This design comes from an exercise in tuning for small area and a short achievable clock period on the open sky130 flow, not from production work. Where RTL was checked, it was by simulation tests only, not by an equivalence proof against the original. The series may have gaps, and a smaller design here may also do less where the tests do not look. Function not checked in runs 4 and 5: the RTL went through the layout flow alone.

==> run_1/final_placement.png <==
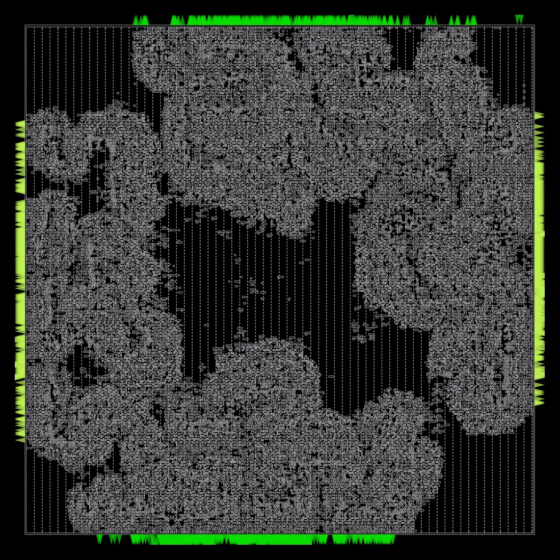
==> run_1/density.png <==
22 x 22 tiles, from white (low) to dark blue (high), 0 to 100% covered.
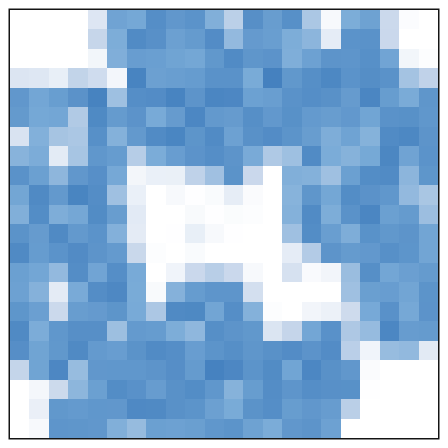
==> run_1/metal_stack.png <==
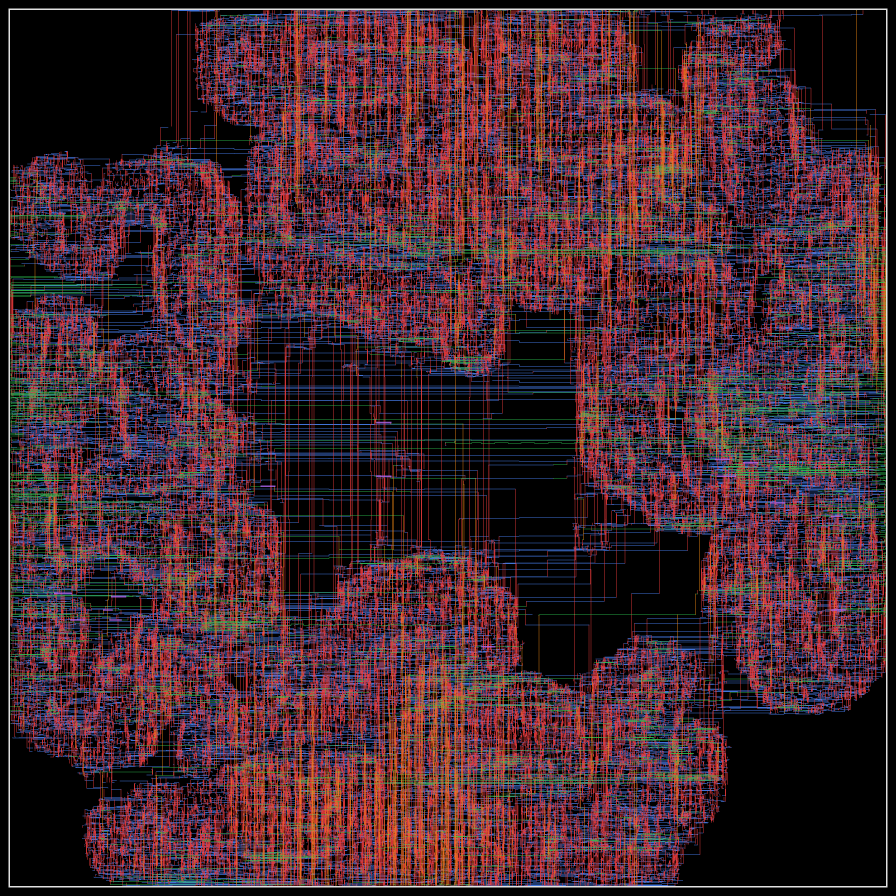
File: flow/config.mk
export PLATFORM = sky130hd
export DESIGN_NAME = systolic_array_os
export DESIGN_NICKNAME = systolic_array_os
export VERILOG_FILES = /design/flow/design.v
export SDC_FILE = /design/flow/constraint.sdc
export NUM_CORES = 8
export LEC_CHECK = 0
export CAP_MARGIN = 20
export CORE_MARGIN = 2
export CORE_UTILIZATION = 40
export SLEW_MARGIN = 20
File: flow/constraint.sdc
create_clock -name core_clock -period 10.0 [get_ports {clk}]
set_input_delay 2.0000 -clock core_clock [delete_from_list [all_inputs] [get_ports {clk}]]
set_output_delay 2.0000 -clock core_clock [all_outputs]
set_load 0.01 [all_outputs]
File: flow/design.v
module mac_os #(
	parameter DATA_WIDTH = 16,
	parameter ACC_WIDTH = 64
	) (    
	input logic clk,
    input logic rstn,
	input logic acc_en,
    input logic signed  [DATA_WIDTH - 1:0] data_i,
	input logic signed  [DATA_WIDTH - 1:0] weight_i,
	output logic signed [DATA_WIDTH - 1:0] data_o,
    output logic signed [DATA_WIDTH - 1:0] weight_o,
	output signed [ACC_WIDTH  - 1:0] acc_o
    );
	logic signed [ACC_WIDTH  - 1:0] acc_r;
	logic signed [ACC_WIDTH  - 1:0] acc_prev_r;
	logic signed [DATA_WIDTH - 1:0] data_r;
    logic signed [DATA_WIDTH - 1:0] weight_r;
	always_ff @(posedge clk, negedge rstn) begin
		if(!rstn) begin
			acc_r      <= '0;
			data_r     <= '0;
            weight_r   <= '0;
		end else begin
            if (acc_en) begin
				acc_r    <= acc_prev_r + data_i * weight_i;
				data_r   <= data_i;
                weight_r <= weight_i;
			end
		end
	end
    assign acc_prev_r = acc_r;
	assign acc_o      = acc_r;
	assign data_o     = data_r;
    assign weight_o   = weight_r;
endmodule  
module pe_os #(
	parameter DATA_WIDTH = 16,
	parameter ACC_WIDTH = 64
	) (    
	input logic clk,
    input logic rstn,
	input logic acc_en,
    input logic signed  [DATA_WIDTH - 1:0] data_i,
	input logic signed  [DATA_WIDTH - 1:0] weight_i,
	output logic signed [DATA_WIDTH - 1:0] data_o,
	output logic signed [DATA_WIDTH - 1:0] weight_o,
	output logic signed [ACC_WIDTH  - 1:0] acc_o
    );
	mac_os #(
        .DATA_WIDTH(DATA_WIDTH),
        .ACC_WIDTH(ACC_WIDTH)
    ) mac_os_inst (
		.clk(clk),
		.rstn(rstn),
		.acc_en(acc_en),
		.data_i(data_i),
		.weight_i(weight_i),
		.data_o(data_o),
		.weight_o(weight_o),
		.acc_o(acc_o)
	);
endmodule
/*verilator lint_off UNUSEDSIGNAL*/
module systolic_array_os #(
    DATA_WIDTH = 16,
    ACC_WIDTH = 64
    )(
    input logic clk,
    input logic rstn,
    input  logic acc_en,
    input logic signed [DATA_WIDTH-1:0] data_0_i,
    input logic signed [DATA_WIDTH-1:0] data_1_i,
    input logic signed [DATA_WIDTH-1:0] data_2_i,
    input logic signed [DATA_WIDTH-1:0] data_3_i,
    input logic signed [DATA_WIDTH-1:0] weight_0_i,
    input logic signed [DATA_WIDTH-1:0] weight_1_i,
    input logic signed [DATA_WIDTH-1:0] weight_2_i,
    input logic signed [DATA_WIDTH-1:0] weight_3_i,
    output logic signed [ACC_WIDTH-1:0] acc_res_pe0_o,
    output logic signed [ACC_WIDTH-1:0] acc_res_pe1_o,
    output logic signed [ACC_WIDTH-1:0] acc_res_pe2_o,
    output logic signed [ACC_WIDTH-1:0] acc_res_pe3_o,
    output logic signed [ACC_WIDTH-1:0] acc_res_pe4_o,
    output logic signed [ACC_WIDTH-1:0] acc_res_pe5_o,
    output logic signed [ACC_WIDTH-1:0] acc_res_pe6_o,
    output logic signed [ACC_WIDTH-1:0] acc_res_pe7_o,
    output logic signed [ACC_WIDTH-1:0] acc_res_pe8_o,
    output logic signed [ACC_WIDTH-1:0] acc_res_pe9_o,
    output logic signed [ACC_WIDTH-1:0] acc_res_pe10_o,
    output logic signed [ACC_WIDTH-1:0] acc_res_pe11_o,
    output logic signed [ACC_WIDTH-1:0] acc_res_pe12_o,
    output logic signed [ACC_WIDTH-1:0] acc_res_pe13_o,
    output logic signed [ACC_WIDTH-1:0] acc_res_pe14_o,
    output logic signed [ACC_WIDTH-1:0] acc_res_pe15_o   
    );
    logic signed [DATA_WIDTH-1:0] data_pe0;
    logic signed [DATA_WIDTH-1:0] data_pe1;
    logic signed [DATA_WIDTH-1:0] data_pe2;
    logic signed [DATA_WIDTH-1:0] data_pe3;
    logic signed [DATA_WIDTH-1:0] data_pe4;
    logic signed [DATA_WIDTH-1:0] data_pe5;
    logic signed [DATA_WIDTH-1:0] data_pe6;
    logic signed [DATA_WIDTH-1:0] data_pe7;
    logic signed [DATA_WIDTH-1:0] data_pe8;
    logic signed [DATA_WIDTH-1:0] data_pe9;
    logic signed [DATA_WIDTH-1:0] data_pe10;
    logic signed [DATA_WIDTH-1:0] data_pe11;
    logic signed [DATA_WIDTH-1:0] data_pe12;
    logic signed [DATA_WIDTH-1:0] data_pe13;
    logic signed [DATA_WIDTH-1:0] data_pe14;
    logic signed [DATA_WIDTH-1:0] data_pe15;
    logic signed [DATA_WIDTH-1:0] weight_pe0;
    logic signed [DATA_WIDTH-1:0] weight_pe1;
    logic signed [DATA_WIDTH-1:0] weight_pe2;
    logic signed [DATA_WIDTH-1:0] weight_pe3;
    logic signed [DATA_WIDTH-1:0] weight_pe4;
    logic signed [DATA_WIDTH-1:0] weight_pe5;
    logic signed [DATA_WIDTH-1:0] weight_pe6;
    logic signed [DATA_WIDTH-1:0] weight_pe7;
    logic signed [DATA_WIDTH-1:0] weight_pe8;
    logic signed [DATA_WIDTH-1:0] weight_pe9;
    logic signed [DATA_WIDTH-1:0] weight_pe10;
    logic signed [DATA_WIDTH-1:0] weight_pe11;
    logic signed [DATA_WIDTH-1:0] weight_pe12;
    logic signed [DATA_WIDTH-1:0] weight_pe13;
    logic signed [DATA_WIDTH-1:0] weight_pe14;
    logic signed [DATA_WIDTH-1:0] weight_pe15;
    pe_os #(.DATA_WIDTH(DATA_WIDTH), .ACC_WIDTH(ACC_WIDTH)) pe_0 (
        .clk(clk),
        .rstn(rstn),
        .acc_en(acc_en),
        .data_i(data_0_i),
        .weight_i(weight_0_i),
        .data_o(data_pe0),
        .weight_o(weight_pe0),
        .acc_o(acc_res_pe0_o)
    );
    pe_os #(.DATA_WIDTH(DATA_WIDTH), .ACC_WIDTH(ACC_WIDTH)) pe_1 (
        .clk(clk),
        .rstn(rstn),
        .acc_en(acc_en),
        .data_i(data_pe0),
        .weight_i(weight_1_i),
        .data_o(data_pe1),
        .weight_o(weight_pe1),
        .acc_o(acc_res_pe1_o)
    );
    pe_os #(.DATA_WIDTH(DATA_WIDTH), .ACC_WIDTH(ACC_WIDTH)) pe_2 (
        .clk(clk),
        .rstn(rstn),
        .acc_en(acc_en),
        .data_i(data_pe1),
        .weight_i(weight_2_i),
        .data_o(data_pe2),
        .weight_o(weight_pe2),
        .acc_o(acc_res_pe2_o)
    );
    pe_os #(.DATA_WIDTH(DATA_WIDTH), .ACC_WIDTH(ACC_WIDTH)) pe_3 (
        .clk(clk),
        .rstn(rstn),
        .acc_en(acc_en),
        .data_i(data_pe2),
        .weight_i(weight_3_i),
        .data_o(data_pe3),
        .weight_o(weight_pe3),
        .acc_o(acc_res_pe3_o) 
    );
    pe_os #(.DATA_WIDTH(DATA_WIDTH), .ACC_WIDTH(ACC_WIDTH)) pe_4 (
        .clk(clk),
        .rstn(rstn),
        .acc_en(acc_en),
        .data_i(data_1_i),
        .weight_i(weight_pe0),
        .data_o(data_pe4),
        .weight_o(weight_pe4),
        .acc_o(acc_res_pe4_o)
    );
    pe_os #(.DATA_WIDTH(DATA_WIDTH), .ACC_WIDTH(ACC_WIDTH)) pe_5 (
        .clk(clk),
        .rstn(rstn),
        .acc_en(acc_en),
        .data_i(data_pe4),
        .weight_i(weight_pe1),
        .data_o(data_pe5),
        .weight_o(weight_pe5),
        .acc_o(acc_res_pe5_o)
    );
    pe_os #(.DATA_WIDTH(DATA_WIDTH), .ACC_WIDTH(ACC_WIDTH)) pe_6 (
        .clk(clk),
        .rstn(rstn),
        .acc_en(acc_en),
        .data_i(data_pe5),
        .weight_i(weight_pe2),
        .data_o(data_pe6),
        .weight_o(weight_pe6),
        .acc_o(acc_res_pe6_o)
    );
    pe_os #(.DATA_WIDTH(DATA_WIDTH), .ACC_WIDTH(ACC_WIDTH)) pe_7 (
        .clk(clk),
        .rstn(rstn),
        .acc_en(acc_en),
        .data_i(data_pe6),
        .weight_i(weight_pe3),
        .data_o(data_pe7),
        .weight_o(weight_pe7),
        .acc_o(acc_res_pe7_o)
    );
    pe_os #(.DATA_WIDTH(DATA_WIDTH), .ACC_WIDTH(ACC_WIDTH)) pe_8 (
        .clk(clk),
        .rstn(rstn),
        .acc_en(acc_en),
        .data_i(data_2_i),
        .weight_i(weight_pe4),
        .data_o(data_pe8),
        .weight_o(weight_pe8),
        .acc_o(acc_res_pe8_o)
    );
    pe_os #(.DATA_WIDTH(DATA_WIDTH), .ACC_WIDTH(ACC_WIDTH)) pe_9 (
        .clk(clk),
        .rstn(rstn),
        .acc_en(acc_en),
        .data_i(data_pe8),
        .weight_i(weight_pe5),
        .data_o(data_pe9),
        .weight_o(weight_pe9),
        .acc_o(acc_res_pe9_o)
    );
    pe_os #(.DATA_WIDTH(DATA_WIDTH), .ACC_WIDTH(ACC_WIDTH)) pe_10 (
        .clk(clk),
        .rstn(rstn),
        .acc_en(acc_en),
        .data_i(data_pe9),
        .weight_i(weight_pe6),
        .data_o(data_pe10),
        .weight_o(weight_pe10),
        .acc_o(acc_res_pe10_o)
    );
    pe_os #(.DATA_WIDTH(DATA_WIDTH), .ACC_WIDTH(ACC_WIDTH)) pe_11 (
        .clk(clk),
        .rstn(rstn),
        .acc_en(acc_en),
        .data_i(data_pe10),
        .weight_i(weight_pe7),
        .data_o(data_pe11),
        .weight_o(weight_pe11),
        .acc_o(acc_res_pe11_o) 
    );
    pe_os #(.DATA_WIDTH(DATA_WIDTH), .ACC_WIDTH(ACC_WIDTH)) pe_12 (
        .clk(clk),
        .rstn(rstn),
        .acc_en(acc_en),
        .data_i(data_3_i),
        .weight_i(weight_pe8),
        .data_o(data_pe12),
        .weight_o(weight_pe12),
        .acc_o(acc_res_pe12_o)
    );
    pe_os #(.DATA_WIDTH(DATA_WIDTH), .ACC_WIDTH(ACC_WIDTH)) pe_13 (
        .clk(clk),
        .rstn(rstn),
        .acc_en(acc_en),
        .data_i(data_pe12),
        .weight_i(weight_pe9),
        .data_o(data_pe13),
        .weight_o(weight_pe13),
        .acc_o(acc_res_pe13_o)
    );
    pe_os #(.DATA_WIDTH(DATA_WIDTH), .ACC_WIDTH(ACC_WIDTH)) pe_14 (
        .clk(clk),
        .rstn(rstn),
        .acc_en(acc_en),
        .data_i(data_pe13),
        .weight_i(weight_pe10),
        .data_o(data_pe14),
        .weight_o(weight_pe14),
        .acc_o(acc_res_pe14_o)
    );
    pe_os #(.DATA_WIDTH(DATA_WIDTH), .ACC_WIDTH(ACC_WIDTH)) pe_15 (
        .clk(clk),
        .rstn(rstn),
        .acc_en(acc_en),
        .data_i(data_pe14),
        .weight_i(weight_pe11),
        .data_o(data_pe15),
        .weight_o(weight_pe15),
        .acc_o(acc_res_pe15_o)
    );
endmodule  
File: flow/run.sh
#!/bin/bash
# synth_recipe.tcl (not shown) runs the flow's synth.tcl, then flattens the netlist and writes it again
# the make line also repeats each setting of config.mk as NAME=value (left out here)
make -C /OpenROAD-flow-scripts/flow DESIGN_CONFIG=/design/flow/config.mk WORK_HOME=/design/flow/orfs CLKGATE_MAP_FILE= SYNTH_SCRIPT=/design/flow/synth_recipe.tcl finish
==> metrics.md, run 1 <==
| Metric | Value |
|---|---|
| Status | `complete, no violations` |
| Hold Vio Cnt, Final | `0` |
| Starting density of the core | `0.4012` |
| Antenna viol nets, final | `0` |
| Global Route Usage Sum | `0.2456` |
| Storage element area | `35240 um^2` |
| Initial DRC count | `12526` |
| Setup Skew | `approximately 0.09 ns` |
| Area grow syn2layout | `11.42%` |
| Synth Instances | `32081` |
| # port buffers | `1154` |
| Detailed Route WL | `954400 um` |
| Vias in the first global route | `roughly 250k` |
| RSZ-0062 raised after global routing | `no` |
| Die area | `about 790000 um^2` |
| Wire length per cell | `21.71 um` |
| Seq/Total Area, Yosys | `0.1121` |
| CP Capture Type | `flip-flop` |
| Final Cell Area | `350100 um^2` |
| Placer Congestion | `0.9452` |
| Crit share post-route | `0.9285` |
| Row count | `approximately 330` |
| Vias | `222921` |
| # IOs | `1155` |
| Root Buffer | `clkbuf_16` |
| Share of cells above drive strength 1 | `0.07620` |
| Largest net degree at the start of global routing | `143` |
| Maxcap violations | `0` |
| Area after DPL | `342100 um^2` |
| WP data arrival | `10.23 ns` |
| CTS tree | `done` |
| Async S/R FF share, synth | `1.000` |
| Final slew viol count | `0` |
| CTS Buf Count | `219` |
| Mapped cell area | `314200 um^2` |
| H-tree depth | `4` |
| Synth Warn # | `1` |
| DRC violations left | `0` |
| Clk slew on worst S/H paths | `~0.06 ns` |
| Commonest cells after routing, fill and taps aside | `inv_1 (8186), fa_1 (6800), nand2_1 (2722)` |
| # hold bufs at CTS | `0` |
| Global route overflow | `0` |
| Nets | `42808` |
| Period minus WS final | `9.285 ns` |
| Fillers | `75150` |
| Vias per cell | `5.071` |
| Area used by multi-input combinational logic | `~240000 um^2` |
| EDFF count, synth | `0` |
| Worst Path Required | `10.94 ns` |
| Die Height | `890.3 um` |
Back to the opening pictures, final_placement.png:
Core Region: 783200 um^2
non-filler cells, final: 43961
fin util: 0.4470

Back to the opening pictures, density.png:
- fullest tile: 67%
- mean over tiles: 43%
- emptiest ninth of the die: center
- nearly empty tiles: 13%

Back to the opening pictures, metal_stack.png:
- green: met3 (wire length 63.0 mm)
- orange: met4 (wire length 45.9 mm)
- purple: met5 (wire length 202 um)
- blue: met1 (wire length 405 mm)
- red: met2 (wire length 441 mm)

run 1: worst max-delay path: stages (launching register included):
cell	delay [ns]
dfrtp_1	0.72
nand2_1	0.42
inv_1	0.12
fa_2	0.65
inv_1	0.11
fa_1	0.87
fa_1	0.64
fa_1	0.59
buf_4	0.24
inv_1	0.33
fa_1	0.59
inv_1	0.05
fa_1	0.48
inv_1	0.04
ha_1	0.36
a21o_1	0.21
a21o_1	0.18
a21oi_1	0.22
and2_1	0.20
o2111ai_1	0.28
a41oi_2	0.43
o21ai_1	0.22
a31o_2	0.30
a311o_1	0.38
a21oi_1	0.18
xnor2_1	0.08
mux2_2	0.26
run 1: layout make-up:
cell class	instances	area share
Antenna cell	59	0.0004217
Clock buffer	283	0.01749
Clock inverter	123	0.004871
Inverter	8205	0.08799
Multi-Input combinational cell	21397	0.6975
Sequential cell	1408	0.1006
Tap cell	10464	0.03740
Timing Repair Buffer	2022	0.05367
run 1: final timing paths:
check	start	cells after the start	endpoint	slack, ns
worst max-delay path	pe_5.mac_os_inst.data_r[15]	26	pe_6.mac_os_inst.acc_r[62]	0.71
worst min-delay path	pe_11.mac_os_inst.acc_r[63]	1	pe_11.mac_os_inst.acc_r[63]	0.48
worst max register to register	pe_5.mac_os_inst.data_r[15]	26	pe_6.mac_os_inst.acc_r[62]	0.71
worst min register to register	pe_11.mac_os_inst.acc_r[63]	1	pe_11.mac_os_inst.acc_r[63]	0.48
max in group asynchronous	rstn	4	pe_14.mac_os_inst.acc_r[61]	7.09
min in group asynchronous	rstn	1	pe_15.mac_os_inst.acc_r[0]	0.91
run 1: synth_stat cells, drive strengths merged (105+ instances only):
| cell type | n |
|---|---|
| xor2 | 340 |
| dfrtp | 1408 |
| o21bai | 216 |
| ha | 2608 |
| nand2 | 2722 |
| mux2 | 1192 |
| clkbuf | 1049 |
| xnor2 | 680 |
| a21oi | 1055 |
| a211oi | 112 |
| inv | 8192 |
| nand3 | 219 |
| nand4 | 174 |
| nor3 | 117 |
| and2 | 1881 |
| fa | 6816 |
| nand2b | 105 |
| a31oi | 131 |
| nor2b | 108 |
| a21o | 631 |
| nor2 | 755 |
| o21ai | 631 |
| o21a | 106 |
run 1: kinds of logic after synthesis:
logic type,count (synthesis),share of synthesized area
AO/OA/AOI/OAI,3409,0.06964
XOR/XNOR,1020,0.02843
adder cells (fa/ha/maj),9424,0.5381
buffers and inverters,9276,0.1108
flip-flops,1408,0.1121
multiplexers,1196,0.04286
AND/OR/NAND/NOR,6348,0.09799
run 1: stage by stage:
stage	setup slack, ns	setup TNS (ns)	hold WS [ns]	instances
after floorplan	0.06216	0	0.4801	32081
after global placement	-0.01528	-0.01528	0.4644	43495
after detailed placement	-0.1027	-0.1588	0.4649	43496
after CTS	0.6585	0	0.4824	43902
after global routing	0.2342	0	0.4908	43927
final	0.7147	0	0.4791	43961
run 1: routing by layer:
layer,wire length (um),vias up,GRT usage,part of all wire
met2,440600,5841,0.3976,0.46
met3,63030,1368,0.04640,0.066
met5,202,-,0.001372,0.00021
li1,-,99595,-,-
met4,45940,30,0.09565,0.048
met1,404700,116087,0.3276,0.42
==> run 2: too many edits to list; what changed since run 1 <==
flow/design.v: 288 -> 5383 lines; modules unchanged: 0
  mac_corner: new, 1756 lines
  mac_edge: new, 1756 lines
  mac_inner: new, 1679 lines
  pe_os: edited, 27 -> 34 lines
  systolic_array_os: edited, 225 -> 158 lines
  removed: mac_os
==> module pe_os as of run 2 <==
module pe_os #(
    parameter int KIND = 2,
    parameter int XA   = 1
) (
    input  logic        clk,
    input  logic        rstn,
    input  logic        en,       
    input  logic        g,        
    input  logic [15:0] data_i,
    input  logic [15:0] weight_i,
    output logic [15:0] data_o,
    output logic [15:0] weight_o,
    output logic [63:0] acc_o
);
    always_ff @(posedge clk)
        if (en) begin
            data_o   <= data_i;
            weight_o <= weight_i;
        end
    logic [15:0] x, y;
    assign x = XA ? data_i : weight_i;
    assign y = XA ? weight_i : data_i;
    logic [47:0] acc;
    generate
        if (KIND == 0) begin : g_mac
            mac_corner u_mac (.clk(clk), .rstn(rstn), .g(g), .x(x), .y(y), .acc(acc));
        end else if (KIND == 1) begin : g_mac
            mac_edge   u_mac (.clk(clk), .rstn(rstn), .g(g), .x(x), .y(y), .acc(acc));
        end else begin : g_mac
            mac_inner  u_mac (.clk(clk), .rstn(rstn), .g(g), .x(x), .y(y), .acc(acc));
        end
    endgenerate
    assign acc_o = {{16{acc[47]}}, acc};
endmodule
==> module systolic_array_os as of run 2 <==
module systolic_array_os #(
    DATA_WIDTH = 16,
    ACC_WIDTH = 64
    )(
    input logic clk,
    input logic rstn,
    input logic acc_en,
    input logic signed [DATA_WIDTH-1:0] data_0_i,
    input logic signed [DATA_WIDTH-1:0] data_1_i,
    input logic signed [DATA_WIDTH-1:0] data_2_i,
    input logic signed [DATA_WIDTH-1:0] data_3_i,
    input logic signed [DATA_WIDTH-1:0] weight_0_i,
    input logic signed [DATA_WIDTH-1:0] weight_1_i,
    input logic signed [DATA_WIDTH-1:0] weight_2_i,
    input logic signed [DATA_WIDTH-1:0] weight_3_i,
    output logic signed [ACC_WIDTH-1:0] acc_res_pe0_o,
    output logic signed [ACC_WIDTH-1:0] acc_res_pe1_o,
    output logic signed [ACC_WIDTH-1:0] acc_res_pe2_o,
    output logic signed [ACC_WIDTH-1:0] acc_res_pe3_o,
    output logic signed [ACC_WIDTH-1:0] acc_res_pe4_o,
    output logic signed [ACC_WIDTH-1:0] acc_res_pe5_o,
    output logic signed [ACC_WIDTH-1:0] acc_res_pe6_o,
    output logic signed [ACC_WIDTH-1:0] acc_res_pe7_o,
    output logic signed [ACC_WIDTH-1:0] acc_res_pe8_o,
    output logic signed [ACC_WIDTH-1:0] acc_res_pe9_o,
    output logic signed [ACC_WIDTH-1:0] acc_res_pe10_o,
    output logic signed [ACC_WIDTH-1:0] acc_res_pe11_o,
    output logic signed [ACC_WIDTH-1:0] acc_res_pe12_o,
    output logic signed [ACC_WIDTH-1:0] acc_res_pe13_o,
    output logic signed [ACC_WIDTH-1:0] acc_res_pe14_o,
    output logic signed [ACC_WIDTH-1:0] acc_res_pe15_o
    );
    logic v1, v2, v3;
    always_ff @(posedge clk or negedge rstn)
        if (!rstn) begin
            v1 <= 1'b0;
            v2 <= 1'b0;
            v3 <= 1'b0;
        end else if (acc_en) begin
            v1 <= 1'b1;
            v2 <= v1;
            v3 <= v2;
        end
    logic [3:0] gate;
    assign gate = {acc_en & v3, acc_en & v2, acc_en & v1, acc_en};
    logic [15:0] d_0_0, w_0_0;
    logic [15:0] d_0_1, w_0_1;
    logic [15:0] d_0_2, w_0_2;
    logic [15:0] d_0_3, w_0_3;
    logic [15:0] d_1_0, w_1_0;
    logic [15:0] d_1_1, w_1_1;
    logic [15:0] d_1_2, w_1_2;
    logic [15:0] d_1_3, w_1_3;
    logic [15:0] d_2_0, w_2_0;
    logic [15:0] d_2_1, w_2_1;
    logic [15:0] d_2_2, w_2_2;
    logic [15:0] d_2_3, w_2_3;
    logic [15:0] d_3_0, w_3_0;
    logic [15:0] d_3_1, w_3_1;
    logic [15:0] d_3_2, w_3_2;
    logic [15:0] d_3_3, w_3_3;
    pe_os #(.KIND(0), .XA(1)) pe_0 (
        .clk(clk), .rstn(rstn), .en(acc_en), .g(gate[0]),
        .data_i(data_0_i), .weight_i(weight_0_i),
        .data_o(d_0_0), .weight_o(w_0_0),
        .acc_o(acc_res_pe0_o)
    );
    pe_os #(.KIND(1), .XA(0)) pe_1 (
        .clk(clk), .rstn(rstn), .en(acc_en), .g(gate[1]),
        .data_i(d_0_0), .weight_i(weight_1_i),
        .data_o(d_0_1), .weight_o(w_0_1),
        .acc_o(acc_res_pe1_o)
    );
    pe_os #(.KIND(1), .XA(0)) pe_2 (
        .clk(clk), .rstn(rstn), .en(acc_en), .g(gate[2]),
        .data_i(d_0_1), .weight_i(weight_2_i),
        .data_o(d_0_2), .weight_o(w_0_2),
        .acc_o(acc_res_pe2_o)
    );
    pe_os #(.KIND(1), .XA(0)) pe_3 (
        .clk(clk), .rstn(rstn), .en(acc_en), .g(gate[3]),
        .data_i(d_0_2), .weight_i(weight_3_i),
        .data_o(d_0_3), .weight_o(w_0_3),
        .acc_o(acc_res_pe3_o)
    );
    pe_os #(.KIND(1), .XA(1)) pe_4 (
        .clk(clk), .rstn(rstn), .en(acc_en), .g(gate[1]),
        .data_i(data_1_i), .weight_i(w_0_0),
        .data_o(d_1_0), .weight_o(w_1_0),
        .acc_o(acc_res_pe4_o)
    );
    pe_os #(.KIND(2), .XA(1)) pe_5 (
        .clk(clk), .rstn(rstn), .en(acc_en), .g(gate[1]),
        .data_i(d_1_0), .weight_i(w_0_1),
        .data_o(d_1_1), .weight_o(w_1_1),
        .acc_o(acc_res_pe5_o)
    );
    pe_os #(.KIND(2), .XA(1)) pe_6 (
        .clk(clk), .rstn(rstn), .en(acc_en), .g(gate[2]),
        .data_i(d_1_1), .weight_i(w_0_2),
        .data_o(d_1_2), .weight_o(w_1_2),
        .acc_o(acc_res_pe6_o)
    );
    pe_os #(.KIND(2), .XA(1)) pe_7 (
        .clk(clk), .rstn(rstn), .en(acc_en), .g(gate[3]),
        .data_i(d_1_2), .weight_i(w_0_3),
        .data_o(d_1_3), .weight_o(w_1_3),
        .acc_o(acc_res_pe7_o)
    );
    pe_os #(.KIND(1), .XA(1)) pe_8 (
        .clk(clk), .rstn(rstn), .en(acc_en), .g(gate[2]),
        .data_i(data_2_i), .weight_i(w_1_0),
        .data_o(d_2_0), .weight_o(w_2_0),
        .acc_o(acc_res_pe8_o)
    );
    pe_os #(.KIND(2), .XA(1)) pe_9 (
        .clk(clk), .rstn(rstn), .en(acc_en), .g(gate[2]),
        .data_i(d_2_0), .weight_i(w_1_1),
        .data_o(d_2_1), .weight_o(w_2_1),
        .acc_o(acc_res_pe9_o)
    );
    pe_os #(.KIND(2), .XA(1)) pe_10 (
        .clk(clk), .rstn(rstn), .en(acc_en), .g(gate[2]),
        .data_i(d_2_1), .weight_i(w_1_2),
        .data_o(d_2_2), .weight_o(w_2_2),
        .acc_o(acc_res_pe10_o)
    );
    pe_os #(.KIND(2), .XA(1)) pe_11 (
        .clk(clk), .rstn(rstn), .en(acc_en), .g(gate[3]),
        .data_i(d_2_2), .weight_i(w_1_3),
        .data_o(d_2_3), .weight_o(w_2_3),
        .acc_o(acc_res_pe11_o)
    );
    pe_os #(.KIND(1), .XA(1)) pe_12 (
        .clk(clk), .rstn(rstn), .en(acc_en), .g(gate[3]),
        .data_i(data_3_i), .weight_i(w_2_0),
        .data_o(d_3_0), .weight_o(w_3_0),
        .acc_o(acc_res_pe12_o)
    );
    pe_os #(.KIND(2), .XA(1)) pe_13 (
        .clk(clk), .rstn(rstn), .en(acc_en), .g(gate[3]),
        .data_i(d_3_0), .weight_i(w_2_1),
        .data_o(d_3_1), .weight_o(w_3_1),
        .acc_o(acc_res_pe13_o)
    );
    pe_os #(.KIND(2), .XA(1)) pe_14 (
        .clk(clk), .rstn(rstn), .en(acc_en), .g(gate[3]),
        .data_i(d_3_1), .weight_i(w_2_2),
        .data_o(d_3_2), .weight_o(w_3_2),
        .acc_o(acc_res_pe14_o)
    );
    pe_os #(.KIND(2), .XA(1)) pe_15 (
        .clk(clk), .rstn(rstn), .en(acc_en), .g(gate[3]),
        .data_i(d_3_2), .weight_i(w_2_3),
        .data_o(d_3_3), .weight_o(w_3_3),
        .acc_o(acc_res_pe15_o)
    );
endmodule
==> flow/flow/run.sh (new file) <==
#!/bin/bash
# Layout flow: the standard flow, except that synthesis skips the quick
# ABC pass inside Yosys's "synth" command (synth -noabc).  That pass remaps the
# full adders the RTL spells out gate by gate; without it extract_fa finds them
# as written, with no inverters between them.  Everything else (the rest of
# ORFS's synthesis script, synth_recipe.tcl's flatten and renaming, and the
# layout steps) is the standard flow's own.
set -euo pipefail
sed 's/yosys synth -nofsm -noshare /yosys synth -nofsm -noshare -noabc /' synth_recipe.tcl > noabc_synth.tcl
grep -q -- '-noabc' noabc_synth.tcl
sed "s#SYNTH_SCRIPT=[^ ]*#SYNTH_SCRIPT=$PWD/noabc_synth.tcl#" standard.sh > noabc_standard.sh
grep -q 'noabc_synth.tcl' noabc_standard.sh
bash noabc_standard.sh synth > synth.log 2>&1
bash standard.sh > layout.log 2>&1
==> flow/standard.sh (new file) <==
#!/bin/bash
# synth_recipe.tcl (not shown) runs the flow's synth.tcl, then flattens the netlist and writes it again
# the make line also repeats each setting of config.mk as NAME=value (left out here)
make -C /OpenROAD-flow-scripts/flow DESIGN_CONFIG=/design/flow/config.mk WORK_HOME=/design/flow/orfs CLKGATE_MAP_FILE= SYNTH_SCRIPT=/design/flow/synth_recipe.tcl "${@:-finish}"
removed: flow/run.sh
==> run_2/final_all.png <==
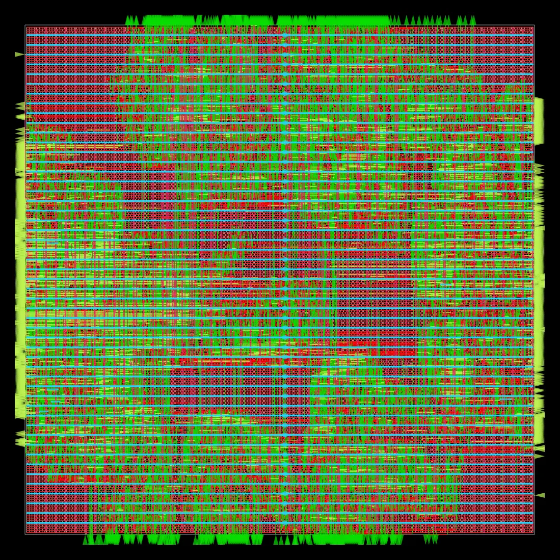
non-filler cells, final: 25628
row count: 259
Detailed Route WL: 641000 um
Die Height: 710.5 um

==> run_2/density.png <==
Scale: 0.5 px per um. 36 x 36 tiles, from white (low) to dark blue (high), 0 to 100% covered.
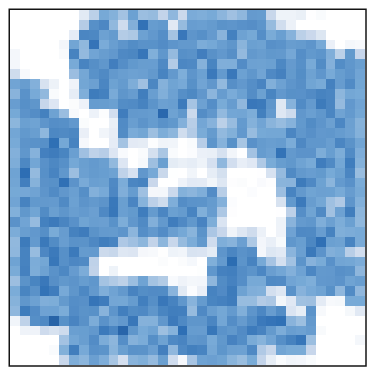
- nearly empty tiles: 13%
- fullest tile: 79%
- tiles over 75% full: 0.40%

==> run 2 against run 1 <==
Global-route usage grew 0.88 points. Worst setup slack gained 1.3 ns. Non-clock buffer count shrank 651. Die area shrank 36%. Synthesized cell count shrank 43%. Cell count shrank 42%. Area after synthesis shrank 36%. Via count shrank 37%. Cell area shrank 36%.
==> metrics.md, run 2 <==
| Metric | Value |
|---|---|
| Status | `complete, no violations (unchanged)` |
| Post-synth top flop | `dfrtp_1 (unchanged)` |
| WP data arrival | `8.76 ns (was 10.23 ns)` |
| Reg-to-Reg End | `pe_6.genblk1.g_mac.u_mac.acc_r[44] (was pe_6.mac_os_inst.acc_r[62])` |
| # hold bufs at CTS | `0 (unchanged)` |
| Synth Warn # | `8 (was 1)` |
| Critical Path Max Stage Delay | `1.11 ns (was 0.87 ns)` |
| Setup Skew | `0.1071 ns (was 0.09135 ns)` |
| Clk buf depth | `4 (unchanged)` |
| Area grow syn2layout | `11.62% (was 11.42%)` |
| Die area | `504800 um^2 (was 792600 um^2)` |
| CP max stage cell | `edfxtp_1 (was fa_1)` |
| Starting density of the core | `0.4013 (was 0.4012)` |
| Global-route wire length before repair | `976400 um (was 1503000 um)` |
| Wire length per cell | `25.01 um (was 21.71 um)` |
| # IOs | `1155 (unchanged)` |
| Period minus WS final | `7.948 ns (was 9.285 ns)` |
| HPWL Detailed | `480300 um (was 796500 um)` |
| Cell taking the most area after synthesis | `fa_1 (unchanged)` |
| Hold Startpoint | `pe_4.genblk1.g_mac.u_mac.c_r[0] (was pe_11.mac_os_inst.acc_r[63])` |
| Share of cells above drive strength 1 | `0.03434 (was 0.07620)` |
| Largest net degree at the start of global routing | `227 (was 143)` |
| Vias per cell | `5.520 (was 5.071)` |
| CTS Buf Count | `203 (was 219)` |
| Antenna viol nets, final | `0 (unchanged)` |
| Synth Instances | `18379 (was 32081)` |
| Synth Register Bits | `1491 (was 1408)` |
| Slew @ Worst Pin | `1.169 ns (was 1.250 ns)` |
| RSZ-0062 raised after global routing | `no (unchanged)` |
| Commonest cells after routing, fill and taps aside | `fa_1 (3803), and3_1 (2137), and2_1 (2101) (was inv_1 (8186), fa_1 (6800), nand2_1 (2722))` |
| Most Frequent Cell on Critical Path | `fa_1` |
| Commonest non-fill, non-tap cell in the layout | `fa_1 (was inv_1)` |
| Global Route Usage Sum | `0.2544 (was 0.2456)` |
| CTS tree | `done (unchanged)` |
| Top-count cell post-synth | `fa_1 (was inv_1)` |
| Die W | `710.5 um (was 890.3 um)` |
| Root Buffer | `clkbuf_16 (unchanged)` |
| Synth area leaders | `fa_1 (38%), dfrtp_1 (14%), ha_1 (8.6%) (was fa_1 (43%), dfrtp_1 (11%), ha_1 (10%))` |
| Synth top area share | `0.3813 (was 0.4343)` |
| Initial DRC count | `10552 (was 12526)` |
| Final slew viol count | `0 (unchanged)` |
| R2R Path Start | `pe_5.data_o[2] (was pe_5.mac_os_inst.data_r[15])` |
| Worst Path Max Fanout | `18 (unchanged)` |
| Clk slew on worst S/H paths | `0.07 ns (was 0.06 ns)` |
| WS Path Type | `flip-flop to flip-flop (unchanged)` |
| Syn_area_per_cell | `10.86 um^2 (was 9.794 um^2)` |
| Number of gates resized after cts | `0 (unchanged)` |
| Worst Hold Endpoint | `pe_4.genblk1.g_mac.u_mac.s_r[0] (was pe_11.mac_os_inst.acc_r[63])` |
| Vias in the first global route | `153279 (was 245834)` |
| Maxcap violations | `0 (unchanged)` |
| Fmax | `0.1258 GHz (was 0.1077 GHz)` |
| Clock sinks | `1491 (was 1408)` |
| Clock latency on the worst-skew pair | `0.98 ns (was 1.06 ns)` |
| Vias | `141460 (was 222921)` |
| Global route overflow | `0 (unchanged)` |
| DRC violations left | `0 (unchanged)` |
| Fillers | `46541 (was 75150)` |
| Mapped cell area | `199600 um^2 (was 314200 um^2)` |
| Final setup vio count | `0 (unchanged)` |
| Crit share post-route | `0.7948 (was 0.9285)` |
| Min-delay worst type | `flip-flop to flip-flop (unchanged)` |
| Hold Vio Cnt, Final | `0 (unchanged)` |
| Post-CTS setup buffer count | `0 (unchanged)` |
| CP Capture Type | `flip-flop (unchanged)` |
| Synth cell types | `106 (was 102)` |
| Async S/R FF share, synth | `0.7425 (was 1.000)` |
| Initial antenna violation count | `51 (was 119)` |
| FF-to-FF setup slack | `2.05 ns (was 0.71 ns)` |
| Crit-path cells | `and2_1 -> fa_1 -> fa_1 -> fa_1 -> fa_1 -> fa_1 -> fa_1 -> and3_1 -> fa_1 -> ha_1 -> nand4_1 -> a2111oi_0 -> o21ai_0 -> a21oi_1 -> o21a_1 -> o21ai_0 -> a221oi_1` |
| Core Region | `497400 um^2 (was 783200 um^2)` |
| EDFF count, synth | `384 (was 0)` |
| R2R cell count | `17 (was 26)` |
| Worst setup SP type | `flip-flop (unchanged)` |
| Rel. slew slack | `0.2206 (was 0.1638)` |
| Seq/Total Area, Yosys | `0.1965 (was 0.1121)` |
| Worst Path Required | `10.82 ns (was 10.94 ns)` |
| # port buffers | `1154 (unchanged)` |
| Nets | `24065 (was 42808)` |
| H-tree depth | `4 (unchanged)` |
| Top cells by count, synth | `fa_1 (3803), and3_1 (2137), and2_1 (2101) (was inv_1 (8192), fa_1 (6816), nand2_1 (2722))` |
| WHS | `0.4845 ns (was 0.4791 ns)` |
| Setup TNS Final | `0 ns (unchanged)` |
| Pre-antenna DRT Iters | `6 (unchanged)` |
| Placer Congestion | `0.9095 (was 0.9452)` |
| Hold-critical path depth | `1 (unchanged)` |
==> run_2/metal_stack.png <==
Scale: 1 px per um.
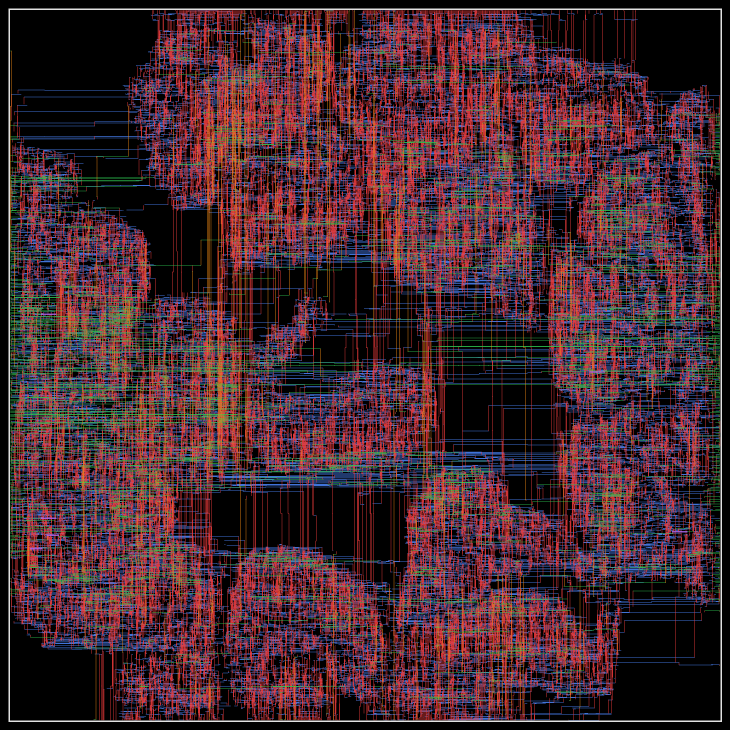
- green: met3 (wire length 48.5 mm)
- orange: met4 (wire length 23.4 mm)
- red: met2 (wire length 302 mm)
- blue: met1 (wire length 267 mm)
- purple: met5 (wire length 77.3 um)

run 2: cell count changes in the layout (fill, tap and decap cells not counted), sizes merged, moves of 384 or more:
cell    previous run  this run
ha              2608      1376
buf              870       219
fa              6816      3803
inv             8210      1335
and3             101      2137
mux2            1192         3
edfxtp             0       384
nand2           2722       799
run 2: kinds of logic after synthesis:
| kind of cell | share of synthesized area |
|---|---|
| AND/OR/NAND/NOR | 0.1764 |
| adder cells (fa/ha/maj) | 0.4676 |
| buffers and inverters | 0.05276 |
| AO/OA/AOI/OAI | 0.07503 |
| flip-flops | 0.1965 |
| XOR/XNOR | 0.03128 |
| multiplexers | 0.0004700 |
run 2: worst max-delay path: cells and delay by family (launching register included):
kind | cells | cell delay (ns)
adders and majority gates | 8 | 3.66
and+or+nand+nor | 3 | 0.60
DFF | 1 | 1.11
AOI/OAI and AO/OA | 6 | 2.43
run 2: area by class of cell:
class                           instances  area (um^2)  share of cell area
Antenna cell                           46        115.1           0.0005166
Tap cell                             6655         8327             0.03737
Timing Repair Buffer                 1371        13330             0.05982
Clock inverter                        109         1252            0.005621
Multi-Input combinational cell      14364       149900              0.6727
Inverter                             1324         4992             0.02240
Clock buffer                          268         5677             0.02547
Sequential cell                      1491        39240              0.1761
run 2: layer usage:
| metal | track usage | up-vias | wire length [um] |
|---|---|---|---|
| li1 | - | 61527 | - |
| met1 | 0.3377 | 74251 | 266600 |
| met2 | 0.4139 | 4823 | 302400 |
| met3 | 0.05470 | 847 | 48470 |
| met4 | 0.08593 | 12 | 23440 |
| met5 | 0 | - | 77 |
run 2: how the worst max path moves through the flow:
stage,startpoint,to,slack (ns)
after floorplan,acc_en,pe_3.genblk1.g_mac.u_mac.c_r[16],1.94
after global placement,acc_en,pe_3.genblk1.g_mac.u_mac.c_r[16],2.11
after detailed placement,acc_en,pe_3.genblk1.g_mac.u_mac.c_r[16],1.96
after CTS,pe_2.genblk1.g_mac.u_mac.s_r[16],acc_res_pe2_o[48],1.99
after global routing,pe_5.data_o[1],pe_6.genblk1.g_mac.u_mac.acc_r[44],1.61
final,pe_5.data_o[2],pe_6.genblk1.g_mac.u_mac.acc_r[44],2.05
run 2: per-stage QoR:
step | instance area (um^2) | setup slack, ns | std cells | util
floorplan | 199600 | 1.943 | 18379 | -
global placement | 215800 | 2.108 | 25204 | 0.4338
detailed placement | 215800 | 1.956 | 25205 | 0.4338
CTS | 222700 | 1.993 | 25582 | 0.4477
global route | 222700 | 1.610 | 25592 | 0.4478
finish | 222800 | 2.052 | 25628 | 0.4480
## Run 3: what changed since run 2
==> flow/run.sh (new file) <==
#!/bin/bash
# synth_recipe.tcl (not shown) runs the flow's synth.tcl, then flattens the netlist and writes it again
# the make line also repeats each setting of config.mk as NAME=value (left out here)
make -C /OpenROAD-flow-scripts/flow DESIGN_CONFIG=/design/flow/config.mk WORK_HOME=/design/flow/orfs CLKGATE_MAP_FILE= SYNTH_SCRIPT=/design/flow/synth_recipe.tcl finish
removed: flow/flow/run.sh
removed: flow/standard.sh
==> run_3/cell_classes.png <==
Scale: 1 px per um. Fill, decap, tap and diode cells in gray.
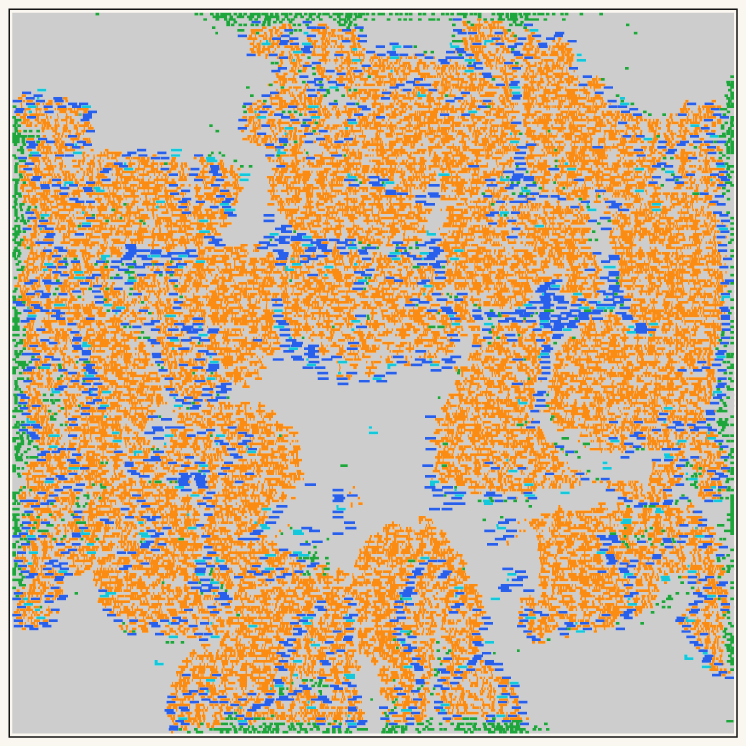
- orange: all other logic (cells 19034)
- blue: flip-flops (cells 1491)
- cyan: clock drivers and dummy loads (cells 375)
- green: other buffers and delay cells (cells 1374)

==> run_3/metal_stack.png <==
Scale: 1 px per um.
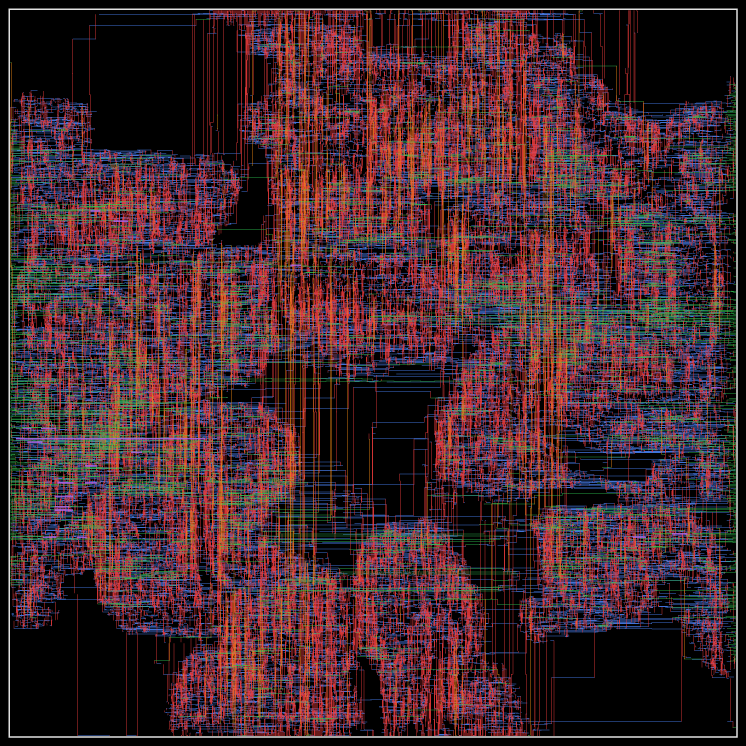
- green: met3 (wire length 52.2 mm)
- red: met2 (wire length 299 mm)
- blue: met1 (wire length 264 mm)
- orange: met4 (wire length 34.9 mm)
- purple: met5 (wire length 411 um)

==> run 3 against run 2 <==
Clock skew fell by 0.0018 ns. Highest routed layer unchanged. Utilization fell by 0.078 points. Global-route usage fell by 0.54 points. Worst setup slack got worse by 0.14 ns. Sequential share of layout area fell by 0.74 points.
==> metrics.md, run 3 <==
| Metric | Value |
|---|---|
| Slew @ Worst Pin | `1.210 ns (was 1.169 ns)` |
| Top cells by count, synth | `inv_1 (4778), fa_1 (3803), nand2_1 (1818) (was fa_1 (3803), and3_1 (2137), and2_1 (2101))` |
| Setup TNS Final | `0 ns (unchanged)` |
| Global-route wire length before repair | `1006000 um (was 976400 um)` |
| Syn_area_per_cell | `9.642 um^2 (was 10.86 um^2)` |
| Number of gates resized after cts | `0 (unchanged)` |
| Clk slew on worst S/H paths | `0.06 ns (was 0.07 ns)` |
| Starting density of the core | `0.4011 (was 0.4013)` |
| Period minus WS final | `8.083 ns (was 7.948 ns)` |
| Global Route Usage Sum | `0.2490 (was 0.2544)` |
| Rel. slew slack | `0.1907 (was 0.2206)` |
| Vias in the first global route | `163174 (was 153279)` |
| Min-delay worst type | `flip-flop to flip-flop (unchanged)` |
| H-tree depth | `4 (unchanged)` |
| Place WS | `2.054 ns (was 1.956 ns)` |
| Crit share post-route | `0.8083 (was 0.7948)` |
| Cell taking the most area after synthesis | `fa_1 (unchanged)` |
| Clk buf depth | `4 (unchanged)` |
| Seq/Total Area, Yosys | `0.1880 (was 0.1965)` |
| # port buffers | `1154 (unchanged)` |
| HPWL Detailed | `496600 um (was 480300 um)` |
| Synth top area share | `0.3649 (was 0.3813)` |
| CP Capture Type | `output pin (was flip-flop)` |
| Mux cell area share after synthesis | `0.0001019 (was 0.0004700)` |
| WP data arrival | `6.08 ns (was 8.76 ns)` |
| Core Region | `520200 um^2 (was 497400 um^2)` |
| Detailed Route WL | `650300 um (was 641000 um)` |
| Worst Path Required | `8.00 ns (was 10.82 ns)` |
| Setup Skew | `0.1053 ns (was 0.1071 ns)` |
| Clock sinks | `1491 (unchanged)` |
| CTS Buf Count | `205 (was 203)` |
| Initial DRC count | `10202 (was 10552)` |
| Clock latency on the worst-skew pair | `0.98 ns (about the same)` |
| Area used by multi-input combinational logic | `146300 um^2 (was 149900 um^2)` |
| Combinational family with the most area after synthesis | `adder cells (unchanged)` |
| Status | `complete, no violations (unchanged)` |
| Final setup vio count | `0 (unchanged)` |
| Synth Area in XOR/XNOR | `0.03043 (was 0.03128)` |
| Die area | `527400 um^2 (was 504800 um^2)` |
| Antenna viol nets, final | `0 (unchanged)` |
| Synth Instances | `21639 (was 18379)` |
| Dpl cells | `28839 (was 25205)` |
| Worst setup SP type | `flip-flop (unchanged)` |
| # IOs | `1155 (unchanged)` |
| Maxcap violations | `0 (unchanged)` |
| # hold bufs at CTS | `0 (unchanged)` |
| Synth area leaders | `fa_1 (36%), dfrtp_1 (13%), inv_1 (8.6%) (was fa_1 (38%), dfrtp_1 (14%), ha_1 (8.6%))` |
| Synth Area in Adders | `0.4474 (was 0.4676)` |
| Async S/R FF share, synth | `0.7425 (unchanged)` |
| Fmax | `0.1237 GHz (was 0.1258 GHz)` |
| Post-CTS setup buffer count | `0 (unchanged)` |
| WS Path Type | `flip-flop to output pin (was flip-flop to flip-flop)` |
| Nets | `27416 (was 24065)` |
| RSZ-0062 raised after global routing | `no (unchanged)` |
| Final slew viol count | `0 (unchanged)` |
| Commonest non-fill, non-tap cell in the layout | `inv_1 (was fa_1)` |
| Post-synthesis compound-gate area fraction | `0.06872 (was 0.07503)` |
| Wire length per cell | `22.23 um (was 25.01 um)` |
| Root Buffer | `clkbuf_16 (unchanged)` |
| Worst Path Max Fanout | `17 (was 18)` |
| Hold Vio Cnt, Final | `0 (unchanged)` |
| Initial antenna violation count | `71 (was 51)` |
| CTS tree | `done (unchanged)` |
| Mapped cell area | `208600 um^2 (was 199600 um^2)` |
| Setup WS post-layout | `1.917 ns (was 2.052 ns)` |
| Fillers | `49844 (was 46541)` |
| Commonest cells after routing, fill and taps aside | `inv_1 (4778), fa_1 (3803), nand2_1 (1817) (was fa_1 (3803), and3_1 (2137), and2_1 (2101))` |
| Die Height | `726.2 um (was 710.5 um)` |
| Global route overflow | `0 (unchanged)` |
| Storage element area | `39240 um^2 (about the same)` |
| DRC violations left | `0 (unchanged)` |
| Top-count cell post-synth | `inv_1 (was fa_1)` |
| Post-synth top flop | `dfrtp_1 (unchanged)` |
| Synth Warn # | `8 (unchanged)` |
| Post-Synth Simple-Gate Area | `0.1543 (was 0.1764)` |
| Area grow syn2layout | `11.50% (was 11.62%)` |
| Synth Register Bits | `1491 (unchanged)` |
| EDFF count, synth | `384 (unchanged)` |
| Die W | `726.2 um (was 710.5 um)` |
| Share of cells above drive strength 1 | `0.02945 (was 0.03434)` |
==> run_3/final_placement.png <==
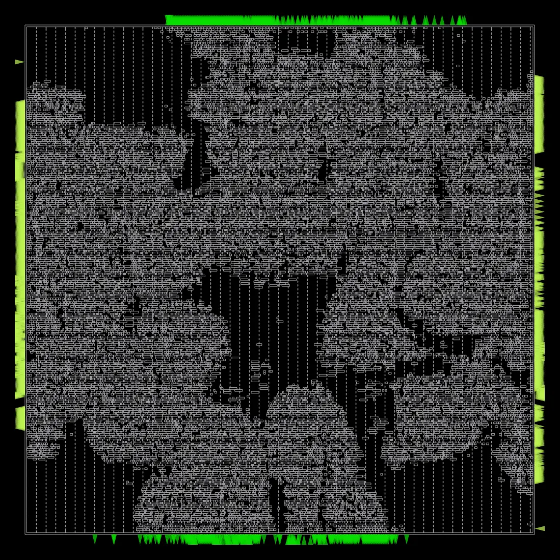
fin util: 0.4472
row count: 265
Seq Cell Count: 1491
non-filler cells, final: 29254

## run 3: critical path, cell delays in order, from the launching register on
cell and delay, ns:
dfrtp_1 0.40, ha_1 0.29, a21o_1 0.12, a21oi_1 0.12, o21a_1 0.22, o31ai_1 0.55
a41oi_1 0.35, and4bb_2 0.42, o211ai_1 0.20, o211a_1 0.30, o41ai_1 0.46, a21oi_1 0.15
xor2_1 0.80, clkdlybuf4s50_1 0.71
## run 3: kinds of logic after synthesis
group	after synthesis
simple gates	6136
buf+inv	5895
fa+ha+maj	5179
compound gates	2211
flops	1491
xor+xnor	725
mux	2
## run 3: layout make-up
type | count | area share
clock inverter | 102 | 0.005663
sequential | 1491 | 0.1687
inverter | 4781 | 0.07724
timing repair buffer | 1374 | 0.05749
clock buffer | 273 | 0.02442
tap | 6942 | 0.03734
antenna | 38 | 0.0004087
multi-input combinational | 14253 | 0.6288
## run 3: stage by stage
stage          hold WS (ns)  utilization  instance area [um^2]
2_1_floorplan        0.4180            -                208600
3_3_place_gp         0.4737       0.4334                225500
3_5_place_dp         0.4867       0.4334                225500
4_1_cts              0.5005       0.4469                232500
5_1_grt              0.5129       0.4470                232600
6_report             0.4973       0.4472                232600
## run 3: routing by layer
layer,global-route usage,routed length [um]
met5,0.002540,411
met4,0.1119,34850
met3,0.05375,52160
met2,0.4012,299100
met1,0.3223,263800
## run 3: worst paths after layout
check | startpoint | endpoint | slack [ns] | cells past startpoint
setup / recovery | pe_2.genblk1.g_mac.u_mac.s_r[1] | acc_res_pe2_o[57] | 1.92 | 13
hold / removal | pe_13.genblk1.g_mac.u_mac.acc_r[0] | pe_13.genblk1.g_mac.u_mac.acc_r[0] | 0.50 | 1
setup reg to reg | pe_14.data_o[4] | pe_15.genblk1.g_mac.u_mac.acc_r[42] | 2.08 | 23
hold reg to reg | pe_13.genblk1.g_mac.u_mac.acc_r[0] | pe_13.genblk1.g_mac.u_mac.acc_r[0] | 0.50 | 1
max in group asynchronous | rstn | pe_2.genblk1.g_mac.u_mac.s_r[8] | 7.00 | 3
min in group asynchronous | rstn | pe_3.genblk1.g_mac.u_mac.c_r[47] | 1.00 | 1
==> run_3/density.png <==
Scale: 0.5 px per um. 36 x 36 tiles, from white (low) to dark blue (high), 0 to 100% covered.
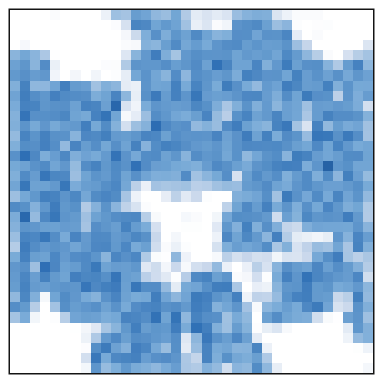

## Run 4: large edit since run 3, in outline
flow/design.v: 5383 -> 7858 lines; modules unchanged: 2
  mac_corner: edited, 1756 -> 2397 lines
  mac_edge: edited, 1756 -> 2397 lines
  mac_inner: edited, 1679 -> 2872 lines
==> flow/flow/run.sh (new file) <==
#!/bin/bash
# Layout flow: the standard flow, except that synthesis skips the quick
# ABC pass inside Yosys's "synth" command (synth -noabc).  That pass remaps the
# full adders the RTL spells out gate by gate; without it extract_fa finds them
# as written, with no inverters between them.  Everything else (the rest of
# ORFS's synthesis script, synth_recipe.tcl's flatten and renaming, and the
# layout steps) is the standard flow's own.
set -euo pipefail
sed 's/yosys synth -nofsm -noshare /yosys synth -nofsm -noshare -noabc /' synth_recipe.tcl > noabc_synth.tcl
grep -q -- '-noabc' noabc_synth.tcl
sed "s#SYNTH_SCRIPT=[^ ]*#SYNTH_SCRIPT=$PWD/noabc_synth.tcl#" standard.sh > noabc_standard.sh
grep -q 'noabc_synth.tcl' noabc_standard.sh
bash noabc_standard.sh synth > synth.log 2>&1
bash standard.sh > layout.log 2>&1
==> flow/standard.sh (new file) <==
#!/bin/bash
# synth_recipe.tcl (not shown) runs the flow's synth.tcl, then flattens the netlist and writes it again
# the make line also repeats each setting of config.mk as NAME=value (left out here)
make -C /OpenROAD-flow-scripts/flow DESIGN_CONFIG=/design/flow/config.mk WORK_HOME=/design/flow/orfs CLKGATE_MAP_FILE= SYNTH_SCRIPT=/design/flow/synth_recipe.tcl "${@:-finish}"
--- a/flow/config.mk
+++ b/flow/config.mk
@@ -9,3 +9,4 @@
 export CORE_MARGIN = 2
 export CORE_UTILIZATION = 40
+export SETUP_SLACK_MARGIN = 4.0
 export SLEW_MARGIN = 20
removed: flow/run.sh
==> run_4/density.png <==
Scale: 0.5 px per um. 34 x 34 tiles, from white (low) to dark blue (high), 0 to 100% covered.
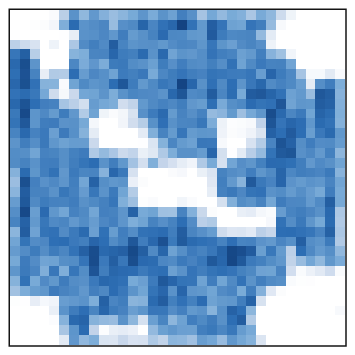
- mean over tiles: 48%
- nearly empty tiles: 16%
- tiles over 75% full: 12%
- fullest tile: 92%

==> run_4/final_all.png <==
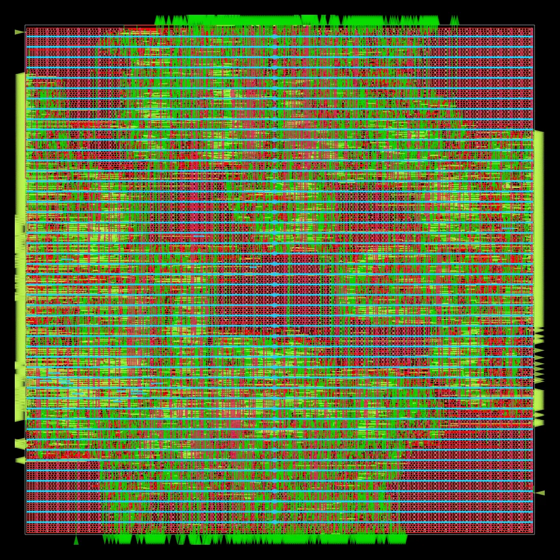
Detailed Route WL: 595500 um
non-filler cells, final: 24394

==> run_4/metal_stack.png <==
Scale: 1 px per um.
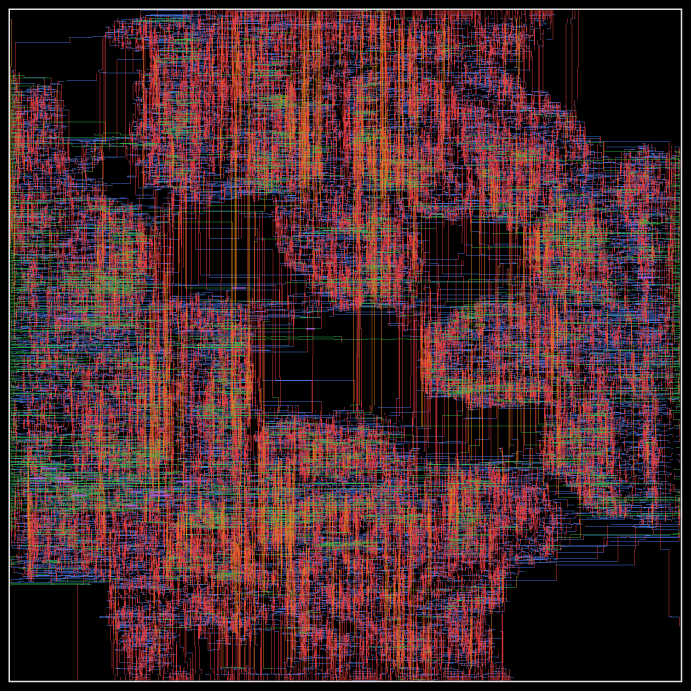
- green: met3 (wire length 50.9 mm)
- blue: met1 (wire length 225 mm)
- red: met2 (wire length 285 mm)
- orange: met4 (wire length 34.6 mm)
- purple: met5 (wire length 180 um)

==> run 4 against run 3 <==
Sequential share of layout area shrank 0.96 points. Cell area shrank 3.2%. Still clean. Synthesized cell count decreased by 25%. Clock skew fell by 0.0043 ns. Routed wire length down 8.4%. Worst setup slack better by 1.5 ns. Sequential cell count is 182 lower. Worst hold slack worse by 0.0059 ns. Cell count is 17% lower.
==> metrics.md, run 4 <==
| Metric | Value |
|---|---|
| Fin util | `0.5095 (was 0.4472)` |
| Min-delay worst type | `flip-flop to flip-flop (unchanged)` |
| Setup Skew | `0.1009 ns (was 0.1053 ns)` |
| Commonest cells after routing, fill and taps aside | `nand2_1 (3802), fa_1 (3539), inv_1 (1505) (was inv_1 (4778), fa_1 (3803), nand2_1 (1817))` |
| Wire length per cell | `24.41 um (was 22.23 um)` |
| Cell taking the most area after synthesis | `fa_1 (unchanged)` |
| Rel. slew slack | `0.1930 (was 0.1907)` |
| CTS Buf Count | `182 (was 205)` |
| Synth Register Bits | `1309 (was 1491)` |
| Clock sinks | `1309 (was 1491)` |
| Place WS | `1.899 ns (was 2.054 ns)` |
| Worst Hold Endpoint | `pe_1.data_o[12] (was pe_13.genblk1.g_mac.u_mac.acc_r[0])` |
| Period minus WS final | `6.595 ns (was 8.083 ns)` |
| Antenna viol nets, final | `0 (unchanged)` |
| Global Route Usage Sum | `0.2620 (was 0.2490)` |
| Global-route wire length before repair | `895700 um (was 1006000 um)` |
| R2R Path Start | `pe_14.data_o[2] (was pe_14.data_o[4])` |
| Setup TNS Final | `0 ns (unchanged)` |
| Syn_area_per_cell | `10.91 um^2 (was 9.642 um^2)` |
| Mapped cell area | `177800 um^2 (was 208600 um^2)` |
| Hold Vio Cnt, Final | `0 (unchanged)` |
| H-tree depth | `4 (unchanged)` |
| Post-synth top flop | `dfstp_2 (was dfrtp_1)` |
| RSZ-0062 raised after global routing | `yes (was no)` |
| Critical Path Max Stage Delay | `0.59 ns (was 0.80 ns)` |
| Vias | `129889 (was 151307)` |
| WHS | `0.4914 ns (was 0.4973 ns)` |
| Die Height | `670.7 um (was 726.2 um)` |
| Synth top area share | `0.4641 (was 0.3649)` |
| Hold Startpoint | `pe_0.data_o[12] (was pe_13.genblk1.g_mac.u_mac.acc_r[0])` |
| Worst Path Required | `10.80 ns (was 8.00 ns)` |
| Placer Congestion | `0.8990 (was 0.9144)` |
| Fmax | `0.1516 GHz (was 0.1237 GHz)` |
| Reg-to-Reg End | `pe_15.genblk1.g_mac.u_mac.acc_rn[40] (was pe_15.genblk1.g_mac.u_mac.acc_r[42])` |
| Final setup vio count | `0 (unchanged)` |
| Global route overflow | `0 (unchanged)` |
| Area grow syn2layout | `26.69% (was 11.50%)` |
| Final Cell Area | `225200 um^2 (was 232600 um^2)` |
| Synth cell types | `98 (was 104)` |
| FF-to-FF setup slack | `3.41 ns (was 2.08 ns)` |
| CP Capture Type | `flip-flop (was output pin)` |
| WS Path Type | `flip-flop to flip-flop (was flip-flop to output pin)` |
| Area after DPL | `194200 um^2 (was 225500 um^2)` |
| Vias in the first global route | `143588 (was 163174)` |
| Status | `complete, no violations (unchanged)` |
| Async S/R FF share, synth | `0.7066 (was 0.7425)` |
| # port buffers | `1154 (unchanged)` |
| Synth Warn # | `8 (unchanged)` |
| HPWL Detailed | `420200 um (was 496600 um)` |
| Clk buf depth | `4 (unchanged)` |
| Synth area leaders | `fa_1 (46%), dfstp_2 (14%), nand2_1 (8.3%) (was fa_1 (36%), dfrtp_1 (13%), inv_1 (8.6%))` |
| Starting density of the core | `0.4022 (was 0.4011)` |
| Synth Instances | `16302 (was 21639)` |
| Largest net degree at the start of global routing | `151 (was 213)` |
| Worst Path Max Fanout | `4 (was 17)` |
| # hold bufs at CTS | `0 (unchanged)` |
| Hold-critical path depth | `0 (was 1)` |
| Pre-antenna DRT Iters | `15 (was 6)` |
| Setup WS post-layout | `3.405 ns (was 1.917 ns)` |
| Clock latency on the worst-skew pair | `0.94 ns (was 0.98 ns)` |
| Crit share post-route | `0.6595 (was 0.8083)` |
| Core Region | `442100 um^2 (was 520200 um^2)` |
| EDFF count, synth | `384 (unchanged)` |
| Clk slew on worst S/H paths | `0.06 ns (about the same)` |
==> run 4: cell count changes after synthesis, moves of 228 or more <==
cell and delta:
inv_1 -3216, nand2_1 +2090, and2_1 -1336, dfrtp_1 -1104
dfstp_2 +922, and3_1 -836, ha_1 -507, a21oi_1 -464
fa_1 +319, nand3_1 -228
==> run 4: worst max-delay path by stage <==
stage | from | end | slack (ns) | depth (start not counted)
after floorplan | acc_en | pe_10.genblk1.g_mac.u_mac.acc_rn[44] | 3.72 | 20
after CTS | pe_8.genblk1.g_mac.u_mac.c_rn[12] | acc_res_pe8_o[53] | 3.32 | 16
after global placement | acc_en | pe_10.genblk1.g_mac.u_mac.acc_rn[47] | 1.99 | 17
after global routing | pe_14.data_o[2] | pe_15.genblk1.g_mac.u_mac.acc_rn[40] | 3.21 | 24
after detailed placement | acc_en | pe_10.genblk1.g_mac.u_mac.acc_rn[47] | 1.90 | 17
final | pe_14.data_o[2] | pe_15.genblk1.g_mac.u_mac.acc_rn[40] | 3.41 | 24
==> run 4: timing repair <==
| item | CTS | global route |
|---|---|---|
| endpoints found under the setup margin | 833 | 657 |
| buffers inserted | 1174 | 305 |
| gates resized for setup | 2752 | 1149 |
| endpoints found under the hold margin | 0 | 0 |
| gates cloned | 22 | 6 |
| pin swaps | 575 | 716 |
==> run 4: layer usage <==
layer,up-vias,part of all wire,GRT usage
li1,54246,-,-
met1,68192,0.38,0.3275
met5,-,0.00030,0
met3,1354,0.086,0.05916
met2,6069,0.48,0.4282
met4,28,0.058,0.1317
==> run 4: kinds of logic after synthesis <==
| group | share of synthesized area |
|---|---|
| compound gates | 0.04199 |
| xor+xnor | 0.02837 |
| fa+ha+maj | 0.5253 |
| buf+inv | 0.06028 |
| flops | 0.2015 |
| mux | 0.0001126 |
| other cells | 0.00004224 |
| simple gates | 0.1424 |
==> run 4: cell type report <==
class                      instances  area [um^2]
fill                           38728       216800
multi-input combinational      12435       141200
sequential                      1309        35830
timing repair buffer            2813        28430
tap                             5904         7387
inverter                        1564         5933
clock buffer                     236         5101
clock inverter                    98         1272
antenna                           31        77.57
timing repair inverter             4        35.03
==> run 4: critical path: cells and delay by family, from the launching register on <==
kind            cells  cell delay [ns]
xor+xnor            1             0.19
fa+ha+maj           8             3.47
buf+inv             4             0.58
compound gates      8             1.28
simple gates        3             0.48
flops               1             0.43
==> run 4: stage by stage <==
step	cells
final	24394
after global routing	24384
after CTS	24052
after detailed placement	22522
after global placement	22521
after floorplan	16321
==> run_4/final_placement.png <==
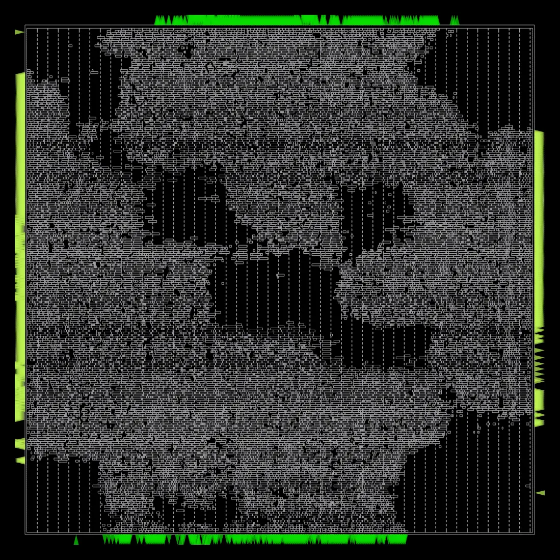

## Run 5: what changed since run 4
--- a/flow/config.mk
+++ b/flow/config.mk
@@ -7,6 +7,6 @@
 export LEC_CHECK = 0
 export CAP_MARGIN = 20
 export CORE_MARGIN = 2
-export CORE_UTILIZATION = 40
+export CORE_UTILIZATION = 60
 export SETUP_SLACK_MARGIN = 4.0
 export SLEW_MARGIN = 20
==> run_5/final_placement.png <==
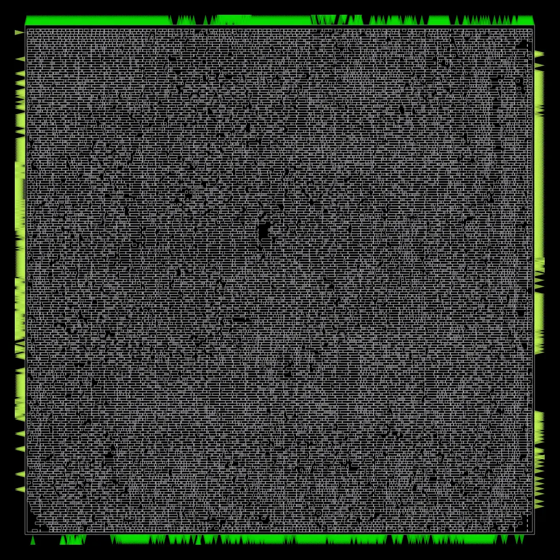
Seq Cell Count: 1309
fin util: 0.7594
row count: 199
num tapcells: 3919

==> run_5/metal_stack.png <==
Scale: 1 px per um.
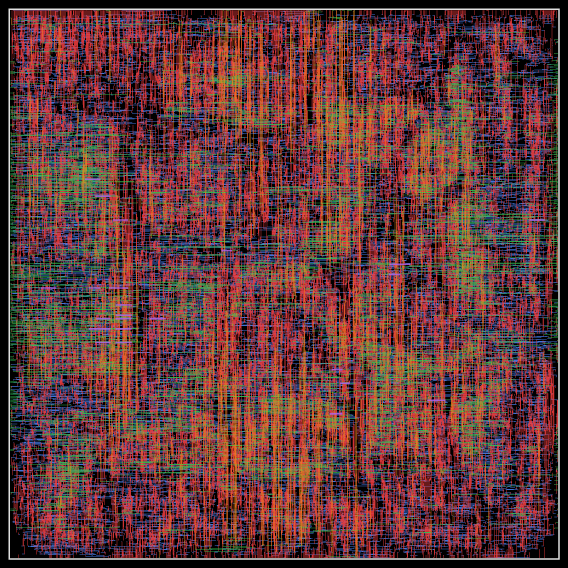
- blue: met1 (wire length 203 mm)
- green: met3 (wire length 58.1 mm)
- purple: met5 (wire length 316 um)
- orange: met4 (wire length 38.1 mm)
- red: met2 (wire length 271 mm)

==> run_5/final_all.png <==
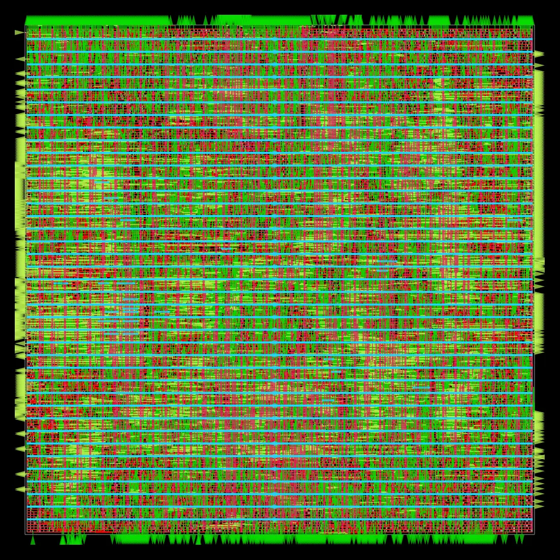
die area: 300700 um^2
non-filler cells, final: 22502

==> run 5 against run 4 <==
Still clean on timing, DRC and antenna. Maximum frequency shrank 1.9%. Cell area shrank 0.77%. Utilization grew 25 points. Worst hold slack gained 0.038 ns. Register-to-register slack gained 0.05 ns. Critical path type is now flip-flop to output pin. Die area shrank 33%. Global-route usage grew 11 points. Routed wire length shrank 4.1%.
==> metrics.md, run 5 <==
| Metric | Value |
|---|---|
| CP endpoint | `acc_res_pe2_o[51] (was pe_15.genblk1.g_mac.u_mac.acc_rn[40])` |
| CP Capture Type | `output pin (was flip-flop)` |
| Root Buffer | `clkbuf_16 (unchanged)` |
| Core Region | `294300 um^2 (was 442100 um^2)` |
| Die W | `548.4 um (was 670.7 um)` |
| Hold Vio Cnt, Final | `0 (unchanged)` |
| Nets | `23538 (was 23431)` |
| RSZ-0062 raised after global routing | `yes (unchanged)` |
| Global route overflow | `0 (unchanged)` |
| FF-to-FF setup slack | `3.46 ns (was 3.41 ns)` |
| Worst Path Max Fanout | `6 (was 4)` |
| Wire length per cell | `25.38 um (was 24.41 um)` |
| Critical Path Max Stage Delay | `0.57 ns (was 0.59 ns)` |
| Crit path launch | `pe_2.genblk1.g_mac.u_mac.c_rn[7] (was pe_14.data_o[2])` |
| Synth Warn # | `8 (unchanged)` |
| Top cells by count, synth | `fa_1 (4122), nand2_1 (3908), inv_1 (1562) (unchanged)` |
| Global Route Usage Sum | `0.3768 (was 0.2620)` |
| Hold Startpoint | `pe_4.weight_o[14] (was pe_0.data_o[12])` |
| Setup TNS Final | `0 ns (unchanged)` |
| Status | `complete, no violations (unchanged)` |
| Crit share post-route | `0.6721 (was 0.6595)` |
| Final setup vio count | `0 (unchanged)` |
| WS Path Type | `flip-flop to output pin (was flip-flop to flip-flop)` |
| Vias | `133112 (was 129889)` |
| Commonest non-fill, non-tap cell in the layout | `nand2_1 (unchanged)` |
| Clk buf depth | `4 (unchanged)` |
| Synth area leaders | `fa_1 (46%), dfstp_2 (14%), nand2_1 (8.3%) (unchanged)` |
| Period minus WS final | `6.721 ns (was 6.595 ns)` |
| Rel. slew slack | `0.1755 (was 0.1930)` |
| Commonest cells after routing, fill and taps aside | `nand2_1 (3766), fa_1 (3452), inv_1 (1509) (was nand2_1 (3802), fa_1 (3539), inv_1 (1505))` |
| Antenna viol nets, final | `0 (unchanged)` |
| Clock sinks | `1309 (unchanged)` |
| Detailed Route WL | `571000 um (was 595500 um)` |
| Maxcap violations | `0 (unchanged)` |
| Dpl cells | `20547 (was 22522)` |
| Fmax | `0.1488 GHz (was 0.1516 GHz)` |
| # IOs | `1155 (unchanged)` |
| Initial antenna violation count | `61 (was 55)` |
| Critical path depth | `16 (was 24)` |
| Synth Instances | `16302 (unchanged)` |
| HPWL Detailed | `387500 um (was 420200 um)` |
| Final slew viol count | `0 (unchanged)` |
| Synth top area share | `0.4641 (unchanged)` |
| Async S/R FF share, synth | `0.7066 (unchanged)` |
| Initial DRC count | `12085 (was 9452)` |
| CP max stage cell | `dfstp_2 (was fa_1)` |
| Die Height | `548.4 um (was 670.7 um)` |
| Area grow syn2layout | `25.71% (was 26.69%)` |
| R2R cell count | `22 (was 24)` |
| CTS Buf Count | `168 (was 182)` |
| Crit-path leading delay family | `compound AO/OA/AOI/OAI gates (was adder cells)` |
| Synth cell types | `98 (unchanged)` |
| Share of cells above drive strength 1 | `0.2769 (was 0.2688)` |
| Global-route wire length before repair | `858700 um (was 895700 um)` |
| R2R Path Start | `pe_2.weight_o[15] (was pe_14.data_o[2])` |
| EDFF count, synth | `384 (unchanged)` |
| Worst setup SP type | `flip-flop (unchanged)` |
| Post-synth top flop | `dfstp_2 (unchanged)` |
| Largest net degree at the start of global routing | `146 (was 151)` |
| Worst Path Buf+Inv | `5 (was 4)` |
| Vias per cell | `5.916 (was 5.325)` |
| Worst Path Required | `8.00 ns (was 10.80 ns)` |
| H-tree depth | `4 (unchanged)` |
| Synth Register Bits | `1309 (unchanged)` |
| Pre-antenna DRT Iters | `20 (was 15)` |
| Reg-to-Reg End | `pe_6.genblk1.g_mac.u_mac.acc_rn[45] (was pe_15.genblk1.g_mac.u_mac.acc_rn[40])` |
| Starting density of the core | `0.6041 (was 0.4022)` |
| # hold bufs at CTS | `0 (unchanged)` |
| Crit-path cells | `ha_4 -> o41a_1 -> a211o_1 -> a31oi_4 -> a31oi_4 -> a211o_4 -> a41oi_4 -> o21a_1 -> nand2b_4 -> a21oi_2 -> a31oi_2 -> buf_4 -> buf_6 -> buf_6 -> buf_8 -> buf_6 (was buf_6 -> buf_16 -> and2_4 -> fa_2 -> fa_2 -> fa_2 -> fa_2 -> fa_1 -> fa_1 -> nand2b_4 -> fa_1 -> ha_4 -> a21oi_2 -> o211ai_1 -> o31ai_2 -> buf_4 -> o21ai_4 -> a21oi_4 -> buf_6 -> o21ai_4 -> a31oi_1 -> nand3b_1 -> o2111ai_2 -> xor2_1)` |
| Mapped cell area | `177800 um^2 (unchanged)` |
| Clock latency on the worst-skew pair | `0.92 ns (was 0.94 ns)` |
| Most Frequent Cell on Critical Path | `buf_6 (was fa_2)` |
| Top-count cell post-synth | `fa_1 (unchanged)` |
| Vias in the first global route | `145090 (was 143588)` |
| WHS | `0.5291 ns (was 0.4914 ns)` |
| Setup Skew | `0.06133 ns (was 0.1009 ns)` |
| Slew @ Worst Pin | `1.233 ns (was 1.207 ns)` |
| Min-delay worst type | `flip-flop to flip-flop (unchanged)` |
| Placer Congestion | `0.9347 (was 0.8990)` |
| # port buffers | `1154 (unchanged)` |
| Syn_area_per_cell | `10.91 um^2 (unchanged)` |
| Clk slew on worst S/H paths | `0.06 ns (about the same)` |
| DRC violations left | `0 (unchanged)` |
| WP data arrival | `4.72 ns (was 7.40 ns)` |
| CTS tree | `done (unchanged)` |
| Cell taking the most area after synthesis | `fa_1 (unchanged)` |
| Seq/Total Area, Yosys | `0.2015 (unchanged)` |
==> run 5: cell count changes in the layout (fill, tap and decap cells not counted), sizes merged, moves of 3 or more <==
cell	previous run	this run
dlymetal6s2s	4	15
inv	1587	1571
clkdlybuf4s50	819	833
clkinvlp	18	14
diode	31	34
dlygate4sd2	31	23
clkbuf	252	239
buf	1935	2034
clkinv	39	47
==> run 5: worst min path at each step <==
stage               slack, ns                                 to  cells past startpoint
floorplan                0.42                     pe_1.data_o[0]                      0
global placement         0.51  pe_1.genblk1.g_mac.u_mac.s_rn[47]                      1
detailed placement       0.51  pe_1.genblk1.g_mac.u_mac.s_rn[47]                      1
CTS                      0.52  pe_1.genblk1.g_mac.u_mac.s_rn[47]                      1
global route             0.52                  pe_8.weight_o[12]                      0
finish                   0.53                  pe_8.weight_o[14]                      0
==> run 5: metal layers <==
layer,vias to the layer above,track usage,share of wire
met5,-,0,0.00055
met4,46,0.2102,0.067
met3,1835,0.1001,0.10
met2,7820,0.5977,0.48
met1,68932,0.4729,0.36
li1,54479,-,-
==> run 5: what timing repair did <==
| item | in CTS | in global routing |
|---|---|---|
| gates resized for setup | 2862 | 1208 |
| cloned | 21 | 6 |
| pin swaps | 833 | 747 |
| setup endpoints to repair | 768 | 598 |
| buffers inserted | 1286 | 305 |
==> run 5: area by class of cell <==
class / count / area, um^2
multi-input cells: 12435 / 141400
fillers: 19182 / 70800
flip-flops and latches: 1309 / 35830
repair buffers: 2936 / 29610
inverters: 1564 / 5959
well taps: 3919 / 4903
clock buffers: 217 / 4621
clock inverters: 86 / 1079
diodes: 34 / 85.08
repair inverters: 2 / 17.52
==> run 5: worst reg2reg max path, cell delays in order (launching register included) <==
cell and delay, ns:
edfxtp_1 0.46, buf_6 0.16, and2_4 0.13, fa_2 0.35, fa_2 0.57, fa_2 0.47
fa_2 0.37, fa_2 0.55, fa_1 0.43, nand2b_4 0.16, fa_1 0.48, ha_4 0.32
o21ai_2 0.05, o21bai_1 0.22, a211oi_1 0.10, o21ai_1 0.27, a21oi_4 0.08, o31a_1 0.35
buf_4 0.16, a21o_1 0.23, o21bai_2 0.19, a41oi_2 0.14, xnor2_1 0.18
==> run 5: metrics by stage <==
step	instance area (um^2)	worst slack [ns]
final	223500	3.279
after global routing	223500	3.152
after CTS	216800	3.218
after detailed placement	191900	1.998
after floorplan	180000	3.718
after global placement	191900	2.091
==> run 5: logic make-up (layout without fill, tap and decap cells) <==
logic type	Yosys count	count (layout)	share of synthesized area
buffers and inverters	2578	4805	0.06028
XOR/XNOR	576	576	0.02837
AO/OA/AOI/OAI	1123	1123	0.04199
other	2	55	0.00004224
flip-flops	1309	1309	0.2015
multiplexers	2	2	0.0001126
adder cells (fa/ha/maj)	4991	4991	0.5253
AND/OR/NAND/NOR	5721	5722	0.1424

==> layout pictures side by side <==
Placement by cell class.
shot_01.png
Scale: 1 px per um. Fill, decap, tap and diode cells in gray.
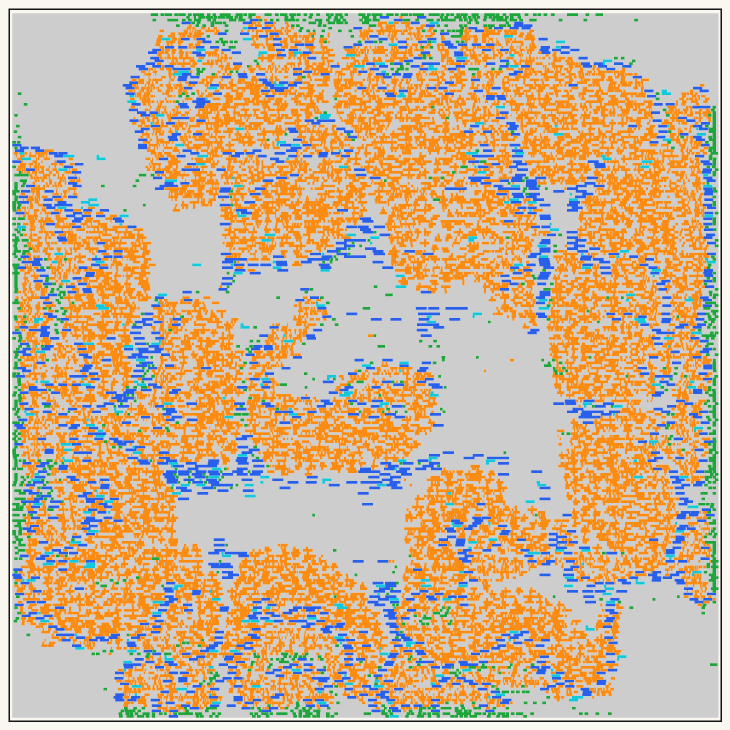
shot_02.png
Scale: 1 px per um. Fill, decap, tap and diode cells in gray.
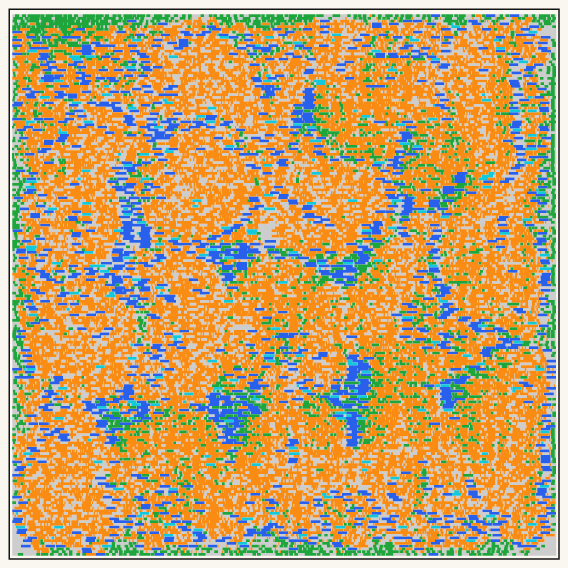
shot_03.png
Scale: 1 px per um. Fill, decap, tap and diode cells in gray.
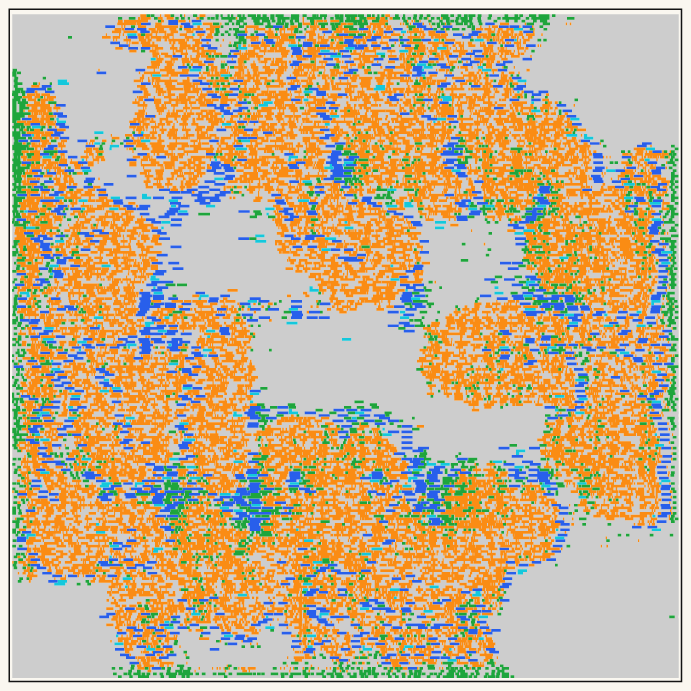
shot_04.png
Fill, decap, tap and diode cells in gray.
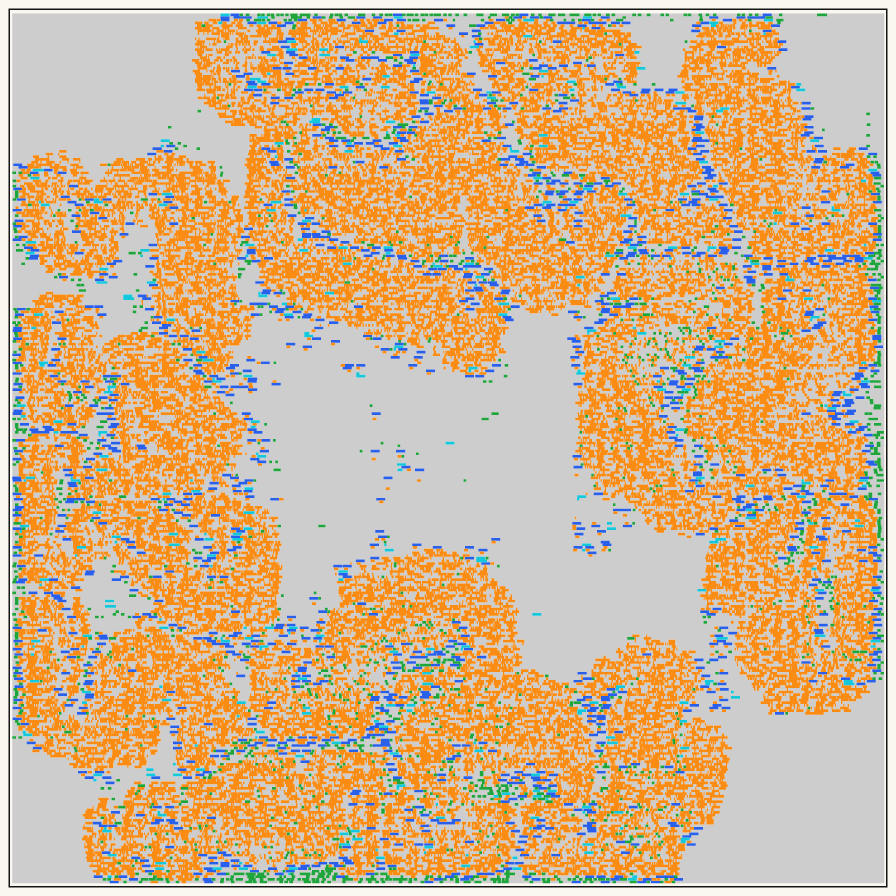
shot_03.png: run 4
shot_04.png: run 1
shot_02.png: run 5
shot_01.png: run 2

Key to shot_02.png:
- blue: flip-flops (cells 1309)
- cyan: clock drivers and dummy loads (cells 303)
- green: other buffers and delay cells (cells 2936)
- orange: all other logic (cells 14001)

static timing again, ports no longer ideal:
No port has a modelled driver above. Below, the same layouts with a new extraction and two added sets of constraints. Step 1 sets driving cells, clkbuf_16 on the clock port and buf_2 on the other inputs (assumed; they add their load-dependent delay and slew). Step 2, shift: input delay + t, output delay - t, t = (earliest + latest rising clock arrival at the registers) / 2. This alone moves slack from input paths to output paths. a / b / c = ideal ports / drivers / drivers and shift; a / b = the first two.
run	shift t [ns]	setup slack, ns	slew at the worst register clock pin (ns)
run 1	1.157	0.715 / 0.715 / -0.226	0.08 / 0.08
run 2	1.047	2.052 / 2.052 / 1.885	0.08 / 0.08
run 3	1.065	1.917 / 1.787 / 2.076	0.07 / 0.07
run 4	1.024	3.405 / 3.307 / 2.376	0.07 / 0.07
run 5	1.010	3.279 / 3.156 / 2.813	0.07 / 0.07
Met with ideal ports but missed after step 2: setup timing in run 1. For run 4, which loses most, drivers alone change the setup slack by -0.098 ns; drivers and shift together by -1.029 ns.
